Source: an optimization exercise on an open RTL-to-GDS flow (aim: a short achievable clock period and few clock cycles). Production flows keep margins and buffers that such runs may drop.
The RTL was checked by simulation tests, not by an equivalence proof against the original design.
The series may have gaps, and a smaller design here may also do less where the tests do not look.
Power figures rest on the tool's default switching activity, not on a simulated workload.

==> flow/design.v <==
module mux_2to1   #(parameter WIDTH = 32)
(
    input wire [WIDTH-1:0]  d0,     
    input wire [WIDTH-1:0]  d1,     
    input wire sel,    
    output reg [WIDTH-1:0] y       
);
always @(*) begin
    case (sel)
        1'b0: y = d0;  
        1'b1: y = d1;  
        default: y = d0;  
    endcase
end
endmodule
module register_nor #(parameter WIDTH = 32)
(
    input logic rst, 
    input logic en,  
    input logic clk,    
    input logic [WIDTH-1:0] D,
    output logic [WIDTH-1:0] Q
);
    logic [WIDTH-1:0] D_in;
    always_comb begin
        if (en)
            D_in = D;
        else
            D_in = Q;
    end
    always_ff @(posedge clk or posedge rst) begin
        if (rst)
            Q <= 0;
        else
            Q <= D_in;
    end
endmodule
module pc_reg (
	input wire i_clk,
	input wire i_rst,en,
	input wire [31:0] pc_next,
	output reg [31:0] pc
);
always @(posedge i_clk or posedge i_rst) begin
	if (i_rst) begin 
		pc <= 32'b0;
	end else if (en) begin
		pc <= pc_next;
	end else begin
		pc <= pc;
	end
end
endmodule
module pc_plus4 (
	input wire [31:0] pc,
	output reg [31:0] pc_four	
);
always @(*) begin
	pc_four = pc + 4;
end
endmodule
module IF_stage (
	input wire i_clk,
	input wire i_rst, 
	input wire IF_stall, EX_br_sel,  
	input wire [31:0] EX_alu_data,
	input wire [31:0] i_imem_data,
	output reg [31:0] IF_inst, IF_pc
);
	wire [31:0] IF_pc_four, IF_next_pc;
	mux_2to1 mux_pc_sel(
		    .d0(IF_pc_four),
		    .d1(EX_alu_data),
		    .sel(EX_br_sel),
		    .y(IF_next_pc)    
		);
	pc_reg pc_reg_block(
		    .i_clk(i_clk),
		    .i_rst(i_rst),
			.en(~IF_stall),
		    .pc_next(IF_next_pc),
		    .pc(IF_pc)    
		);
	pc_plus4 pc_plus4_block(
		    .pc(IF_pc),
		    .pc_four(IF_pc_four)    
		);
	assign IF_inst = i_imem_data;
endmodule
module IF_buf #(parameter WIDTH = 32)
(
    input wire i_rst, i_clk,
    input wire ID_stall, ID_flush,
    input wire [WIDTH-1:0] IF_inst, IF_pc,
    output reg [WIDTH-1:0] ID_inst,
    output reg [WIDTH-1:0] ID_pc
);
	wire flush;
	assign flush = i_rst | ID_flush;
	always @(posedge i_clk or posedge i_rst) begin
        if (i_rst) begin
            ID_pc <= 32'b0;
			ID_inst <= 32'b0;         
        end else if (ID_flush) begin
            ID_pc <= 32'b0;
			ID_inst <= 32'b0;         
        end else if (~ID_stall) begin
            ID_pc 	<= IF_pc;
			ID_inst <= IF_inst;   
        end
    end
endmodule
module MUX (
    input logic [1023:0] d,      
    input logic [4:0] sel,
    output logic [31:0] y
);
    assign y = d[32*sel +: 32];
endmodule
module MUX2 (
    input logic [4:0] A,
    input logic sel,
    output logic [4:0] out
);	
    assign out = sel ? A : 5'b0;
endmodule
module register (
    input logic rst, en, clk,
    input logic [31:0] D,
    output logic [31:0] Q
);
    always_ff @(posedge clk or posedge rst) begin    
        if (rst)
            Q <= 32'b0;
        else if (en)
            Q <= D;
    end
endmodule
module decoder_5to32 (
  input  wire [4:0]  x,   
  output reg [31:0] en    
);
  always @(*) begin
    en = 32'b0;             
    en[x] = 1'b1;       
  end
endmodule
module regfile (
	 input logic i_rst_n, i_rd_wren, i_clk,
    input logic [4:0] i_rs1_addr,
	 input logic [4:0] i_rs2_addr,
	 input logic [4:0] i_rd_addr,
	 input logic [31:0] i_rd_data,
    output logic [31:0] o_rs1_data,
	 output logic [31:0] o_rs2_data);
	 logic [4:0] rd_addr_en;
	 logic [31:0] reg_en;
	 MUX2 rdaddr_en(
					.A(i_rd_addr),
					.sel(i_rd_wren),
					.out(rd_addr_en));
	 decoder_5to32 decoder5_32(
					.x(rd_addr_en),
					.en(reg_en));
    logic [1023:0] Q;	 
	 genvar i;
	 generate
    for (i = 0; i < 32; i = i + 1) begin : register_loop
        register register_inst (
            .rst(~i_rst_n),
            .en(reg_en[i]),
            .clk(i_clk),
            .D(i == 0 ? 32'b0 : i_rd_data),
            .Q(Q[32*i +: 32])
        );
    end
	endgenerate
	MUX muxA(
					.sel(i_rs1_addr),
					.d(Q),
					.y(o_rs1_data));
	MUX muxB(
					.sel(i_rs2_addr),
					.d(Q),
					.y(o_rs2_data));
		endmodule
module cla_4bit 
( 
    input wire [3:0] A, B,
    input wire Cin,
    output reg [3:0] S,
    output reg Co
);
    wire [3:0] P, G;
    wire [4:0] C;
    assign C[0] = Cin;
    generate
	genvar i;
	for (i = 0; i < 4; i = i + 1) begin : adder_loop
		assign G[i] = A[i] & B[i];     
        	assign P[i] = A[i] ^ B[i];     
        	assign C[i+1] = G[i] | (P[i] & C[i]);  
		assign S[i] = P[i] ^ C[i];     
        end
    endgenerate
	assign Co=C[4];
endmodule
module cla_32bit (
    input [31:0] a,
    input [31:0] b,
    input Cin,
    output [31:0] S,
    output Cout
);
    wire [8:0] c;
    assign c[0]=Cin ;
    wire [31:0] b_sel;
    genvar i;
    generate
        for (i = 0; i < 8; i = i + 1) begin : cla_loop
            wire [3:0] a_part = a[4*i +: 4];
            wire [3:0] b_part = b[4*i +: 4];
            wire [3:0] sum_part;
            wire cout_part;
            cla_4bit cla (
                .A(a_part),
                .B(b_part),
                .Cin(c[i]),
                .S(S[4*i +: 4]),
                .Co(cout_part)
            );
            assign c[i+1] =  cout_part;
        end
    endgenerate
    assign Cout= c[8];
endmodule
module BRC (
    input wire [31:0] rs1_data, rs2_data,
    input wire br_un,
    output reg br_less, br_equal
);
    logic [31:0]S;
    logic Cin, a , b, f, c, Cout;
    assign a= rs1_data[31];
    assign b= rs2_data[31];
    assign c= ~Cout;    
    logic [31:0] xor_result;
    assign xor_result = rs1_data ^ rs2_data;
    assign br_equal = ~|xor_result;
cla_32bit sub_block (
	        .a(rs1_data),
	        .b(~rs2_data),
		.S(S),
	        .Cin(1'b1),
		.Cout(Cout)
    );
    assign f =( (~a & ~b &c) | a&(b ~^ c) ) &~br_equal ;
mux_2to1 #(.WIDTH(1)) mux_block (
        .d0(f),
        .d1(c),
        .sel(br_un),
        .y(br_less)
    );
endmodule 
/*verilator lint_off UNUSED*/
module immGen(
    input [31:0] instr,    
    output reg [31:0] immediate  
);
    always @(*) begin
        case (instr[6:0])
            7'b0010011, 7'b0000011, 7'b1100111: begin  
                immediate = {{20{instr[31]}}, instr[31:20]};
            end
            7'b0100011: begin  
                immediate = {{20{instr[31]}}, instr[31:25], instr[11:7]};
            end
            7'b1100011: begin  
                immediate = {{19{instr[31]}}, instr[31], instr[7], instr[30:25], instr[11:8], 1'b0};
            end
            7'b1101111: begin  
                immediate = {{11{instr[31]}}, instr[31], instr[19:12], instr[20], instr[30:21], 1'b0};
            end
            7'b0110111, 7'b0010111: begin  
                immediate = {instr[31:12], 12'b0};
            end
            default: begin
                immediate = 32'b0;  
            end
        endcase
    end
endmodule
/*verilator lint_on UNUSED*/
/*verilator lint_off UNUSED*/
module controlunit(
    input logic [31:0] instr,      
    input logic br_less,           
    input logic br_equal,          
	output logic br_un,  
    output logic pc_sel,        
    output logic rd_wren,          
    output logic mem_wren,         
    output logic mem_rden,         
    output logic op_a_sel,         
    output logic op_b_sel, id_is_rs2, id_is_rs1,       
    output logic [1:0] wb_sel,     
    output logic [2:0] funct3,     
    output logic [3:0] alu_op,
    output logic w_b_LSU,
    output logic l_unsigned, 
    output logic o_insn_vld  
);
    logic [6:0] opcode;
    logic [6:0] funct7;
    assign opcode = instr[6:0];
    assign funct3 = instr[14:12];
    assign funct7 = instr[31:25];
	localparam OPCODE_RTYPE     = 7'b0110011;
	localparam OPCODE_ITYPE     = 7'b0010011;
	localparam OPCODE_LOAD      = 7'b0000011;
	localparam OPCODE_STORE     = 7'b0100011;
	localparam OPCODE_BRANCH    = 7'b1100011;
	localparam OPCODE_JAL		= 7'b1101111;
	localparam OPCODE_JALR		= 7'b1100111;
	localparam OPCODE_LUI		= 7'b0110111;
	localparam OPCODE_AUIPC		= 7'b0010111;
    always_comb begin
        pc_sel      = 1'b0;
        br_un 		= 1'b0;
        rd_wren     = 1'b0;
        mem_wren    = 1'b0;
		id_is_rs2   = 1'b0;
		id_is_rs1   = 1'b0;
        mem_rden    = 1'b0;
        op_a_sel    = 1'b0;
        op_b_sel    = 1'b0;
        wb_sel      = 2'b00;
        alu_op		= 4'b0;
		w_b_LSU 	= 1'b0;
		l_unsigned 	= 1'b0;
		o_insn_vld  = 1'b0;
        case (opcode)
            OPCODE_BRANCH: begin  
            rd_wren     = 1'b0;
            mem_wren    = 1'b0;
			id_is_rs2   = 1'b1;
			id_is_rs1   = 1'b1;
            mem_rden    = 1'b0;
            op_a_sel    = 1'b1;
            op_b_sel    = 1'b1;
            wb_sel      = 2'b00;
            alu_op		= 4'b0;
           	w_b_LSU 	= 1'b0;
			l_unsigned 	= 1'b0;
                case (funct3)  
                    3'b000: begin  
                    pc_sel = br_equal;  
                    br_un = 1'b0;
		    o_insn_vld  = 1'b1;
                    end  
                    3'b001: begin  
                    pc_sel = ~br_equal;      
                    br_un = 1'b0;
		    o_insn_vld  = 1'b1;
                    end  
                    3'b100: begin  
                    pc_sel = br_less;        
                    br_un = 1'b0;
		    o_insn_vld  = 1'b1;
                    end  
                    3'b101: begin  
                    pc_sel = ~br_less;       
                    br_un = 1'b0;
		    o_insn_vld  = 1'b1;
                    end  
                    3'b110: begin  
                    pc_sel = br_less;        
                    br_un = 1'b1;
		    o_insn_vld  = 1'b1;
                    end  
                    3'b111: begin  
                    pc_sel = ~br_less;
                    br_un = 1'b1;
		    o_insn_vld  = 1'b1;
                    end  
                default:     
		    o_insn_vld  = 1'b0;
                endcase
            end
            OPCODE_LOAD: begin  
            	pc_sel      = 1'b0;
            	br_un 		= 1'b0;
            	mem_wren    = 1'b0;
            	mem_rden    = 1'b1;
            	op_a_sel    = 1'b0;
				id_is_rs1   = 1'b1;
            	alu_op		= 4'b0;
                rd_wren 	= 1'b1;      
                op_b_sel 	= 1'b1;     
                wb_sel 		= 2'b01; 
                case (funct3)
                    3'd0: begin  
						w_b_LSU = 1'b1;
						l_unsigned = 1'b0;
                				o_insn_vld  = 1'b1;     
					end
					3'd1: begin  
						w_b_LSU = 1'b0;
						l_unsigned = 1'b0;
                				o_insn_vld  = 1'b1;     
					end
					3'd2: begin  
						w_b_LSU = 1'b0;
						l_unsigned = 1'b0;
                				o_insn_vld  = 1'b1;     
					end
					3'd4: begin  
						w_b_LSU = 1'b1;
						l_unsigned = 1'b1;
                				o_insn_vld  = 1'b1;     
					end
					3'd5: begin  
						w_b_LSU = 1'b0;
						l_unsigned = 1'b1;
                				o_insn_vld  = 1'b1;     
					end
					default:				
                				o_insn_vld  = 1'b0;     
                endcase
            end
            OPCODE_STORE: begin  
            	pc_sel      = 1'b0;
				br_un 		= 1'b0;
				rd_wren     = 1'b0;
				mem_wren 	= 1'b1;
				mem_rden 	= 1'b0;
				op_a_sel	= 1'b0;
				op_b_sel    = 1'b1;
				id_is_rs2   = 1'b1;
				id_is_rs1   = 1'b1;
				wb_sel      = 2'b00;
				alu_op		= 4'b0;
                case (funct3)
                    3'd0: begin  
						w_b_LSU = 1'b1;
						l_unsigned = 1'b0;
						o_insn_vld  = 1'b1;
                    end
                    3'd1: begin  
                    	w_b_LSU = 1'b0;
						l_unsigned = 1'b0;
						o_insn_vld  = 1'b1;
					end
		   3'd2: begin  
                    	w_b_LSU = 1'b0;
						l_unsigned = 1'b0;
						o_insn_vld  = 1'b1;
					end
				default:
						o_insn_vld  = 1'b0;
                endcase
            end
            OPCODE_ITYPE: begin  
                rd_wren 	= 1'b1;         
                op_a_sel 	= 1'b0;        
                op_b_sel 	= 1'b1;        
                wb_sel 		= 2'b00;
				id_is_rs1   = 1'b1;         
                pc_sel      = 1'b0;
				br_un 		= 1'b0;
				mem_wren = 1'b0;
				mem_rden = 1'b0;
				w_b_LSU = 1'b0;
				l_unsigned = 1'b0;
				o_insn_vld  = 1'b1;
				case (funct3)
                	3'b000: alu_op = 4'b0000;
                   	3'b001: alu_op = 4'b0111;	
           			3'b010: alu_op = 4'b0010;
           			3'b011: alu_op = 4'b0011;
                    3'b100: alu_op = 4'b0100;
                    3'b101: alu_op = (funct7[5] ? 4'b1001 : 4'b1000);	
                    3'b110: alu_op = 4'b0101;
                    3'b111: alu_op = 4'b0110;
                endcase
            end
            OPCODE_RTYPE: begin  
				pc_sel 	= 1'b0;
                rd_wren = 1'b1;         
                op_a_sel = 1'b0;        
                op_b_sel = 1'b0;        
                wb_sel = 2'b00;         
                mem_wren = 1'b0;
				id_is_rs2 = 1'b1;
				id_is_rs1   = 1'b1;
                mem_rden = 1'b0;
				br_un 	= 1'b0;
				w_b_LSU = 1'b0;
				l_unsigned = 1'b0;
				o_insn_vld  = 1'b1;
                case (funct3)
	            	3'b000: alu_op = (funct7[5] ? 4'b0001: 4'b0000);  
	                3'b001: alu_op = 4'b0111;
                    3'b010: alu_op = 4'b0010;
                    3'b011: alu_op = 4'b0011;
                    3'b100: alu_op = 4'b0100;
                    3'b101: alu_op = (funct7[5] ? 4'b1001 : 4'b1000);
                    3'b110: alu_op = 4'b0101;
                    3'b111: alu_op = 4'b0110;
                endcase
            end
			OPCODE_JAL: begin  
                pc_sel      = 1'b1;
                br_un 		= 1'b0;
                rd_wren     = 1'b1;
                mem_wren    = 1'b0;
                mem_rden    = 1'b0;
                op_a_sel    = 1'b1;
                op_b_sel    = 1'b1;
                wb_sel      = 2'b11;
                alu_op		= 4'b0;
                w_b_LSU		= 1'b0;
				l_unsigned 	= 1'b0;
				o_insn_vld  = 1'b1;
            end
            OPCODE_JALR: begin  
                pc_sel      = 1'b1;
                br_un 		= 1'b0;
                id_is_rs1   = 1'b1;
                rd_wren     = 1'b1;
                mem_wren    = 1'b0;
                mem_rden    = 1'b0;
               	op_a_sel    = 1'b0;
                op_b_sel    = 1'b1;
                wb_sel      = 2'b11;
                alu_op		= 4'b0;
                w_b_LSU		= 1'b0;
                l_unsigned 	= 1'b0;
                o_insn_vld  = 1'b1;
            end
			 OPCODE_LUI: begin 
                pc_sel      = 1'b0;
                br_un 		= 1'b0;
                rd_wren     = 1'b1;
                mem_wren    = 1'b0;
                mem_rden    = 1'b0;
               	op_a_sel    = 1'b0;
                op_b_sel    = 1'b1;
                wb_sel      = 2'b00;
                alu_op		= 4'b0;
                w_b_LSU		= 1'b0;
                l_unsigned 	= 1'b0;
                o_insn_vld  = 1'b1;
            end
			OPCODE_AUIPC: begin 
                pc_sel      = 1'b0;
                br_un 		= 1'b0;
                rd_wren     = 1'b1;
                mem_wren    = 1'b0;
                mem_rden    = 1'b0;
               	op_a_sel    = 1'b1;
                op_b_sel    = 1'b1;
                wb_sel      = 2'b00;
                alu_op		= 4'b0;
                w_b_LSU		= 1'b0;
                l_unsigned 	= 1'b0;
                o_insn_vld  = 1'b1;
            end
            default: o_insn_vld  = 1'b0;
        endcase
    end
endmodule: controlunit
/*verilator lint_off UNUSED*/
module ID_stage (
	input wire i_clk,
	input wire i_rst, 
	input wire WB_rd_wren, 
	input wire [31:0] ID_inst, WB_wb_data,
	input wire [4:0] WB_rd_addr,
	input wire ID_forward_rs1, ID_forward_rs2,
	output reg [1:0]  ID_wb_sel,
	output reg [3:0]  ID_alu_op,
	output reg  ID_rd_wren, ID_mem_wren, ID_mem_rden, ID_op_b_sel, ID_op_a_sel, ID_insn_vld,id_is_rs1, id_is_rs2,ID_br_un,  
	output reg [31:0] ID_rs1_data, ID_rs2_data, ID_immediate,
	output reg [4:0] ID_rd_addr, ID_rs1_addr, ID_rs2_addr,
	output reg [2:0] ID_funct3
);
	wire [31:0] reg_res1_data, reg_res2_data;
    assign ID_rs1_addr = (ID_inst[6:0] == 7'b0110111) ? 5'd0 : ID_inst [19:15];
    assign ID_rs2_addr = ID_inst [24:20];
    assign ID_rd_addr  = ID_inst [11:7];
	mux_2to1 forward_rs1_sel(
		    .d0(reg_res1_data),
		    .d1(WB_wb_data),
		    .sel(ID_forward_rs1),
		    .y(ID_rs1_data)    
		);
	mux_2to1 forward_rss_sel(
		    .d0(reg_res2_data),
		    .d1(WB_wb_data),
		    .sel(ID_forward_rs2),
		    .y(ID_rs2_data)    
		);
    regfile regfile_block(
        .i_rst_n(~i_rst),
        .i_clk(i_clk),
        .i_rs1_addr(ID_rs1_addr),
        .i_rs2_addr(ID_rs2_addr),
        .i_rd_addr(WB_rd_addr), 
        .i_rd_wren(WB_rd_wren), 
        .i_rd_data(WB_wb_data),
        .o_rs1_data(reg_res1_data),
        .o_rs2_data(reg_res2_data)    
    );
    immGen immGen_block(
        .instr(ID_inst),
        .immediate(ID_immediate)
    );
	controlunit controlunit(
        .instr(ID_inst),
        .br_un(ID_br_un),
	.id_is_rs1(id_is_rs1),
	.id_is_rs2(id_is_rs2),
        .rd_wren(ID_rd_wren), 
        .mem_wren(ID_mem_wren),
        .mem_rden(ID_mem_rden),
        .funct3(ID_funct3),
	.wb_sel(ID_wb_sel),
        .op_a_sel(ID_op_a_sel),
        .op_b_sel(ID_op_b_sel),
        .alu_op(ID_alu_op),
        .o_insn_vld(ID_insn_vld)
    );
endmodule
module ID_buf (
	input wire i_clk, i_rst, EX_flush,
	input wire ID_rd_wren, ID_br_un, ID_mem_wren, ID_mem_rden, ID_op_b_sel, ID_op_a_sel, ID_insn_vld,id_is_rs1, id_is_rs2,  
	input wire [2:0] ID_funct3,
	input wire [1:0] ID_wb_sel,
	input wire [3:0] ID_alu_op,
	input wire [31:0] ID_rs1_data, ID_rs2_data, ID_immediate, ID_pc,ID_inst,
	input wire [4:0] ID_rd_addr, ID_rs1_addr, ID_rs2_addr,
	output reg [1:0] EX_wb_sel,
	output reg [3:0] EX_alu_op,
	output reg EX_rd_wren, EX_br_un, EX_mem_wren, EX_mem_rden,  EX_op_b_sel, EX_op_a_sel, EX_insn_vld,ex_is_rs1, ex_is_rs2,  
	output reg [2:0] EX_funct3,
	output reg [31:0] EX_rs1_data, EX_rs2_data, EX_immediate, EX_pc,EX_inst,
	output reg [4:0] EX_rd_addr, EX_rs1_addr, EX_rs2_addr	
);
	always @(posedge i_clk or posedge i_rst) begin
    if (i_rst) begin
      EX_rs1_data       <= 32'd0;
      EX_rs2_data      	<= 32'd0;
      EX_immediate    	<= 32'd0;
      EX_pc    			<= 32'd0;
      EX_inst    		<= 32'd0;
	  EX_rd_addr   		<= 5'd0;
	  EX_rs1_addr   		<= 5'd0;
	  EX_rs2_addr   		<= 5'd0;
      EX_funct3    		<= 3'd0;
      ex_is_rs1     	<= 1'd0;
      ex_is_rs2     	<= 1'd0;		
      EX_rd_wren     	<= 1'd0;
      EX_br_un     	<= 1'd0;
      EX_wb_sel      	<= 1'd0;
      EX_mem_wren     	<= 1'd0;
      EX_mem_rden      	<= 1'd0;
      EX_alu_op     	<= 1'd0;
      EX_op_b_sel     	<= 1'd0;
      EX_op_a_sel      	<= 1'd0;
      EX_insn_vld     	<= 1'd0;
    end else if (EX_flush) begin
      EX_rs1_data       <= 32'd0;
      EX_rs2_data      	<= 32'd0;
      EX_immediate    	<= 32'd0;
      EX_pc    			<= 32'd0;
      EX_inst    		<= 32'd0;
	  EX_rd_addr   		<= 5'd0;
	  EX_rs1_addr   		<= 5'd0;
	  EX_rs2_addr   		<= 5'd0;
      EX_funct3    		<= 3'd0;
      ex_is_rs1     	<= 1'd0;
      ex_is_rs2     	<= 1'd0;		
      EX_rd_wren     	<= 1'd0;
      EX_br_un     	<= 1'd0;
      EX_wb_sel      	<= 1'd0;
      EX_mem_wren     	<= 1'd0;
      EX_mem_rden      	<= 1'd0;
      EX_alu_op     	<= 1'd0;
      EX_op_b_sel     	<= 1'd0;
      EX_op_a_sel      	<= 1'd0;
      EX_insn_vld     	<= 1'd0;
    end else begin
      ex_is_rs1     	<= id_is_rs1;
      ex_is_rs2     	<= id_is_rs2;
      EX_rs1_data       <= ID_rs1_data;
      EX_rs2_data      	<= ID_rs2_data;
      EX_immediate    	<= ID_immediate;
      EX_pc    			<= ID_pc;
	  EX_inst    			<= ID_inst;
	  EX_rd_addr   		<= ID_rd_addr;
	  EX_rs1_addr   		<= ID_rs1_addr;
	  EX_rs2_addr   		<= ID_rs2_addr;
      EX_funct3    		<= ID_funct3;
      EX_rd_wren     	<= ID_rd_wren;
      EX_br_un     	<= ID_br_un;
      EX_wb_sel      	<= ID_wb_sel;
      EX_mem_wren     	<= ID_mem_wren;
      EX_mem_rden      	<= ID_mem_rden;
      EX_alu_op     	<= ID_alu_op;
      EX_op_b_sel     	<= ID_op_b_sel;
      EX_op_a_sel      	<= ID_op_a_sel;
      EX_insn_vld     	<= ID_insn_vld;
    end
  end
endmodule
module full_adder(
    input a, 
    input b, 
    input cin, 
    output sum, 
    output cout
);
    assign sum = a ^ b ^ cin;        		     
    assign cout = (a & b) | (b & cin) | (a & cin);   
endmodule
/*verilator lint_off UNOPTFLAT*/
module adder (
    input [31:0] a,     
    input [31:0] b,     
    input cin,          
    output [31:0] sum,  
    output cout         
);
    wire [31:0] carry;  
    generate
        genvar i;
        full_adder fa0 (
            .a(a[0]),
            .b(b[0]),
            .cin(cin),
            .sum(sum[0]),
            .cout(carry[0])
        );
        for (i = 1; i < 32; i = i + 1) begin : gen_block  
            full_adder fa (
                .a(a[i]),
                .b(b[i]),
                .cin(carry[i-1]),
                .sum(sum[i]),
                .cout(carry[i])
            );
        end
    endgenerate
    assign cout = carry[31];
endmodule
/*verilator lint_on UNOPTFLAT*/
module subtractor(
    input  [31:0] a, 
    input  [31:0] b,  
    input  cin,	
    output  [31:0] sub,
    output  cout      
);
    wire [31:0] b_neg;   
    assign b_neg = ~b;
    adder adder_inst (
        .a(a),
        .b(b_neg),        
        .cin(cin),        
        .sum(sub),        
        .cout(cout)       
    );
endmodule
module and_32bit (
    input [31:0] a,     
    input [31:0] b,     
    output [31:0] result   
);
    assign result = a & b;  
endmodule
module or_32bit (
    input [31:0] a,     
    input [31:0] b,     
    output [31:0] result   
);
    assign result = a | b;  
endmodule
module xor_32bit (
    input [31:0] a,     
    input [31:0] b,     
    output [31:0] result   
);
    assign result = a ^ b;  
endmodule
module sll (
    input [31:0] a,           
    input [4:0] b,            
    output reg [31:0] result  
);
    reg [31:0] stage1, stage2, stage3, stage4;
    always @(*) begin
        if (b[4] == 1'b1)
            stage1 = {a[15:0], 16'b0};
        else
            stage1 = a;
        if (b[3] == 1'b1)
            stage2 = {stage1[23:0], 8'b0};
        else
            stage2 = stage1;
        if (b[2] == 1'b1)
            stage3 = {stage2[27:0], 4'b0};
        else
            stage3 = stage2;
        if (b[1] == 1'b1)
            stage4 = {stage3[29:0], 2'b0};
        else
            stage4 = stage3;
        if (b[0] == 1'b1)
            result = {stage4[30:0], 1'b0};
        else
            result = stage4;
    end
endmodule
module slr (
    input [31:0] a,           
    input [4:0] b,            
    output reg [31:0] result  
);
    reg [31:0] stage1, stage2, stage3, stage4;
    always @(*) begin
        if (b[4] == 1'b1)
            stage1 = {16'b0, a[31:16]};
        else
            stage1 = a;
        if (b[3] == 1'b1)
            stage2 = {8'b0, stage1[31:8]};
        else
            stage2 = stage1;
        if (b[2] == 1'b1)
            stage3 = {4'b0, stage2[31:4]};
        else
            stage3 = stage2;
        if (b[1] == 1'b1)
            stage4 = {2'b0, stage3[31:2]};
        else
            stage4 = stage3;
        if (b[0] == 1'b1)
            result = {1'b0, stage4[31:1]};
        else
            result = stage4;
    end
endmodule
module sra (
    input [31:0] a,             
    input [4:0] b,              
    output reg [31:0] result    
);
    reg [31:0] stage1, stage2, stage3, stage4;
    wire sign_bit;
    assign sign_bit = a[31];   
    always @(*) begin
        if (b[4] == 1'b1)
            stage1 = {{16{sign_bit}}, a[31:16]};
        else
            stage1 = a;
        if (b[3] == 1'b1)
            stage2 = {{8{sign_bit}}, stage1[31:8]};
        else
            stage2 = stage1;
        if (b[2] == 1'b1)
            stage3 = {{4{sign_bit}}, stage2[31:4]};
        else
            stage3 = stage2;
        if (b[1] == 1'b1)
            stage4 = {{2{sign_bit}}, stage3[31:2]};
        else
            stage4 = stage3;
        if (b[0] == 1'b1)
            result = {sign_bit, stage4[31:1]};
        else
            result = stage4;
    end
endmodule
/*verilator lint_off UNUSED*/
module slt (
    input [31:0] a,   
    input [31:0] b,   
    output reg [31:0] result   
);
    wire [31:0] b_negated;
    wire [31:0] diff;
    wire cout;
    wire is_a_neg, is_b_neg, diff_sign;
    assign b_negated = ~b ;
    adder subtractor_unit (
        .a(a),
        .b(b_negated),
        .cin(1'b1),
        .sum(diff),
        .cout(cout)
    );
    assign is_a_neg = a[31];
    assign is_b_neg = b[31];
    assign diff_sign = diff[31];
    always @(*) begin
        if (is_a_neg != is_b_neg) begin
            result = {31'b0,is_a_neg};
        end else begin
            result = {31'b0,diff_sign};
        end
    end
endmodule
/*verilator lint_off UNUSED*/
/*verilator lint_off UNUSED*/
module sltu (
    input [31:0] a,     
    input [31:0] b,     
    output reg [31:0] result   
);
    wire [31:0] b_negated;
    wire [31:0] diff;
    wire cout;
    assign b_negated = ~b;
    adder subtractor (
        .a(a),
        .b(b_negated),
        .cin(1'b1),
        .sum(diff),
        .cout(cout)
    );
    always @(*) begin
        result = {31'b0,~cout};
    end
endmodule
/*verilator lint_off UNUSED*/
module alu(
    input [31:0] i_operand_a, 		  
    input [31:0] i_operand_b, 		      
    input [3:0] i_alu_op, 
    output reg [31:0] o_alu_data  
);
/*verilator lint_off UNUSED*/
    wire [31:0] add_res, sub_res, and_res, or_res, xor_res, sll_res, slr_res, sra_res, slt_res, sltu_res;  
    wire cout_res, cout_sub;
    adder add_unit 	(.a(i_operand_a), .b(i_operand_b), .cin(1'b0), .sum(add_res), .cout(cout_res));
    subtractor sub_unit (.a(i_operand_a), .b(i_operand_b), .cin(1'b1), .sub(sub_res), .cout(cout_sub));
    slt slt_unit  	(.a(i_operand_a), .b(i_operand_b), .result(slt_res));  
    sltu sltu_unit 	(.a(i_operand_a), .b(i_operand_b), .result(sltu_res));  
    xor_32bit xor_unit  	(.a(i_operand_a), .b(i_operand_b), .result(xor_res));
    or_32bit or_unit  	(.a(i_operand_a), .b(i_operand_b), .result(or_res));
    and_32bit and_unit  	(.a(i_operand_a), .b(i_operand_b), .result(and_res));
    sll sll_unit  	(.a(i_operand_a), .b(i_operand_b[4:0]), .result(sll_res));
    slr slr_unit  	(.a(i_operand_a), .b(i_operand_b[4:0]), .result(slr_res));
    sra sra_unit  	(.a(i_operand_a), .b(i_operand_b[4:0]), .result(sra_res));
    always @* begin
        case (i_alu_op)
            4'b0000: o_alu_data = add_res;
            4'b0001: o_alu_data = sub_res;
            4'b0010: o_alu_data = slt_res; 
            4'b0011: o_alu_data = sltu_res;
            4'b0100: o_alu_data = xor_res;
            4'b0101: o_alu_data = or_res;
            4'b0110: o_alu_data = and_res;
            4'b0111: o_alu_data = sll_res;
            4'b1000: o_alu_data = slr_res;    
            4'b1001: o_alu_data = sra_res;           
            default: o_alu_data = 32'b0;  
        endcase
    end
endmodule  
/*verilator lint_off UNUSED*/
module brc_taken_n_forwarding(
	input  logic [31:0]   i_inst,
	input  logic 		  i_br_less,
	input  logic  		  i_br_equal,
	output logic		  brc_taken
);
	localparam [4:0]	B_TYPE = 5'b11000,
							JAL    = 5'b11011,
							JALR   = 5'b11001;
	localparam [2:0]	BEQ  = 3'b000,
							BNE  = 3'b001,
							BLT  = 3'b100,
							BGE  = 3'b101,
							BLTU = 3'b110,
							BGEU = 3'b111;
	localparam 			pc_four     = 1'b0,
							pc_plus_imm = 1'b1;
	always_comb begin: proc_decoder_o_pc
		if(i_inst[6:2] == B_TYPE) begin  
			case(i_inst[14:12])  
				BEQ  : brc_taken   = i_br_equal;
				BNE  : brc_taken   = ~i_br_equal;
				BLT  : brc_taken   = i_br_less;
				BGE  : brc_taken   = ~i_br_less;
				BLTU : brc_taken   = i_br_less;
				BGEU : brc_taken   = ~i_br_less;
				default: brc_taken   = pc_four;
			endcase
		end else if((i_inst[6:2] == JAL) || (i_inst[6:2] == JALR)) brc_taken = pc_plus_imm;
		else brc_taken = pc_four;
	end		  
endmodule 
module EX_stage (
	input wire i_clk,
	input wire i_rst, 
	input wire EX_rd_wren, EX_br_un, EX_mem_wren, EX_mem_rden, EX_op_b_sel, EX_op_a_sel, EX_insn_vld, MEM_flush,  
	input wire [2:0] EX_funct3, 
	input wire [1:0] EX_wb_sel, ID_forward_A, ID_forward_B, 
	input wire [31:0] EX_rs1_data, EX_rs2_data, EX_immediate, EX_pc, EX_inst,
	input wire [31:0] WB_wb_data,
	input wire [4:0] EX_rd_addr,
	input wire [3:0]  EX_alu_op,
	output reg [1:0] MEM_wb_sel,
	output reg MEM_rd_wren, MEM_mem_wren, MEM_mem_rden, MEM_insn_vld, EX_br_sel, MEM_br_sel,
	output reg [2:0] MEM_funct3,
	output reg [31:0] MEM_alu_data, MEM_rs2_data, MEM_pc, EX_alu_data, MEM_inst,
	output reg [4:0] MEM_rd_addr
);
	wire [31:0] operand_a, operand_b;
	wire [31:0] EX_forward_dataA, EX_forward_dataB;
	wire br_less, br_equal;
	wire [31:0] MEM_fwd_data;
	assign MEM_fwd_data = (MEM_wb_sel == 2'b11) ? (MEM_pc + 32'd4) : MEM_alu_data;
	BRC BRC_block (
        .rs1_data(EX_forward_dataA), 
        .rs2_data(EX_forward_dataB),
        .br_un(EX_br_un),
        .br_less(br_less), 
        .br_equal(br_equal)    
    );
	brc_taken_n_forwarding brc_taken_block (
        .i_inst    (EX_inst),         
        .i_br_less (br_less),      
        .i_br_equal(br_equal),    
        .brc_taken (EX_br_sel)      
    );
	mux_4to1 forward_a_sel(
        .d0(EX_rs1_data),
        .d1(WB_wb_data),
        .d2(MEM_fwd_data),
        .d3(EX_rs1_data),
        .sel(ID_forward_A),
        .y(EX_forward_dataA)
    );
	mux_4to1 forward_b_sel(
        .d0(EX_rs2_data),
        .d1(WB_wb_data),
        .d2(MEM_fwd_data),
        .d3(EX_rs2_data),
        .sel(ID_forward_B),
        .y(EX_forward_dataB)
    );
	mux_2to1 mux_op_a_sel(
		    .d0(EX_forward_dataA),
		    .d1(EX_pc),
		    .sel(EX_op_a_sel),
		    .y(operand_a)    
		);
	mux_2to1 mux_op_b_sel(
		    .d0(EX_forward_dataB),
		    .d1(EX_immediate),
		    .sel(EX_op_b_sel),
		    .y(operand_b)    
		);
	alu alu_block(
        .i_operand_a(operand_a),
        .i_operand_b(operand_b),
        .i_alu_op(EX_alu_op),
        .o_alu_data(EX_alu_data)
    );
		always @(posedge i_clk or posedge i_rst) begin
    if (i_rst) begin
      MEM_rs2_data      <= 32'd0;
      MEM_alu_data    	<= 32'd0;
      MEM_pc    	<= 32'd0;
	  MEM_inst    	<= 32'd0;
      MEM_rd_addr   	<= 5'd0;
      MEM_funct3    	<= 3'd0;
      MEM_rd_wren     	<= 1'd0;
     MEM_br_sel     	<= 1'd0;
      MEM_wb_sel      	<= 1'd0;
      MEM_mem_wren     	<= 1'd0;
      MEM_mem_rden      <= 1'd0;
      MEM_insn_vld     	<= 1'd0;
    end else if (MEM_flush) begin
      MEM_rs2_data      <= 32'd0;
      MEM_alu_data    	<= 32'd0;
      MEM_pc    	<= 32'd0;
	  MEM_inst    	<= 32'd0;
      MEM_rd_addr   	<= 5'd0;
      MEM_funct3    	<= 3'd0;
      MEM_rd_wren     	<= 1'd0;
     MEM_br_sel     	<= 1'd0;
      MEM_wb_sel      	<= 1'd0;
      MEM_mem_wren     	<= 1'd0;
      MEM_mem_rden      <= 1'd0;
      MEM_insn_vld     	<= 1'd0;
    end else begin
      MEM_rs2_data      <= EX_forward_dataB;
      MEM_alu_data    	<= EX_alu_data;
      MEM_pc    		<= EX_pc;
	  MEM_inst    		<= EX_inst;
      MEM_rd_addr       <= EX_rd_addr;
      MEM_funct3    	<= EX_funct3;
      MEM_rd_wren     	<= EX_rd_wren;
     MEM_br_sel     	<= EX_br_sel;
      MEM_wb_sel      	<= EX_wb_sel;
      MEM_mem_wren     	<= EX_mem_wren;
      MEM_mem_rden      <= EX_mem_rden;
      MEM_insn_vld     	<= EX_insn_vld;
    end
  end
endmodule
module decode_buf (
	input wire [31:0] i_lsu_addr,   
	output reg output_buf_en,    
	output reg sram_buf_en    
);
    wire [31:0] addr;
    assign addr =  i_lsu_addr[31:0];
    assign output_buf_en = ~addr[15] & ( addr[14] & addr[13] & addr[12] ) & ~( addr[11] | addr[10] | addr[9] | addr[8] ) ;
    assign sram_buf_en = ~addr[15] & ~addr[14] & addr[13] ;
endmodule
/*verilator lint_off UNUSED*/
module dmem (
    input wire i_rst,                
    input wire [31:0] i_lsu_addr,    
    input wire i_lsu_wren,           
    input wire i_lsu_rden, sram_buf_en,  
    input wire [31:0] wdata,         
    input wire [2:0] funct3,         
    output reg [31:0] rdata,         
    output wire [10:0] o_mem_addr,   
    output reg  [31:0] o_mem_wdata,  
    output reg  [3:0]  o_mem_wmask,  
    input  wire [31:0] i_mem_rdata   
);
    wire [1:0] byte_offset;
	wire write_en, read_en;
    reg  [7:0]  rd_byte;
    reg  [15:0] rd_half;
    assign o_mem_addr = i_lsu_addr[12:2];
    assign byte_offset = i_lsu_addr[1:0];
	assign write_en = ~i_rst & i_lsu_wren & sram_buf_en;
	assign read_en = ~i_rst & i_lsu_rden & sram_buf_en;
    always_comb begin
        case (byte_offset)
            2'b00: rd_byte = i_mem_rdata[7:0];
            2'b01: rd_byte = i_mem_rdata[15:8];
            2'b10: rd_byte = i_mem_rdata[23:16];
            default: rd_byte = i_mem_rdata[31:24];
        endcase
        rd_half = byte_offset[1] ? i_mem_rdata[31:16] : i_mem_rdata[15:0];
    end
    always_comb begin
        if (read_en) begin
            case (funct3)
                3'd0: rdata = {{24{rd_byte[7]}}, rd_byte};    
                3'd1: rdata = {{16{rd_half[15]}}, rd_half};   
                3'd2: rdata = i_mem_rdata;                    
                3'd4: rdata = {24'b0, rd_byte};               
                3'd5: rdata = {16'b0, rd_half};               
                default: rdata = 32'b0;
            endcase
        end else begin
            rdata = 32'b0;
        end
    end
    always_comb begin
        o_mem_wdata = wdata;
        o_mem_wmask = 4'b0000;
        case (funct3)
            3'd0: begin  
                o_mem_wdata = {4{wdata[7:0]}};
                o_mem_wmask = {4{write_en}} & (4'b0001 << byte_offset);
            end
            3'd1: begin  
                o_mem_wdata = {2{wdata[15:0]}};
                o_mem_wmask = {4{write_en}} & (byte_offset[1] ? 4'b1100 : 4'b0011);
            end
            3'd2: begin  
                o_mem_wmask = {4{write_en}};
            end
            default: o_mem_wmask = 4'b0000;
        endcase
    end
endmodule
module input_bank (
    input wire [31:0] i_io_sw, i_lsu_addr, 
    input wire [3:0] i_io_btn,    
    input wire i_clk, i_rst,  i_lsu_wren, o_ACK,i_lsu_rden,  
    input wire [2:0] funct3,       
    output reg [31:0] input_buffer_out    
);
    wire [31:0] i_io_btn_in;
    reg [31:0] buttons_buf_out;
    reg [31:0] swiches_buf_out;
    reg [31:0] flag_buf_out;
    wire [31:0] ready;
    reg sw_en, btn_en, flag_en;
    reg [1:0] sel;  
    reg [31:0] read_data;
    wire [1:0] byte_offset;        
    wire read_en;
    wire [31:0] addr;
    assign i_io_btn_in = {28'b0, i_io_btn};
    assign byte_offset = i_lsu_addr[1:0];  
    assign addr = i_lsu_addr[31:0];  
    assign read_en = ~i_rst & i_lsu_rden;
    register_nor buttons_buf(
        .clk    (i_clk),
        .rst    (i_rst),
        .en     (1'b1),
        .D      (i_io_btn_in),
        .Q      (buttons_buf_out)
    );
    register_nor swiches_buf(
        .clk    (i_clk),
        .rst    (i_rst),
        .en     (1'b1),
        .D      (i_io_sw),
        .Q      (swiches_buf_out)
    );
    register_nor flag_buf(
        .clk    (i_clk),
        .rst    (i_rst | i_lsu_wren | read_en),
        .en     (o_ACK),
        .D      ({31'b0, o_ACK}),
        .Q      (flag_buf_out)
    );
    assign ready = flag_buf_out | {31'b0, o_ACK};
	always @(*) begin
    	sw_en = ~addr[15] & 
                   (addr[14] & addr[13] & addr[12] ) & 
                   (addr[11] &~addr[10] & ~addr[9] & ~addr[8] ) & (~addr[7] & ~addr[6] & ~addr[5] & ~addr[4])  & (~addr[3] & ~addr[2]);
    	btn_en = ~addr[15] & 
                    (addr[14] & addr[13] & addr[12] ) & 
                    ( addr[11] & ~addr[10] & ~addr[9] & ~addr[8]) & (~addr[7] & ~addr[6] & ~addr[5] & addr[4] ) & (~addr[3] & ~addr[2]);
    	flag_en = ~addr[15] & 
                     (addr[14] & addr[13] & addr[12] & addr[11]) & 
                     (~addr[10] & ~addr[9] & ~addr[8] & ~addr[7] & ~addr[6] & addr[5] & ~addr[4] & ~addr[3] & ~addr[2]);
    	sel[0] = ~flag_en & btn_en & ~sw_en;
    	sel[1] = flag_en & ~btn_en & ~sw_en;
	end
    mux_4to1 mux(
        .d0(swiches_buf_out),
        .d1(buttons_buf_out),
        .d2(ready),
        .d3(swiches_buf_out),
        .sel(sel),            
        .y(read_data)
    );
    always @(*) begin
        if (read_en) begin
            case (funct3)
                3'd0: begin  
                    case (byte_offset)
                        2'b00: input_buffer_out = {{24{read_data[7]}}, read_data[7:0]};     
                        2'b01: input_buffer_out = {{24{read_data[15]}}, read_data[15:8]};   
                        2'b10: input_buffer_out = {{24{read_data[23]}}, read_data[23:16]};  
                        2'b11: input_buffer_out = {{24{read_data[31]}}, read_data[31:24]};  
                        default: input_buffer_out = 32'b0;
                    endcase
                end
                3'd1: begin  
                    input_buffer_out = {{16{read_data[15]}}, read_data[15:0]};
                end
                3'd2: begin  
                    input_buffer_out = read_data;
                end
                3'd4: begin  
                    case (byte_offset)
                        2'b00: input_buffer_out = {24'b0, read_data[7:0]};    
                        2'b01: input_buffer_out = {24'b0, read_data[15:8]};   
                        2'b10: input_buffer_out = {24'b0, read_data[23:16]};  
                        2'b11: input_buffer_out = {24'b0, read_data[31:24]};  
                        default: input_buffer_out = 32'b0;
                    endcase
                end
                3'd5: begin  
                    input_buffer_out = {16'b0, read_data[15:0]};
                end
                default: begin
                    input_buffer_out = 32'b0;  
                end
            endcase
        end else begin
            input_buffer_out = 32'b0;  
        end
    end
endmodule
module output_bank (
    input wire i_clk,                
    input wire i_rst,                
    input wire i_lsu_wren,           
    input wire i_lsu_rden,            
    input wire [31:0] i_lsu_addr,        
    input wire [31:0] i_st_data,       
    input wire [2:0] funct3,       
    input wire 	  output_buf_en,
	output reg [31:0] o_ld_data,  
	output reg [31:0] o_io_ledr,    
	output reg [31:0] o_io_ledg,
	output reg [6:0]  o_io_hex0,
	output reg [6:0]  o_io_hex1,
	output reg [6:0]  o_io_hex2,
	output reg [6:0]  o_io_hex3,
	output reg [6:0]  o_io_hex4,
	output reg [6:0]  o_io_hex5,
	output reg [6:0]  o_io_hex6,
	output reg [6:0]  o_io_hex7,
	output reg [31:0] o_io_lcd  
);
    	reg [31:0] red_reg ;  
	reg [31:0] green_reg ;  
	reg [31:0] seven_seg_reg[1:0];  
	reg [31:0] lcd_reg;  
	reg [31:0] read_data;  
    	wire [12:0] addr_word;         
    	wire [1:0] byte_offset;        
	reg write_en;
	reg read_en;
	reg red_en;
	reg green_en;
	reg seven_seg_en;
	reg lcd_en;
    	assign addr_word = i_lsu_addr[14:2];  
    	assign byte_offset = i_lsu_addr[1:0];  
	assign write_en= ~i_rst & i_lsu_wren & output_buf_en;
	assign read_en = ~i_rst & i_lsu_rden & output_buf_en;
    always @(*) begin
        red_en = 1'b0;
        green_en = 1'b0;
        seven_seg_en = 1'b0;
        lcd_en = 1'b0;
        case (i_lsu_addr[5:3])
            3'b000: red_en = ~i_rst & output_buf_en & ~i_lsu_addr[2];
            3'b010: green_en = ~i_rst & output_buf_en & ~i_lsu_addr[2];
            3'b100: seven_seg_en = ~i_rst & output_buf_en;
            3'b110: lcd_en = ~i_rst & output_buf_en & ~i_lsu_addr[2];
        endcase
    end
    always @(*) begin
        read_data = 32'b0;  
        case (i_lsu_addr[5:4])
            2'd0: read_data = red_reg;
            2'd1: read_data = green_reg;
            2'd2: read_data = seven_seg_en ? 
                    (i_lsu_addr[2] ? seven_seg_reg[1] : seven_seg_reg[0]) : 32'b0;
            2'd3: read_data = lcd_reg;
            default: read_data = 32'b0;
        endcase
    end
    always @(*) begin
        if (read_en) begin
            case (funct3)
                3'd0: begin  
                    case (byte_offset)
                        2'b00: o_ld_data = {{24{read_data[7]}}, read_data[7:0]};     
                        2'b01: o_ld_data = {{24{read_data[15]}}, read_data[15:8]};   
                        2'b10: o_ld_data = {{24{read_data[23]}}, read_data[23:16]};  
                        2'b11: o_ld_data = {{24{read_data[31]}}, read_data[31:24]};  
                        default: o_ld_data = 32'b0;
                    endcase
                end
                3'd1: begin  
                    o_ld_data = {{16{read_data[15]}}, read_data[15:0]};
                end
                3'd2: begin  
                    o_ld_data = read_data;
                end
                3'd4: begin  
                    case (byte_offset)
                        2'b00: o_ld_data = {24'b0, read_data[7:0]};    
                        2'b01: o_ld_data = {24'b0, read_data[15:8]};   
                        2'b10: o_ld_data = {24'b0, read_data[23:16]};  
                        2'b11: o_ld_data = {24'b0, read_data[31:24]};  
                        default: o_ld_data = 32'b0;
                    endcase
                end
                3'd5: begin  
                    o_ld_data = {16'b0, read_data[15:0]};
                end
                default: begin
                    o_ld_data = 32'b0;  
                end
            endcase
        end else begin
            o_ld_data = 32'b0;  
        end
    end
    always @(posedge i_clk or posedge i_rst) begin 
        if (i_rst) begin
            red_reg <=0; 
        end else if (red_en & write_en) begin
            case (funct3)
                3'd0: begin  
                    case (byte_offset)
                        2'b00: red_reg[7:0]   <= i_st_data[7:0];    
                        2'b01: red_reg[15:8]  <= i_st_data[7:0];    
                        2'b10: red_reg[23:16] <= i_st_data[7:0];    
                        2'b11: red_reg[31:24] <= i_st_data[7:0];    
                    endcase
                end
                3'd1: begin  
                        red_reg[15:0] <= i_st_data[15:0];
                end
                3'd2: begin  
                    red_reg <= i_st_data;  
                end
            endcase
        end
    end
	always @(posedge i_clk or posedge i_rst) begin  
        if (i_rst) begin
            green_reg <=0; 
        end else if (green_en & write_en) begin
            case (funct3)
                3'd0: begin  
                    case (byte_offset)
                        2'b00: green_reg[7:0]   <= i_st_data[7:0];    
                        2'b01: green_reg[15:8]  <= i_st_data[7:0];    
                        2'b10: green_reg[23:16] <= i_st_data[7:0];    
                        2'b11: green_reg[31:24] <= i_st_data[7:0];    
                    endcase
                end
                3'd1: begin  
                        green_reg[15:0] <= i_st_data[15:0];
                end
                3'd2: begin  
                    green_reg <= i_st_data;  
                end
                default: begin
                end
            endcase
        end
    end
	always @(posedge i_clk or posedge i_rst) begin  
        if (i_rst) begin
            seven_seg_reg[0] <=0; 
			seven_seg_reg[1] <=0; 
        end else if (seven_seg_en & ~i_lsu_addr[2] & write_en) begin 	 
            case (funct3)
                3'd0: begin  
                    case (byte_offset)
		                2'b00: seven_seg_reg[0][7:0]   <= i_st_data[7:0];    
		                2'b01: seven_seg_reg[0][15:8]  <= i_st_data[7:0];    
		                2'b10: seven_seg_reg[0][23:16] <= i_st_data[7:0];    
		                2'b11: seven_seg_reg[0][31:24] <= i_st_data[7:0];    
                endcase
                end
                3'd1: begin  
                        seven_seg_reg[0][15:0] <= i_st_data[15:0];
                end
                3'd2: begin  
                    seven_seg_reg[0] <= i_st_data;  
                end
                default: begin
                end
            endcase
        end else if (seven_seg_en & i_lsu_addr[2] & write_en) begin                  
            case (funct3)
                3'd0: begin  
                    case (byte_offset)
		                2'b00: seven_seg_reg[1][7:0]   <= i_st_data[7:0];    
		                2'b01: seven_seg_reg[1][15:8]  <= i_st_data[7:0];    
		                2'b10: seven_seg_reg[1][23:16] <= i_st_data[7:0];    
		                2'b11: seven_seg_reg[1][31:24] <= i_st_data[7:0];    
                endcase
                end
                3'd1: begin  
                        seven_seg_reg[1][15:0] <= i_st_data[15:0];
                end
                3'd2: begin  
                    seven_seg_reg[1] <= i_st_data;  
                end
                default: begin
                end
            endcase
        end
    end
	always @(posedge i_clk or posedge i_rst) begin  
        if (i_rst) begin
            lcd_reg <=0; 
        end else if (lcd_en & write_en) begin
            case (funct3)
                3'd0: begin  
                    case (byte_offset)
                        2'b00: lcd_reg[7:0]   <= i_st_data[7:0];    
                        2'b01: lcd_reg[15:8]  <= i_st_data[7:0];    
                        2'b10: lcd_reg[23:16] <= i_st_data[7:0];    
                        2'b11: lcd_reg[31:24] <= i_st_data[7:0];    
                    endcase
                end
                3'd1: begin  
                        lcd_reg[15:0] <= i_st_data[15:0];
                end
                3'd2: begin  
                    lcd_reg <= i_st_data;  
                end
                default: begin
                end
            endcase
        end
    end
	always @(*) begin
		o_io_lcd = lcd_reg;
	end
    assign o_io_ledr = red_reg;
    assign o_io_ledg = green_reg;
				assign o_io_hex0 = seven_seg_reg[0][0 +: 7]; 
			    assign o_io_hex1 = seven_seg_reg[0][8 +: 7]; 
			    assign o_io_hex2 = seven_seg_reg[0][16 +: 7]; 
			    assign o_io_hex3 = seven_seg_reg[0][24 +: 7]; 
				assign o_io_hex4 = seven_seg_reg[1][0 +: 7]; 
			    assign o_io_hex5 = seven_seg_reg[1][8 +: 7]; 
			    assign o_io_hex6 = seven_seg_reg[1][16 +: 7]; 
			    assign o_io_hex7 = seven_seg_reg[1][24 +: 7];
endmodule
module out_mux (
	input wire [31:0] ip,   
	input wire [31:0] op,
	input wire [31:0] sram,
 	input wire [31:0] addr,       
	output reg [31:0] o_ld_data    
);
	wire [1:0] sel;
	wire 	   ip_en,op_en,sram_en;
	assign ip_en = ~addr[15] & 
								(addr[14] & addr[13] & addr[12] & addr[11]) & 
								(~addr[10] & ~addr[9] & ~addr[8] & ~addr[7] & ~addr[6]);
	assign op_en = ~addr[15] & 
								(addr[14] & addr[13] & addr[12]) & 
								(~addr[11] & ~addr[10] & ~addr[9] & ~addr[8] & ~addr[7] & ~addr[6] );
	assign sram_en = ~addr[15] & ~addr[14] & addr[13];
	assign sel[1] = ~ip_en & ~op_en & sram_en;
	assign sel[0] = ~ip_en &  op_en & ~sram_en;	
mux_4to1 mux_(
    .d0    	(ip),
    .d1    	(op),
    .d2  	(sram),
    .d3    	(ip),
    .sel 	(sel),
    .y 		(o_ld_data)
    );
endmodule
module LSU (
	input wire [31:0] i_io_sw,   
	input wire [3:0] i_io_btn,    
	input wire i_clk, i_rst, i_lsu_wren, i_lsu_rden,
	input wire [2:0] funct3,
	input wire [31:0] i_lsu_addr,
	input wire [31:0] i_st_data,
	output reg [31:0] o_ld_data,
	output reg [31:0] o_io_ledr,
	output reg [31:0] o_io_ledg,
	output reg [6:0] o_io_hex0,
	output reg [6:0] o_io_hex1,
	output reg [6:0] o_io_hex2,
	output reg [6:0] o_io_hex3,
	output reg [6:0] o_io_hex4,
	output reg [6:0] o_io_hex5,
	output reg [6:0] o_io_hex6,
	output reg [6:0] o_io_hex7,
	output reg [31:0] o_io_lcd,
	output wire [10:0] o_mem_addr,
	output wire [31:0] o_mem_wdata,
	output wire [3:0]  o_mem_wmask,
	input  wire [31:0] i_mem_rdata
);
	wire [31:0] addr ;
    assign addr = i_lsu_addr;
	wire [31:0] input_buffer_out;
input_bank input_buff(
    .i_io_sw   			(i_io_sw),
    .i_io_btn   		(i_io_btn),
	.i_lsu_addr  		(i_lsu_addr),
    .i_clk 				(i_clk),
    .i_rst  			(i_rst),
    .i_lsu_wren 		(i_lsu_wren),
    .i_lsu_rden  		(i_lsu_rden),
    .o_ACK  			(1'b0),
	.funct3		  		(funct3),
    .input_buffer_out   (input_buffer_out)
	);
	wire output_buf_en ;
	wire sram_buf_en  ;
decode_buf sel_buf(
    .i_lsu_addr    (i_lsu_addr),
    .output_buf_en (output_buf_en),
    .sram_buf_en   (sram_buf_en)
	);
	wire [31:0] o_ld_data_op ;
output_bank output_buf(
    .i_clk (i_clk),
    .i_rst (i_rst),
    .i_lsu_wren   (i_lsu_wren),
    .i_lsu_rden   (i_lsu_rden),
    .i_lsu_addr   (i_lsu_addr),  
    .i_st_data    (i_st_data),
	.funct3		  (funct3),
    .output_buf_en (output_buf_en),
    .o_ld_data (o_ld_data_op),
    .o_io_ledr (o_io_ledr),
    .o_io_ledg (o_io_ledg),
    .o_io_hex0 (o_io_hex0),
    .o_io_hex1 (o_io_hex1),
    .o_io_hex2 (o_io_hex2),
    .o_io_hex3 (o_io_hex3),
    .o_io_hex4 (o_io_hex4),
    .o_io_hex5 (o_io_hex5),
    .o_io_hex6 (o_io_hex6),
    .o_io_hex7 (o_io_hex7),
    .o_io_lcd  (o_io_lcd)
	);
	wire [31:0] o_RDATA;
dmem dmem_bank(
	.i_rst(i_rst),
    .i_lsu_addr(i_lsu_addr),
	.sram_buf_en(sram_buf_en),
    .i_lsu_wren(i_lsu_wren),
    .i_lsu_rden(i_lsu_rden),
    .wdata(i_st_data),
    .funct3(funct3),
    .rdata(o_RDATA),
    .o_mem_addr(o_mem_addr),
    .o_mem_wdata(o_mem_wdata),
    .o_mem_wmask(o_mem_wmask),
    .i_mem_rdata(i_mem_rdata)
    );
out_mux mux_out_data(
    .addr(addr),
	.ip(input_buffer_out),
    .op(o_ld_data_op),
    .sram(o_RDATA),
    .o_ld_data(o_ld_data)
    );
endmodule
module MA_stage (
	input wire [31:0] i_io_sw,   
	input wire [3:0] i_io_btn,    
	input wire i_clk, i_rst,
	output reg [31:0] o_io_ledr, 
	output reg [31:0] o_io_ledg,
	output reg [6:0] o_io_hex0,
	output reg [6:0] o_io_hex1,
	output reg [6:0] o_io_hex2,
	output reg [6:0] o_io_hex3,
	output reg [6:0] o_io_hex4,
	output reg [6:0] o_io_hex5,
	output reg [6:0] o_io_hex6,
	output reg [6:0] o_io_hex7,
	output reg [31:0] o_io_lcd, 
	output wire [10:0] o_mem_addr,
	output wire [31:0] o_mem_wdata,
	output wire [3:0]  o_mem_wmask,
	input  wire [31:0] i_mem_rdata,
	input wire MEM_rd_wren, MEM_mem_wren, MEM_mem_rden, MEM_insn_vld,
	input wire [2:0] MEM_funct3,
	input wire [1:0] MEM_wb_sel,
	input wire [31:0] MEM_alu_data, MEM_rs2_data, MEM_pc,MEM_inst, 
	input wire [4:0] MEM_rd_addr,
	output reg  [1:0]WB_wb_sel,
	output reg  WB_rd_wren,
	output reg  WB_insn_vld,
	output reg [31:0] WB_alu_data,WB_inst,
	output reg [31:0] WB_ld_data,
	output reg [31:0] WB_pc,
	output reg [4:0]  WB_rd_addr
);
	wire [31:0] MEM_ld_data;
    LSU lsu_block(
        .i_io_sw(i_io_sw),
        .i_io_btn(i_io_btn),
        .i_lsu_wren(MEM_mem_wren),
        .i_lsu_rden(MEM_mem_rden),
        .i_clk(i_clk),
        .i_rst(i_rst),
        .i_lsu_addr(MEM_alu_data),
        .i_st_data(MEM_rs2_data),
        .o_ld_data(MEM_ld_data),
        .o_io_ledr(o_io_ledr),
        .o_io_ledg(o_io_ledg),
        .o_io_hex0(o_io_hex0),
        .o_io_hex1(o_io_hex1),
        .o_io_hex2(o_io_hex2),
        .o_io_hex3(o_io_hex3),
        .o_io_hex4(o_io_hex4),
        .o_io_hex5(o_io_hex5),
        .o_io_hex6(o_io_hex6),
        .o_io_hex7(o_io_hex7),
        .o_io_lcd(o_io_lcd),
		.funct3(MEM_funct3),
        .o_mem_addr(o_mem_addr),
        .o_mem_wdata(o_mem_wdata),
        .o_mem_wmask(o_mem_wmask),
        .i_mem_rdata(i_mem_rdata)
		);
always @(posedge i_clk or posedge i_rst) begin
    if(i_rst) begin
      WB_alu_data      	<= 32'd0;
      WB_ld_data    	<= 32'd0;
      WB_pc    	<= 32'd0;
	  WB_inst    	<= 32'd0;
	  WB_rd_addr   		<= 5'd0;
      WB_wb_sel     	<= 1'd0;
      WB_rd_wren     	<= 1'd0;
      WB_insn_vld      	<= 1'd0;
    end else begin
      WB_alu_data      	<= MEM_alu_data;
      WB_ld_data    	<= MEM_ld_data;
      WB_pc    			<= MEM_pc;
      WB_inst    			<= MEM_inst;
	  WB_rd_addr   		<= MEM_rd_addr;
      WB_wb_sel     	<= MEM_wb_sel;
      WB_rd_wren     	<= MEM_rd_wren;
      WB_insn_vld      	<= MEM_insn_vld;
    end
  end
endmodule
module mux_4to1 #(parameter WIDTH = 32)
(
    input wire [WIDTH-1:0] d0,     
    input wire [WIDTH-1:0] d1,     
    input wire [WIDTH-1:0] d2,     
    input wire [WIDTH-1:0] d3,     
    input wire [1:0] sel,          
    output reg [WIDTH-1:0] y       
);
always @(*) begin
    case (sel)
        2'b00: y = d0;  
        2'b01: y = d1;  
        2'b10: y = d2;  
        2'b11: y = d3;  
        default: y = d0;  
    endcase
end
endmodule
module WB_stage (
	input wire [1:0] WB_wb_sel,
	input wire [31:0] WB_alu_data,  
	input wire [31:0] WB_ld_data,  
	input wire [31:0] WB_pc,     
	output reg [31:0] WB_wb_data, o_pc_debug
);
	reg  [31:0] WB_pc_four;
	always @(*) begin
	WB_pc_four = WB_pc + 32'd4;
	o_pc_debug = WB_pc;
	end
    mux_4to1 mux_wb_data(
        .d0(WB_alu_data),
        .d1(WB_ld_data),
        .d2(WB_alu_data),
        .d3(WB_pc_four),
        .sel(WB_wb_sel),
        .y(WB_wb_data)
    );
endmodule
module hazard_detect(
   input wire EX_rd_wren,         
   input wire MEM_rd_wren,        
   input wire WB_rd_wren,         
   input wire id_is_rs1, id_is_rs2,  
   input wire ex_is_rs1, ex_is_rs2,        
   input wire MEM_br_sel,
   input wire EX_br_sel, EX_mem_rden, MEM_mem_rden,
   input wire [4:0] EX_rd_addr,   
   input wire [4:0] MEM_rd_addr,  
   input wire [4:0] WB_rd_addr,   
   input wire [4:0] ID_rs1_addr,  
   input wire [4:0] ID_rs2_addr,  
   input wire [4:0] EX_rs1_addr,  
   input wire [4:0] EX_rs2_addr,  
   input wire [31:0] ID_inst,
   output reg [1:0] ID_forward_A,         
   output reg [1:0] ID_forward_B,         
   output reg 		ID_forward_rs1, ID_forward_rs2,       
   output reg pc_enable_o,         
   output reg id_enable_o,         
   output reg ex_enable_o,         
   output reg mem_enable_o,        
   output reg wb_enable_o,         
   output reg id_reset_no,         
   output reg ex_reset_no,         
   output reg mem_reset_no,        
   output reg wb_reset_no          
);
	always_comb begin
		ID_forward_A = 2'b00;
		if (ex_is_rs1) begin
			if (MEM_rd_wren && (MEM_rd_addr != 5'b00000) && (MEM_rd_addr == EX_rs1_addr)) begin
				ID_forward_A = 2'b10;
			end else if (WB_rd_wren && (WB_rd_addr != 5'b00000) && (WB_rd_addr == EX_rs1_addr)) begin
				ID_forward_A = 2'b01;
			end
		end
		ID_forward_B = 2'b00;
		if (MEM_rd_wren && (MEM_rd_addr != 5'b00000) 
				&& (MEM_rd_addr == EX_rs2_addr)&& ex_is_rs2)
		    ID_forward_B = 2'b10;
		else if (WB_rd_wren && (WB_rd_addr != 5'b00000) 
				    && (WB_rd_addr == EX_rs2_addr)&& ex_is_rs2)
		    ID_forward_B = 2'b01;
		ID_forward_rs1 = 1'b0;
		ID_forward_rs2 = 1'b0;
		if (WB_rd_wren && (WB_rd_addr != 5'b0) &&
                     (WB_rd_addr == ID_rs1_addr) && id_is_rs1)
		    ID_forward_rs1 = 1'b1;
		if (WB_rd_wren && (WB_rd_addr != 5'b0) &&
                      (WB_rd_addr == ID_rs2_addr) && id_is_rs2)
		    ID_forward_rs2 = 1'b1;
	end
   always_comb
	begin
    pc_enable_o = 1'b1;
    id_enable_o = 1'b1;
    ex_enable_o = 1'b1;
    mem_enable_o = 1'b1;
    wb_enable_o = 1'b1;
    id_reset_no = 1'b1;
    ex_reset_no = 1'b1;
    mem_reset_no = 1'b1;
    wb_reset_no = 1'b1;
  if (EX_br_sel ) 
        begin
			  pc_enable_o = 1'b1;
              id_enable_o = 1'b1;
              ex_enable_o = 1'b1;
              id_reset_no = 1'b0;   
			  ex_reset_no = 1'b0;   
        end
	     if (EX_mem_rden | MEM_mem_rden)
        begin
			  pc_enable_o = MEM_mem_rden;
              id_enable_o = MEM_mem_rden;
              ex_enable_o = 1'b1;
              id_reset_no = 1'b1;   
              ex_reset_no = MEM_mem_rden;   
        end
end
endmodule: hazard_detect
module forwarding (
    input wire i_clk,
    input wire i_rst_n,
    input wire [31:0] i_io_sw,
    input wire [3:0] i_io_btn,
    output reg [31:0] o_pc_debug,
    output reg        o_insn_vld,
    output reg [31:0] o_io_ledr,
    output reg [31:0] o_io_ledg,
    output reg [6:0] o_io_hex0,
    output reg [6:0] o_io_hex1,
    output reg [6:0] o_io_hex2,
    output reg [6:0] o_io_hex3,
    output reg [6:0] o_io_hex4,
    output reg [6:0] o_io_hex5,
    output reg [6:0] o_io_hex6,
    output reg [6:0] o_io_hex7,
    output reg [31:0] o_io_lcd,
    output wire [31:0] o_imem_addr,
    input  wire [31:0] i_imem_data,
    output wire [10:0] o_dmem_addr,
    output wire [31:0] o_dmem_wdata,
    output wire [3:0]  o_dmem_wmask,
    input  wire [31:0] i_dmem_rdata
);	
	wire IF_stall;
	wire [31:0] IF_inst, IF_pc, EX_alu_data;
	wire ID_stall, ID_flush;
	wire [31:0] ID_pc, ID_inst;
	wire [4:0] WB_rd_addr;
	wire [3:0] ID_alu_op ;
	wire [1:0] ID_wb_sel;
	wire ID_rd_wren, ID_br_sel, ID_br_un, ID_mem_wren, ID_mem_rden, ID_op_b_sel, ID_op_a_sel, ID_insn_vld, id_is_rs2, ID_forward_rs1, ID_forward_rs2; 
	wire [31:0] ID_rs1_data, ID_rs2_data, ID_immediate;
	wire [4:0] ID_rd_addr, ID_rs1_addr, ID_rs2_addr;
	wire [2:0] ID_funct3;
	wire EX_flush;
	wire [3:0] EX_alu_op ;
	wire [1:0] EX_wb_sel;
	wire EX_rd_wren, EX_br_sel,EX_br_un, EX_mem_wren, EX_mem_rden,  EX_op_b_sel, EX_op_a_sel, EX_insn_vld;
	wire [2:0] EX_funct3;
	wire [31:0] EX_rs1_data, EX_rs2_data, EX_immediate, EX_pc, EX_inst;
	wire [4:0] EX_rd_addr, EX_rs1_addr, EX_rs2_addr;
	wire [1:0]  MEM_wb_sel;
	wire MEM_rd_wren, MEM_mem_wren, MEM_mem_rden, MEM_insn_vld, MEM_flush, MEM_br_sel;
	wire [2:0] MEM_funct3;
	wire [31:0] MEM_alu_data, MEM_rs2_data, MEM_pc, MEM_inst;
	wire [4:0] MEM_rd_addr;
	wire [1:0] WB_wb_sel;
	wire WB_insn_vld;
	wire [31:0] WB_alu_data;
	wire [31:0] WB_ld_data;
	wire [31:0] WB_pc;
	wire [31:0] WB_wb_data, WB_inst;
	wire pc_enable_o;      
	wire id_enable_o;      
	wire ex_enable_o;      
	wire mem_enable_o;     
	wire wb_enable_o;
	wire [1:0] ID_forward_A;
	wire [1:0] ID_forward_B;      
	wire id_reset_no;      
	wire ex_reset_no;      
	wire mem_reset_no;     
	wire wb_reset_no;      
    IF_stage IF_block(
        .i_clk(i_clk),
        .i_rst(~i_rst_n),
        .IF_stall(~IF_stall),
        .EX_br_sel(EX_br_sel),
        .EX_alu_data(EX_alu_data),
        .i_imem_data(i_imem_data),
        .IF_inst(IF_inst),
        .IF_pc(IF_pc)
    );
    IF_buf IF_buf_block(
        .i_clk(i_clk),
        .i_rst(~i_rst_n),
        .ID_stall(~ID_stall),
        .ID_flush(~ID_flush),
        .IF_inst(IF_inst),
        .IF_pc(IF_pc),
        .ID_inst(ID_inst),
        .ID_pc(ID_pc)    
    );
    ID_stage ID_stage_block (
        .i_clk		(i_clk),
        .i_rst		(~i_rst_n),
		.WB_rd_wren   (WB_rd_wren),   
		.ID_inst      (ID_inst),      
		.WB_wb_data   (WB_wb_data),   
		.WB_rd_addr   (WB_rd_addr),   
		.ID_rd_wren   (ID_rd_wren),
		.ID_br_un    (ID_br_un),
		.ID_wb_sel    (ID_wb_sel),
		.ID_mem_wren  (ID_mem_wren),
		.ID_mem_rden  (ID_mem_rden),
		.ID_alu_op    (ID_alu_op),
		.ID_op_b_sel  (ID_op_b_sel),
		.ID_op_a_sel  (ID_op_a_sel),
		.ID_insn_vld  (ID_insn_vld),
		.id_is_rs1    (id_is_rs1),
		.id_is_rs2    (id_is_rs2),
		.ID_forward_rs1    (ID_forward_rs1),
		.ID_forward_rs2    (ID_forward_rs2),
		.ID_rs1_data  (ID_rs1_data),
		.ID_rs2_data  (ID_rs2_data),
		.ID_immediate (ID_immediate),
		.ID_rd_addr   (ID_rd_addr),
		.ID_rs1_addr   (ID_rs1_addr),
		.ID_rs2_addr   (ID_rs2_addr),
		.ID_funct3    (ID_funct3)
);
    ID_buf ID_buf_block (
        .i_clk		(i_clk),
        .i_rst		(~i_rst_n),
    	.EX_flush      (~EX_flush),        
	    .id_is_rs1    (id_is_rs1),
	    .id_is_rs2    (id_is_rs2),
    .ID_rd_wren    (ID_rd_wren),
    .ID_br_un     (ID_br_un),
    .ID_wb_sel     (ID_wb_sel),
    .ID_mem_wren   (ID_mem_wren),
    .ID_mem_rden   (ID_mem_rden),
    .ID_alu_op     (ID_alu_op),
    .ID_op_b_sel   (ID_op_b_sel),
    .ID_op_a_sel   (ID_op_a_sel),
    .ID_insn_vld   (ID_insn_vld),
    .ID_funct3     (ID_funct3),
    .ID_rs1_data   (ID_rs1_data),
    .ID_rs2_data   (ID_rs2_data),
    .ID_immediate  (ID_immediate),
    .ID_pc         (ID_pc),
    .ID_rd_addr    (ID_rd_addr),
	.ID_rs1_addr    (ID_rs1_addr),
	.ID_rs2_addr    (ID_rs2_addr),
	.ID_inst    (ID_inst),
	    .ex_is_rs1    (ex_is_rs1),
	    .ex_is_rs2    (ex_is_rs2),
	.EX_inst    (EX_inst),
    .EX_rd_wren    (EX_rd_wren),
    .EX_br_un     (EX_br_un),
    .EX_wb_sel     (EX_wb_sel),
    .EX_mem_wren   (EX_mem_wren),
    .EX_mem_rden   (EX_mem_rden),
    .EX_alu_op     (EX_alu_op),
    .EX_op_b_sel   (EX_op_b_sel),
    .EX_op_a_sel   (EX_op_a_sel),
    .EX_insn_vld   (EX_insn_vld),
    .EX_funct3     (EX_funct3),
    .EX_rs1_data   (EX_rs1_data),
    .EX_rs2_data   (EX_rs2_data),
	.EX_rs1_addr   (EX_rs1_addr),
	.EX_rs2_addr   (EX_rs2_addr),
    .EX_immediate  (EX_immediate),
    .EX_pc         (EX_pc),
    .EX_rd_addr    (EX_rd_addr)
);
    EX_stage EX_stage_block (
        .i_clk		(i_clk),
        .i_rst		(~i_rst_n),      
		.ID_forward_A(ID_forward_A),     
		.ID_forward_B(ID_forward_B),
    	.EX_br_un     (EX_br_un),
		.EX_rd_wren    (EX_rd_wren), 
		.WB_wb_data    (WB_wb_data),
		.EX_wb_sel     (EX_wb_sel),
		.EX_mem_wren   (EX_mem_wren),
		.EX_mem_rden   (EX_mem_rden),
		.EX_alu_op     (EX_alu_op),
		.EX_op_b_sel   (EX_op_b_sel),
		.EX_op_a_sel   (EX_op_a_sel),
		.EX_insn_vld   (EX_insn_vld),
		.EX_funct3     (EX_funct3),
		.EX_rs1_data   (EX_rs1_data),
		.EX_rs2_data   (EX_rs2_data),
		.EX_immediate  (EX_immediate),
		.EX_pc         (EX_pc),
		.EX_rd_addr    (EX_rd_addr),
		.EX_inst    (EX_inst),
		.MEM_inst    (MEM_inst),
    	.MEM_flush      (~MEM_flush),
		.EX_br_sel   (EX_br_sel),
		.MEM_br_sel   (MEM_br_sel), 
		.EX_alu_data   (EX_alu_data),
		.MEM_rd_wren   (MEM_rd_wren),
		.MEM_wb_sel    (MEM_wb_sel),
		.MEM_mem_wren  (MEM_mem_wren),
		.MEM_mem_rden  (MEM_mem_rden),
		.MEM_insn_vld  (MEM_insn_vld),
		.MEM_funct3    (MEM_funct3),
		.MEM_alu_data  (MEM_alu_data),
		.MEM_rs2_data  (MEM_rs2_data),
		.MEM_pc        (MEM_pc),
		.MEM_rd_addr   (MEM_rd_addr)
);
    MA_stage MA_stage_block (
		.i_io_sw        (i_io_sw),       
		.i_io_btn       (i_io_btn),      
		.i_clk          (i_clk),         
		.i_rst          (~i_rst_n),         
		.o_io_ledr      (o_io_ledr),     
		.o_io_ledg      (o_io_ledg),     
		.o_io_hex0      (o_io_hex0),     
		.o_io_hex1      (o_io_hex1),     
		.o_io_hex2      (o_io_hex2),   
		.o_io_hex3      (o_io_hex3),     
		.o_io_hex4      (o_io_hex4),     
		.o_io_hex5      (o_io_hex5),     
		.o_io_hex6      (o_io_hex6),     
		.o_io_hex7      (o_io_hex7),     
		.o_io_lcd       (o_io_lcd),      
		.o_mem_addr     (o_dmem_addr),
		.o_mem_wdata    (o_dmem_wdata),
		.o_mem_wmask    (o_dmem_wmask),
		.i_mem_rdata    (i_dmem_rdata),
		.MEM_rd_wren    (MEM_rd_wren),   
		.MEM_wb_sel     (MEM_wb_sel),    
		.MEM_mem_wren   (MEM_mem_wren),  
		.MEM_mem_rden   (MEM_mem_rden),  
		.MEM_insn_vld   (MEM_insn_vld),  
		.MEM_funct3     (MEM_funct3),    
		.MEM_alu_data   (MEM_alu_data),  
		.MEM_rs2_data   (MEM_rs2_data),  
		.MEM_pc         (MEM_pc),        
		.MEM_rd_addr    (MEM_rd_addr),
		.MEM_inst    (MEM_inst),   
		.WB_inst    (WB_inst),
		.WB_wb_sel      (WB_wb_sel),    
		.WB_rd_wren     (WB_rd_wren),    
		.WB_insn_vld    (o_insn_vld),   
		.WB_alu_data    (WB_alu_data),   
		.WB_ld_data     (WB_ld_data),    
		.WB_pc    		(WB_pc),    
		.WB_rd_addr     (WB_rd_addr)     
);
	WB_stage WB_stage_block (
		.WB_wb_sel     (WB_wb_sel),     
		.WB_alu_data   (WB_alu_data),   
		.WB_ld_data    (WB_ld_data),    
		.WB_pc    (WB_pc),    
		.o_pc_debug    (o_pc_debug), 
		.WB_wb_data    (WB_wb_data)    
);
	hazard_detect hazard_detect_inst (
		.EX_rd_wren(EX_rd_wren),         
		.MEM_rd_wren(MEM_rd_wren),       
		.WB_rd_wren(WB_rd_wren),        
		.MEM_br_sel(MEM_br_sel),
		.ID_inst   (ID_inst),         
		.EX_br_sel(EX_br_sel),           
		.id_is_rs1(id_is_rs1),               
		.id_is_rs2(id_is_rs2),  
		.ex_is_rs1(ex_is_rs1),               
		.ex_is_rs2(ex_is_rs2),
    	.MEM_mem_rden   (MEM_mem_rden),
    	.EX_mem_rden   (EX_mem_rden),             
		.ID_forward_rs1    (ID_forward_rs1),
		.ID_forward_rs2    (ID_forward_rs2),
		.EX_rd_addr(EX_rd_addr),         
		.MEM_rd_addr(MEM_rd_addr),      
		.WB_rd_addr(WB_rd_addr),        
		.ID_rs1_addr(ID_rs1_addr),       
		.ID_rs2_addr(ID_rs2_addr),          
		.EX_rs1_addr(EX_rs1_addr),       
		.EX_rs2_addr(EX_rs2_addr),   
		.ID_forward_A(ID_forward_A),     
		.ID_forward_B(ID_forward_B),
		.pc_enable_o(IF_stall),       
		.id_enable_o(ID_stall),       
		.id_reset_no(ID_flush),       
		.ex_reset_no(EX_flush),
    	.mem_reset_no    (MEM_flush)       
	);
    assign o_imem_addr = IF_pc;
endmodule
==> flow/run.sh <==
#!/bin/bash
# synth_recipe.tcl (not shown) runs the flow's synth.tcl, then flattens the netlist and writes it again
# the make line also repeats each setting of config.mk as NAME=value (left out here)
make -C /OpenROAD-flow-scripts/flow DESIGN_CONFIG=/design/flow/config.mk WORK_HOME=/design/flow/orfs CLKGATE_MAP_FILE= SYNTH_SCRIPT=/design/flow/synth_recipe.tcl finish
==> flow/config.mk <==
export PLATFORM = sky130hd
export DESIGN_NAME = forwarding
export DESIGN_NICKNAME = forwarding
export VERILOG_FILES = /design/flow/design.v
export SDC_FILE = /design/flow/constraint.sdc
export NUM_CORES = 4
export LEC_CHECK = 0
export CAP_MARGIN = 20
export CORE_MARGIN = 2
export CORE_UTILIZATION = 40
export SLEW_MARGIN = 20
==> flow/constraint.sdc <==
create_clock -name core_clock -period 18.0 [get_ports {i_clk}]
set_input_delay 3.6000 -clock core_clock [delete_from_list [all_inputs] [get_ports {i_clk}]]
set_output_delay 3.6000 -clock core_clock [all_outputs]
set_load 0.01 [all_outputs]
Figure 1. Signal wires on met3 (run 1).
Scale: 1 px per um.
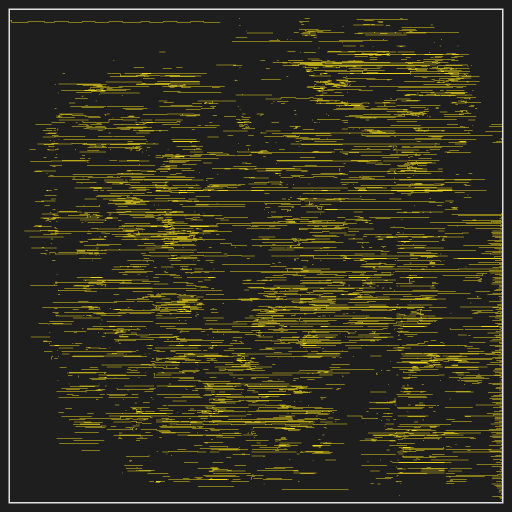
nets with wire on the layer: 1447
share of all routed wire: 10%
wire length on this layer: 46.4 mm
main direction: horizontal
vias: 87500
M3 GR Usage: 8.20%
final WL: 460000 um

Figure 2. Clock tree after CTS (run 1).
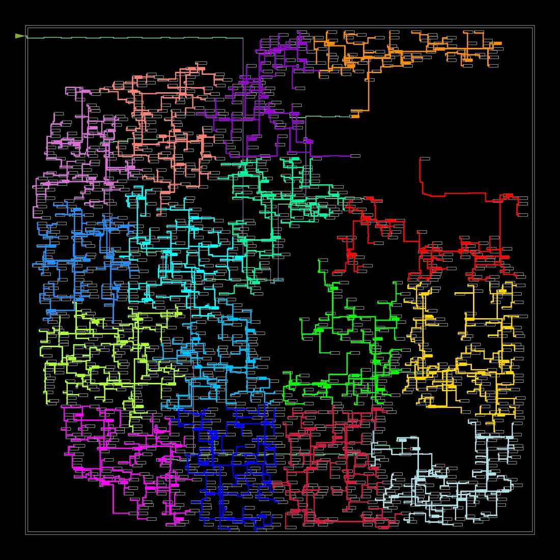
FF+latch count: 1665
clk root buf: clkbuf_16
htree depth: 4
TritonCTS buffer count: 188

==> metrics.md, run 1 <==
| Metric | Value |
|---|---|
| Crit path time final | `15.69 ns` |
| Port-buffer cells | `365` |
| Reg clk slew, reported paths | `0.07 ns` |
| Post-route DRC | `0` |
| Kind of critical path | `reg -> reg` |
| Synth cell types | `102` |
| Final setup TNS | `0 ns` |
| FF-to-FF End | `IF_block.pc_reg_block.pc[0]` |
| Simple-gate share of the synthesized area | `15.8%` |
| I/O pin count | `366` |
| Nets | `10400` |
| Rel. slew slack | `11.2%` |
| Multi-input logic area | `49300 um^2` |
| Number of clock buffers in the layout | `261` |
| Largest cells by area after synthesis | `dfrtp_1, mux4_2, nand2_1, o21ai_0, a21oi_1` |
| Total GRT Usage | `37.1%` |
| Slowest cell on crit path | `or4_4` |
| Multi-input logic portion of the cell area | `45.6%` |
| Total Power | `0.0128 W` |
| Vias in the first global route | `82900` |
| Multiplexer area fraction after synthesis | `12.3%` |
| Final clock-cell share | `5.98%` |
| Final ANT Viol Nets | `0` |
| Layout cell share with drive strength beyond 1 | `12.3%` |
| Dominant class by area | `multi-input gates` |
| Final period util | `87.1%` |
| P per Cell Area | `119 nW/um^2` |
| Yosys top cell by area | `dfrtp_1` |
| DIE HEIGHT | `492 um` |
| Comb_multi_in | `7466` |
| Hold Crit Class | `reg -> reg` |
| Number of inserted diodes | `25` |
| Total congestion overflow | `0` |
| R2r startpoint | `EX_stage_block.MEM_rd_addr[1]` |
| Clk Latency, worst-skew pair | `0.89 ns` |
| Hold path startpoint | `ID_buf_block.EX_insn_vld` |
| CP Data Arrival Time | `16.46 ns` |
| Post-synthesis register bit count | `1665` |
| Hold Path Depth | `0` |
| CTS tree | `yes` |
| Final setup fails | `0` |
| Die area | `242000 um^2` |
| Crit path to | `IF_block.pc_reg_block.pc[0]` |
| Mapped cell area | `95200 um^2` |
| Run status | `no timing/DRC/antenna violations` |
| Mapped Cells | `10300` |
| FFs w/ async S/R, synth | `100%` |
Testbench counts for the RTL of run 1, summed over its fixed seeds: cycles 26,334.
Figure 3. Placement by cell class (run 1).
Scale: 1 px per um.
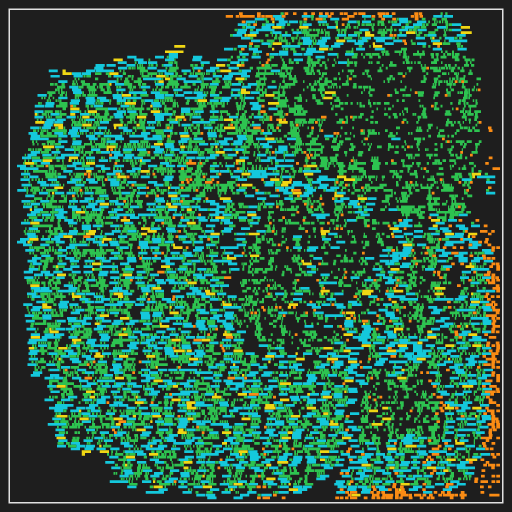
| colour | class | cells | share of their area |
|---|---|---|---|
| yellow | clock drivers and dummy loads | 342 | 6.2% |
| orange | remaining buffers and delay cells | 643 | 5.7% |
| cyan | sequential cells | 1665 | 40% |
| green | combinational and other logic | 7639 | 48% |
core area: 237000 um^2
sequential cell area share: 38.6%
Design Area, Final: 108000 um^2

Figure 4. Cell density map (run 1).
25 x 25 tiles, from dark blue (low) to red (high), 0 to 100% covered.
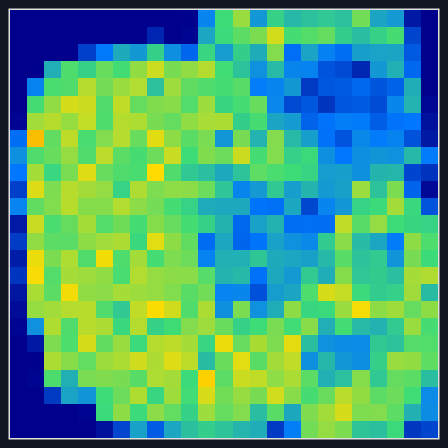
emptiest ninth of the die: top right
mean over tiles: 43%
nearly empty tiles: 8.8%
initial core utilization: 40.1%
fin util: 45.5%

[run 1: layer usage]
metal  vias to the layer above  track usage [%]  wire [um]
met5                         -                0        192
met4                        26             22.5      32800
met3                      1254             8.20      46400
met2                      5632             54.9     199000
met1                     43800             49.8     182000
li1                      36800                -          -
[run 1: critical path, delay by kind of cell (launching register included)]
family | cells | cell delay (ns)
adder cells (fa/ha/maj) | 32 | 9.87
AND/OR/NAND/NOR | 5 | 1.57
multiplexers | 3 | 0.99
AO/OA/AOI/OAI | 5 | 1.15
flip-flops | 1 | 0.44
buffers and inverters | 15 | 1.51
[run 1: through the flow]
stage	worst slack, ns	instance area (um^2)	std cells
after floorplan	3.84	95200	10300
after global placement	2.57	101000	13100
after detailed placement	2.50	102000	13100
after CTS	2.47	108000	13500
after global routing	1.55	108000	13500
final	2.31	108000	13500
[run 1: report_power, final]
part	switching, W	total [W]	internal [W]
logic	0.00276	0.00393	0.00117
registers	0.000721	0.00482	0.00410
clock network	0.00172	0.00407	0.00235
==> run 2: a larger rewrite; changed files in full <==
==> flow/design.v <==
module forwarding (
    input  wire        i_clk,
    input  wire        i_rst_n,
    input  wire [31:0] i_io_sw,
    input  wire [3:0]  i_io_btn,
    output logic [31:0] o_pc_debug,
    output logic        o_insn_vld,
    output logic [31:0] o_io_ledr,
    output logic [31:0] o_io_ledg,
    output logic [6:0]  o_io_hex0,
    output logic [6:0]  o_io_hex1,
    output logic [6:0]  o_io_hex2,
    output logic [6:0]  o_io_hex3,
    output logic [6:0]  o_io_hex4,
    output logic [6:0]  o_io_hex5,
    output logic [6:0]  o_io_hex6,
    output logic [6:0]  o_io_hex7,
    output logic [31:0] o_io_lcd,
    output wire  [31:0] o_imem_addr,
    input  wire  [31:0] i_imem_data,
    output wire  [10:0] o_dmem_addr,
    output wire  [31:0] o_dmem_wdata,
    output wire  [3:0]  o_dmem_wmask,
    input  wire  [31:0] i_dmem_rdata
);
  reg  [31:0] f_pc;
  reg         d_valid;
  reg  [31:0] d_ir, d_pc;
  reg         e_valid, e_we, e_load, e_store, e_br, e_jalr, e_pred, e_early, e_sub;
  reg  [4:0]  e_rd;
  reg  [2:0]  e_f3;
  reg  [31:0] e_pc, e_a, e_b, e_s, e_target, e_eval;
  reg         e_fa_m, e_fa_w, e_fb_m, e_fb_w, e_fs_m, e_fs_w, e_bimm;
  reg         e_sel_add, e_sel_sll, e_sel_slt, e_sel_sltu, e_sel_xor, e_sel_srl, e_sel_sra, e_sel_or, e_sel_and;
  reg         m_valid, m_we, m_load, m_ldio;
  reg  [4:0]  m_rd;
  reg  [2:0]  m_f3;
  reg  [1:0]  m_boff;
  reg  [31:0] m_pc, m_result, m_wdata;
  reg  [10:0] m_addr;
  reg  [3:0]  m_wmask, m_bmask;
  reg  [4:0]  m_io_we;
  reg  [6:0]  m_io_rsel;
  reg         w_we;
  reg  [4:0]  w_rd;
  reg  [31:0] w_val;
  reg  [31:0] rf [0:31];
  reg  [31:0] io_red, io_green, io_seg0, io_seg1, io_lcd, io_sw;
  reg  [3:0]  io_btn;
  assign o_imem_addr  = f_pc;
  assign o_dmem_addr  = m_addr;
  assign o_dmem_wdata = m_wdata;
  assign o_dmem_wmask = m_wmask;
  assign o_io_ledr = io_red;
  assign o_io_ledg = io_green;
  assign o_io_hex0 = io_seg0[6:0];
  assign o_io_hex1 = io_seg0[14:8];
  assign o_io_hex2 = io_seg0[22:16];
  assign o_io_hex3 = io_seg0[30:24];
  assign o_io_hex4 = io_seg1[6:0];
  assign o_io_hex5 = io_seg1[14:8];
  assign o_io_hex6 = io_seg1[22:16];
  assign o_io_hex7 = io_seg1[30:24];
  assign o_io_lcd  = io_lcd;
  wire [31:0] ir = d_ir;
  wire [4:0]  op = ir[6:2];
  wire is_lui   = op == 5'b01101;
  wire is_auipc = op == 5'b00101;
  wire is_jal   = op == 5'b11011;
  wire is_jalr  = op == 5'b11001;
  wire is_br    = op == 5'b11000;
  wire is_load  = op == 5'b00000;
  wire is_store = op == 5'b01000;
  wire is_opimm = op == 5'b00100;
  wire is_op    = op == 5'b01100;
  wire [4:0] rd  = ir[11:7];
  wire [4:0] rs1 = ir[19:15];
  wire [4:0] rs2 = ir[24:20];
  wire [2:0] f3  = ir[14:12];
  wire use1 = ~(is_lui | is_auipc | is_jal);
  wire use2 = is_op | is_store | is_br;
  wire d_we = ~(is_store | is_br) & (rd != 5'd0);
  wire [31:0] imm_i = {{20{ir[31]}}, ir[31:20]};
  wire [31:0] imm_s = {{20{ir[31]}}, ir[31:25], ir[11:7]};
  wire [31:0] imm_b = {{19{ir[31]}}, ir[31], ir[7], ir[30:25], ir[11:8], 1'b0};
  wire [31:0] imm_u = {ir[31:12], 12'd0};
  wire [31:0] imm_j = {{11{ir[31]}}, ir[31], ir[19:12], ir[20], ir[30:21], 1'b0};
  wire [31:0] rf1 = (rs1 == 5'd0) ? 32'd0 : rf[rs1];
  wire [31:0] rf2 = (rs2 == 5'd0) ? 32'd0 : rf[rs2];
  wire w_hit1 = w_we & (w_rd == rs1);
  wire w_hit2 = w_we & (w_rd == rs2);
  wire [31:0] v1 = w_hit1 ? w_val : rf1;
  wire [31:0] v2 = w_hit2 ? w_val : rf2;
  wire e_hit1 = e_valid & e_we & (e_rd == rs1);
  wire e_hit2 = e_valid & e_we & (e_rd == rs2);
  wire m_hit1 = m_valid & m_we & (m_rd == rs1);
  wire m_hit2 = m_valid & m_we & (m_rd == rs2);
  wire stall = d_valid & e_valid & e_load &
               ((use1 & e_hit1) | (use2 & e_hit2));
  wire rdy1 = e_hit1 ? e_early : ~(m_hit1 & m_load);
  wire rdy2 = e_hit2 ? e_early : ~(m_hit2 & m_load);
  wire [31:0] c1 = e_hit1 ? e_eval : m_hit1 ? m_result : v1;
  wire [31:0] c2 = e_hit2 ? e_eval : m_hit2 ? m_result : v2;
  wire c_eq  = c1 == c2;
  wire c_lo  = c1[30:0] < c2[30:0];
  wire c_lt  = (c1[31] ^ c2[31]) ? c1[31] : c_lo;
  wire c_ltu = (c1[31] ^ c2[31]) ? c2[31] : c_lo;
  reg  c_taken;
  always_comb begin
    case (f3)
      3'b000:  c_taken = c_eq;
      3'b001:  c_taken = ~c_eq;
      3'b100:  c_taken = c_lt;
      3'b101:  c_taken = ~c_lt;
      3'b110:  c_taken = c_ltu;
      default: c_taken = ~c_ltu;
    endcase
  end
  wire [31:0] pc_imm = d_pc + (is_jal ? imm_j : is_br ? imm_b : imm_u);
  wire [31:0] pc4_d  = d_pc + 32'd4;
  wire [31:0] jalr_t = c1 + imm_i;
  wire br_ready   = rdy1 & rdy2;
  wire id_br_ex   = is_br & ~br_ready;            
  wire id_pred    = id_br_ex & ir[31];            
  wire id_jalr_ex = is_jalr & ~rdy1;
  wire id_redir_raw = is_jal | (is_br & (br_ready ? c_taken : ir[31])) | (is_jalr & rdy1);
  wire [31:0] id_target = is_jalr ? {jalr_t[31:1], 1'b0} : pc_imm;
  wire [31:0] d_eval = is_lui ? imm_u : is_auipc ? pc_imm : pc4_d;
  wire d_early = is_lui | is_auipc | is_jal | is_jalr;
  wire d_bimm = ~(is_op | is_br);
  wire [31:0] d_b = d_bimm ? (is_store ? imm_s : imm_i) : v2;
  wire [31:0] A = ({32{e_fa_m}} & m_result) | ({32{e_fa_w}} & w_val) | ({32{~e_fa_m & ~e_fa_w}} & e_a);
  wire [31:0] B = ({32{e_fb_m}} & m_result) | ({32{e_fb_w}} & w_val) | ({32{~e_fb_m & ~e_fb_w}} & e_b);
  wire [31:0] S = ({32{e_fs_m}} & m_result) | ({32{e_fs_w}} & w_val) | ({32{~e_fs_m & ~e_fs_w}} & e_s);
  wire [31:0] sum  = A + (e_sub ? ~B : B) + {31'd0, e_sub};
  wire        lo   = A[30:0] < B[30:0];
  wire        lt   = (A[31] ^ B[31]) ? A[31] : lo;
  wire        ltu  = (A[31] ^ B[31]) ? B[31] : lo;
  wire        eq   = A == B;
  wire [31:0] sll  = A << B[4:0];
  wire [31:0] srl  = A >> B[4:0];
  wire [31:0] sra  = srl | ({32{A[31]}} & ~(32'hffffffff >> B[4:0]));
  wire [31:0] alu =
      ({32{e_sel_add}}  & sum) |
      ({32{e_sel_sll}}  & sll) |
      ({32{e_sel_slt}}  & {31'd0, lt}) |
      ({32{e_sel_sltu}} & {31'd0, ltu}) |
      ({32{e_sel_xor}}  & (A ^ B)) |
      ({32{e_sel_srl}}  & srl) |
      ({32{e_sel_sra}}  & sra) |
      ({32{e_sel_or}}   & (A | B)) |
      ({32{e_sel_and}}  & (A & B)) |
      ({32{e_early}}    & e_eval);
  reg e_taken;
  always_comb begin
    case (e_f3)
      3'b000:  e_taken = eq;
      3'b001:  e_taken = ~eq;
      3'b100:  e_taken = lt;
      3'b101:  e_taken = ~lt;
      3'b110:  e_taken = ltu;
      default: e_taken = ~ltu;
    endcase
  end
  wire ex_redirect = e_valid & ((e_br & (e_taken ^ e_pred)) | e_jalr);
  wire [31:0] ex_target = e_jalr ? {sum[31:1], 1'b0} : (e_taken ? e_target : e_eval);
  wire in_dmem = sum[15:13] == 3'b001;
  wire in_io   = sum[15:12] == 4'h7;
  reg [3:0] mask;
  always_comb begin
    case (e_f3[1:0])
      2'b00:   mask = 4'b0001 << sum[1:0];
      2'b01:   mask = sum[1] ? 4'b1100 : 4'b0011;
      default: mask = 4'b1111;
    endcase
  end
  wire [31:0] wdata = (e_f3[1:0] == 2'b00) ? {4{S[7:0]}} :
                      (e_f3[1:0] == 2'b01) ? {2{S[15:0]}} : S;
  wire [11:0] ioa = sum[11:0];
  wire io_a_red   = in_io & (ioa[11:2] == 10'h000);
  wire io_a_green = in_io & (ioa[11:2] == 10'h004);
  wire io_a_seg0  = in_io & (ioa[11:2] == 10'h008);
  wire io_a_seg1  = in_io & (ioa[11:2] == 10'h009);
  wire io_a_lcd   = in_io & (ioa[11:2] == 10'h00c);
  wire io_a_sw    = in_io & (ioa[11:2] == 10'h200);
  wire io_a_btn   = in_io & (ioa[11:2] == 10'h204);
  wire [31:0] io_rdata =
      ({32{m_io_rsel[0]}} & io_red) |
      ({32{m_io_rsel[1]}} & io_green) |
      ({32{m_io_rsel[2]}} & io_seg0) |
      ({32{m_io_rsel[3]}} & io_seg1) |
      ({32{m_io_rsel[4]}} & io_lcd) |
      ({32{m_io_rsel[5]}} & io_sw) |
      ({32{m_io_rsel[6]}} & {28'd0, io_btn});
  wire [31:0] word = m_ldio ? io_rdata : i_dmem_rdata;
  wire [15:0] half = m_boff[1] ? word[31:16] : word[15:0];
  wire [7:0]  byt  = m_boff[0] ? half[15:8] : half[7:0];
  reg  [31:0] ldata;
  always_comb begin
    case (m_f3)
      3'b000:  ldata = {{24{byt[7]}}, byt};
      3'b100:  ldata = {24'd0, byt};
      3'b001:  ldata = {{16{half[15]}}, half};
      3'b101:  ldata = {16'd0, half};
      default: ldata = word;
    endcase
  end
  wire id_go   = d_valid & ~stall & ~ex_redirect;
  wire id_take = id_go & id_redir_raw;
  always_ff @(posedge i_clk or negedge i_rst_n) begin
    if (!i_rst_n) begin
      f_pc    <= 32'd0;
      d_valid <= 1'b0;
      e_valid <= 1'b0;
      m_valid <= 1'b0;
      o_insn_vld <= 1'b0;
      m_wmask <= 4'd0;
      m_io_we <= 5'd0;
      w_we <= 1'b0;
      io_red <= 32'd0; io_green <= 32'd0; io_seg0 <= 32'd0; io_seg1 <= 32'd0; io_lcd <= 32'd0;
    end else begin
      if (ex_redirect)  f_pc <= ex_target;
      else if (stall)   f_pc <= f_pc;
      else if (id_take) f_pc <= id_target;
      else              f_pc <= f_pc + 32'd4;
      if (ex_redirect)  d_valid <= 1'b0;
      else if (!stall)  d_valid <= ~id_take;
      e_valid <= id_go;
      m_valid <= e_valid;
      m_wmask <= (e_valid & e_store & in_dmem) ? mask : 4'd0;
      m_io_we <= {5{e_valid & e_store}} & {io_a_lcd, io_a_seg1, io_a_seg0, io_a_green, io_a_red};
      o_insn_vld <= m_valid;
      w_we <= m_valid & m_we;
      for (int i = 0; i < 4; i++) begin
        if (m_io_we[0] & m_bmask[i]) io_red[8*i +: 8]   <= m_wdata[8*i +: 8];
        if (m_io_we[1] & m_bmask[i]) io_green[8*i +: 8] <= m_wdata[8*i +: 8];
        if (m_io_we[2] & m_bmask[i]) io_seg0[8*i +: 8]  <= m_wdata[8*i +: 8];
        if (m_io_we[3] & m_bmask[i]) io_seg1[8*i +: 8]  <= m_wdata[8*i +: 8];
        if (m_io_we[4] & m_bmask[i]) io_lcd[8*i +: 8]   <= m_wdata[8*i +: 8];
      end
    end
  end
  always_ff @(posedge i_clk) begin
    io_sw  <= i_io_sw;
    io_btn <= i_io_btn;
    if (!stall) begin
      d_ir <= i_imem_data;
      d_pc <= f_pc;
    end
    e_we     <= d_we;
    e_load   <= is_load;
    e_store  <= is_store;
    e_br     <= id_br_ex;
    e_jalr   <= id_jalr_ex;
    e_pred   <= id_pred;
    e_early  <= d_early;
    e_sub    <= is_op & ir[30] & (f3 == 3'b000);
    e_rd     <= rd;
    e_f3     <= f3;
    e_pc     <= d_pc;
    e_a      <= v1;
    e_b      <= d_b;
    e_s      <= v2;
    e_target <= pc_imm;
    e_eval   <= d_eval;
    e_fa_m   <= use1 & e_hit1;
    e_fa_w   <= use1 & ~e_hit1 & m_hit1;
    e_fb_m   <= ~d_bimm & e_hit2;
    e_fb_w   <= ~d_bimm & ~e_hit2 & m_hit2;
    e_fs_m   <= use2 & e_hit2;
    e_fs_w   <= use2 & ~e_hit2 & m_hit2;
    e_bimm   <= d_bimm;
    e_sel_add  <= is_load | is_store | ((is_op | is_opimm) & (f3 == 3'b000));
    e_sel_sll  <= (is_op | is_opimm) & (f3 == 3'b001);
    e_sel_slt  <= (is_op | is_opimm) & (f3 == 3'b010);
    e_sel_sltu <= (is_op | is_opimm) & (f3 == 3'b011);
    e_sel_xor  <= (is_op | is_opimm) & (f3 == 3'b100);
    e_sel_srl  <= (is_op | is_opimm) & (f3 == 3'b101) & ~ir[30];
    e_sel_sra  <= (is_op | is_opimm) & (f3 == 3'b101) & ir[30];
    e_sel_or   <= (is_op | is_opimm) & (f3 == 3'b110);
    e_sel_and  <= (is_op | is_opimm) & (f3 == 3'b111);
    m_we     <= e_we;
    m_load   <= e_load;
    m_ldio   <= ~in_dmem;
    m_rd     <= e_rd;
    m_f3     <= e_f3;
    m_boff   <= sum[1:0];
    m_pc     <= e_pc;
    m_result <= alu;
    m_addr   <= sum[12:2];
    m_wdata  <= wdata;
    m_bmask  <= mask;
    m_io_rsel <= {io_a_btn, io_a_sw, io_a_lcd, io_a_seg1, io_a_seg0, io_a_green, io_a_red};
    w_rd  <= m_rd;
    w_val <= m_load ? ldata : m_result;
    o_pc_debug <= m_pc;
    if (w_we) rf[w_rd] <= w_val;
  end
endmodule
Figure 5. Clock tree after CTS (run 2).
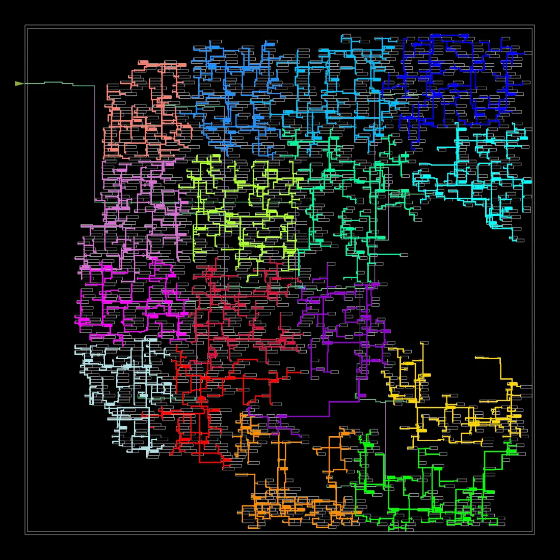
CTS Sinks: 1760
FF+latch count: 1760
TritonCTS buffer count: 186

Figure 6. Signal wires on met3 (run 2).
Scale: 1 px per um.
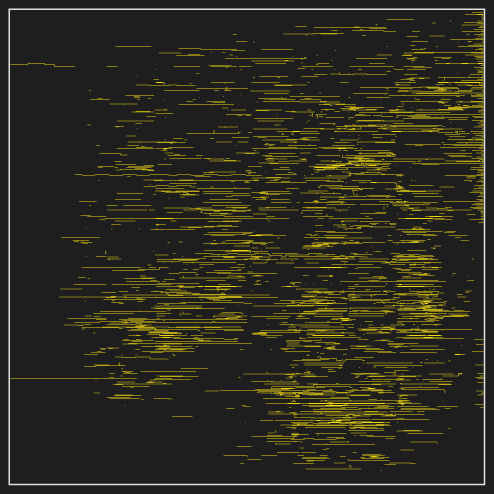
nets with wire on the layer: 1101
share of all routed wire: 9.4%
vias: 63500
final WL: 333000 um
M3 GR Usage: 6.00%

Figure 7. Cell density map (run 2).
24 x 24 tiles, from dark blue (low) to red (high), 0 to 100% covered.
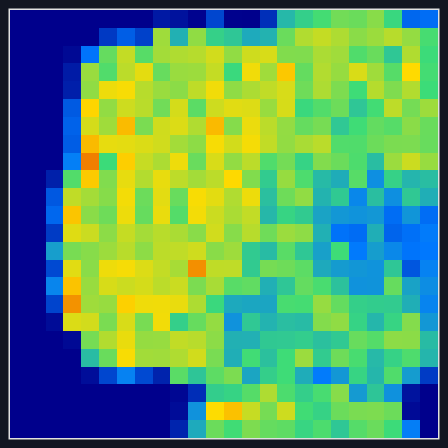
nearly empty tiles: 17%
emptiest ninth of the die: bottom left
fullest tile: 86%
tiles over 75% full: 2.8%
mean over tiles: 44%

Figure 8. Placement by cell class (run 2).
Scale: 1 px per um.
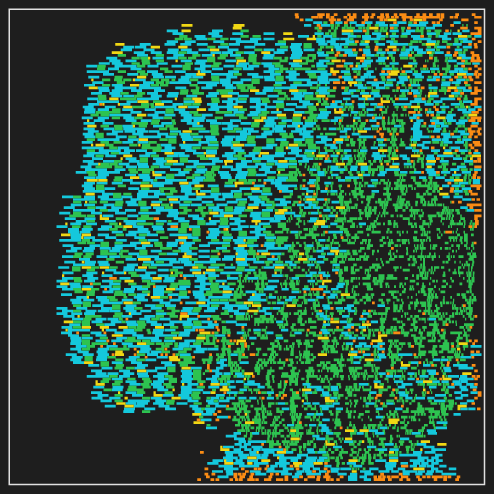
| colour | class | cells | share of their area |
|---|---|---|---|
| orange | remaining buffers and delay cells | 564 | 5.3% |
| green | combinational and other logic | 4395 | 40% |
| yellow | clock drivers and dummy loads | 347 | 6.3% |
| cyan | sequential cells | 1760 | 48% |

==> run 2 against run 1 <==
Compared with the run above: still clean on timing, DRC and antenna; clock power shrank 5%; hold slack worse by 0.031 ns; sequential cell count increased by 95; critical endpoint is now f_pc[25].
==> metrics.md, run 2 <==
| Metric | Value |
|---|---|
| Top sig layer | `met5` |
| Die area | `224000 um^2` |
| Synth cell types | `94` |
| Met1 Usage GRT | `38.4%` |
| Sequential power share | `43.4%` |
| Post-synthesis register bit count | `1760` |
| Layout cell share with drive strength beyond 1 | `20.1%` |
| Rel. slew slack | `22.1%` |
| Internal power | `0.00797 W` |
| Run status | `no timing/DRC/antenna violations` |
| Largest cells by area after synthesis | `edfxtp_1, mux4_2, dfxtp_1, dfrtp_1, ha_1` |
| Fin cells | `9949` |
| Initial core utilization | `40.2%` |
| Number of inserted diodes | `12` |
| Most used routing layer | `met2` |
| Clock share of power | `32.4%` |
| Gate power share | `24.2%` |
| CP Data Arrival Time | `10.20 ns` |
| Dominant power group | `registers` |
| DIE HEIGHT | `474 um` |
| Met3 wire len | `31300 um` |
| Crit path max-delay family | `simple AND/OR/NAND/NOR gates` |
| FF-to-FF End | `f_pc[25]` |
| Crit path time final | `9.46 ns` |
| Clk root buf | `clkbuf_16` |
| Final setup TNS | `0 ns` |
| Vias in the first global route | `61300` |
| Comb_multi_in | `4253` |
| Final ANT Viol Nets | `0` |
| Wire length on met1 | `129000 um` |
| Clk Latency, worst-skew pair | `0.88 ns` |
| Slowest cell on crit path | `buf_4` |
| Reg clk slew, reported paths | `0.06 ns` |
| Final period util | `52.6%` |
| Crit path to | `f_pc[25]` |
| Critical Path Stages | `22` |
| Yosys top cell by area | `edfxtp_1` |
| Switching part of the total | `33.5%` |
| Comb pwr | `0.00290 W` |
| Multi-input logic portion of the cell area | `38.3%` |
| Routed length on met2 | `153000 um` |
| CP Buf/Inv Count | `4` |
| Placed insts | `9587` |
| I/O pin count | `366` |
| FFs w/ async S/R, synth | `11.7%` |
| Hold path startpoint | `e_pc[29]` |
| Total congestion overflow | `0` |
| Grt met2 use | `45.9%` |
| Hold Crit Class | `reg -> reg` |
| Number of clock buffers in the layout | `243` |
Testbench counts for the RTL of run 2, summed over its fixed seeds: cycles 23,023.
## run 2: cell types whose count changed after synthesis, moves of 92 or more
cell / delta
nand3_1: -251
and3_1: -92
nand2_1: -1437
mux4_2: +305
dfxtp_1: +468
clkbuf_1: -446
dfrtp_1: -1459
o21ai_0: -1066
a21oi_1: -241
ha_1: +92
edfxtp_1: +1086
## run 2: stage by stage
step                      util (%)  setup slack, ns  power [W]  instance area, um^2
after global routing          46.2             8.05     0.0123               102000
after global placement        43.4             8.53    0.00805                95300
after detailed placement      43.4             8.45    0.00807                95300
final                         46.3             8.54     0.0120               102000
after CTS                     46.2             8.46     0.0119               101000
after floorplan                  -            11.72    0.00661                88300
## run 2: kinds of logic (layout without fill, tap and decap cells)
group                    Yosys count  count (layout)  share of synthesized area, %
other                              0              12                             0
AO/OA/AOI/OAI                   1439            1439                          10.8
buffers and inverters            634            1053                          3.01
flip-flops                      1760            1760                          53.4
XOR/XNOR                         190             190                          1.89
multiplexers                    1015            1015                          20.7
adder cells (fa/ha/maj)          224             224                          3.20
AND/OR/NAND/NOR                 1385            1385                          7.00
## Run 3: what changed since run 2
--- a/flow/config.mk
+++ b/flow/config.mk
@@ -6,6 +6,8 @@
 export NUM_CORES = 4
 export LEC_CHECK = 0
+export ABC_CLOCK_PERIOD_IN_PS = 4000
 export CAP_MARGIN = 20
 export CORE_MARGIN = 2
 export CORE_UTILIZATION = 40
+export SETUP_SLACK_MARGIN = 5
 export SLEW_MARGIN = 20
==> run 3 against run 2 <==
Compared with the run above: still clean on timing, DRC and antenna; cell area unchanged; hold slack unchanged; synthesized cell count unchanged; critical path type unchanged; largest cell class unchanged; highest routed layer unchanged.
==> metrics.md, run 3 <==
| Metric | Value |
|---|---|
| Final WL | `333000 um` |
| Met3 wire len | `31300 um` |
| FF+latch count | `1760` |
| Slowest cell on crit path | `buf_4` |
| Run status | `no timing/DRC/antenna violations` |
| Total congestion overflow | `0` |
| Sequential power share | `43.4%` |
| Synth cell types | `94` |
| CTS tree | `yes` |
| Clk root buf | `clkbuf_16` |
| Initial core utilization | `40.2%` |
| Critical Path Stages | `22` |
| Grt met2 use | `45.9%` |
| Mapped cell area | `88300 um^2` |
| Sequential cell area share | `46.5%` |
| Mapped Cells | `6647` |
| FF-to-FF End | `f_pc[25]` |
| P per Cell Area | `118 nW/um^2` |
| CTS Sinks | `1760` |
| Final ANT Viol Nets | `0` |
| Dominant class by area | `registers` |
| Number of inserted diodes | `12` |
| Hold path startpoint | `e_pc[29]` |
| Number of clock buffers in the layout | `243` |
| Final clock-cell share | `6.03%` |
| Met1 Usage GRT | `38.4%` |
| Total GRT Usage | `29.2%` |
| Clk Latency, worst-skew pair | `0.88 ns` |
| Multi-input logic portion of the cell area | `38.3%` |
| Hold Crit Class | `reg -> reg` |
| Top sig layer | `met5` |
| Multi-input logic area | `38900 um^2` |
| Vias | `63500` |
## run 3: cell counts in the layout (fill, tap and decap cells not counted)
Identical to the previous run, type by type.
## run 3: kinds of logic (layout without fill, tap and decap cells)
kind of cell | after synthesis | in the layout | share of synthesized area, %
flops | 1760 | 1760 | 53.4
compound gates | 1439 | 1439 | 10.8
simple gates | 1385 | 1385 | 7.00
mux | 1015 | 1015 | 20.7
buf+inv | 634 | 1053 | 3.01
fa+ha+maj | 224 | 224 | 3.20
xor+xnor | 190 | 190 | 1.89
other cells | 0 | 12 | 0
## run 3: through the flow
step	hold slack, ns	instance area, um^2	std cells
2_1_floorplan	0.310	88300	6647
3_3_place_gp	0.311	95300	9585
3_5_place_dp	0.312	95300	9587
4_1_cts	0.309	101000	9934
5_1_grt	0.330	102000	9937
6_report	0.318	102000	9949
## run 3: power groups by stage
stage / clock network, W / registers [W] / logic, W
after floorplan: 0 / 0.00511 / 0.00149
after global placement: 0 / 0.00526 / 0.00279
after detailed placement: 0 / 0.00526 / 0.00281
after CTS: 0.00392 / 0.00519 / 0.00282
after global routing: 0.00407 / 0.00522 / 0.00303
final: 0.00388 / 0.00520 / 0.00290

port drivers added, routing unchanged:
The flow's constraints put no driver on any port. The routed layouts listed below were extracted and timed again, unchanged, in two steps. Step 1 (the two cells are an assumption about what drives the block):
set clk [get_ports {i_clk}]
set_driving_cell -lib_cell sky130_fd_sc_hd__clkbuf_16 $clk
set_driving_cell -lib_cell sky130_fd_sc_hd__buf_2 [delete_from_list [all_inputs] $clk]
Step 2 moves the port delays by t, midway between the first and last clock arrival at a register: inputs arrive t later, outputs are due t later. That takes back most of the time a late clock gives input paths. Three values: ideal, step 1, step 2; two values: the first two.
run	shift t [ns]	slack for setup (ns)	pins driven straight from the clock port
run 1	0.968	2.314 / 2.314 / 2.314	1
run 2	0.947	8.541 / 8.541 / 8.541	1
run 3	0.947	8.541 / 8.541 / 8.541	1
After both steps setup and hold are still met in every run listed.
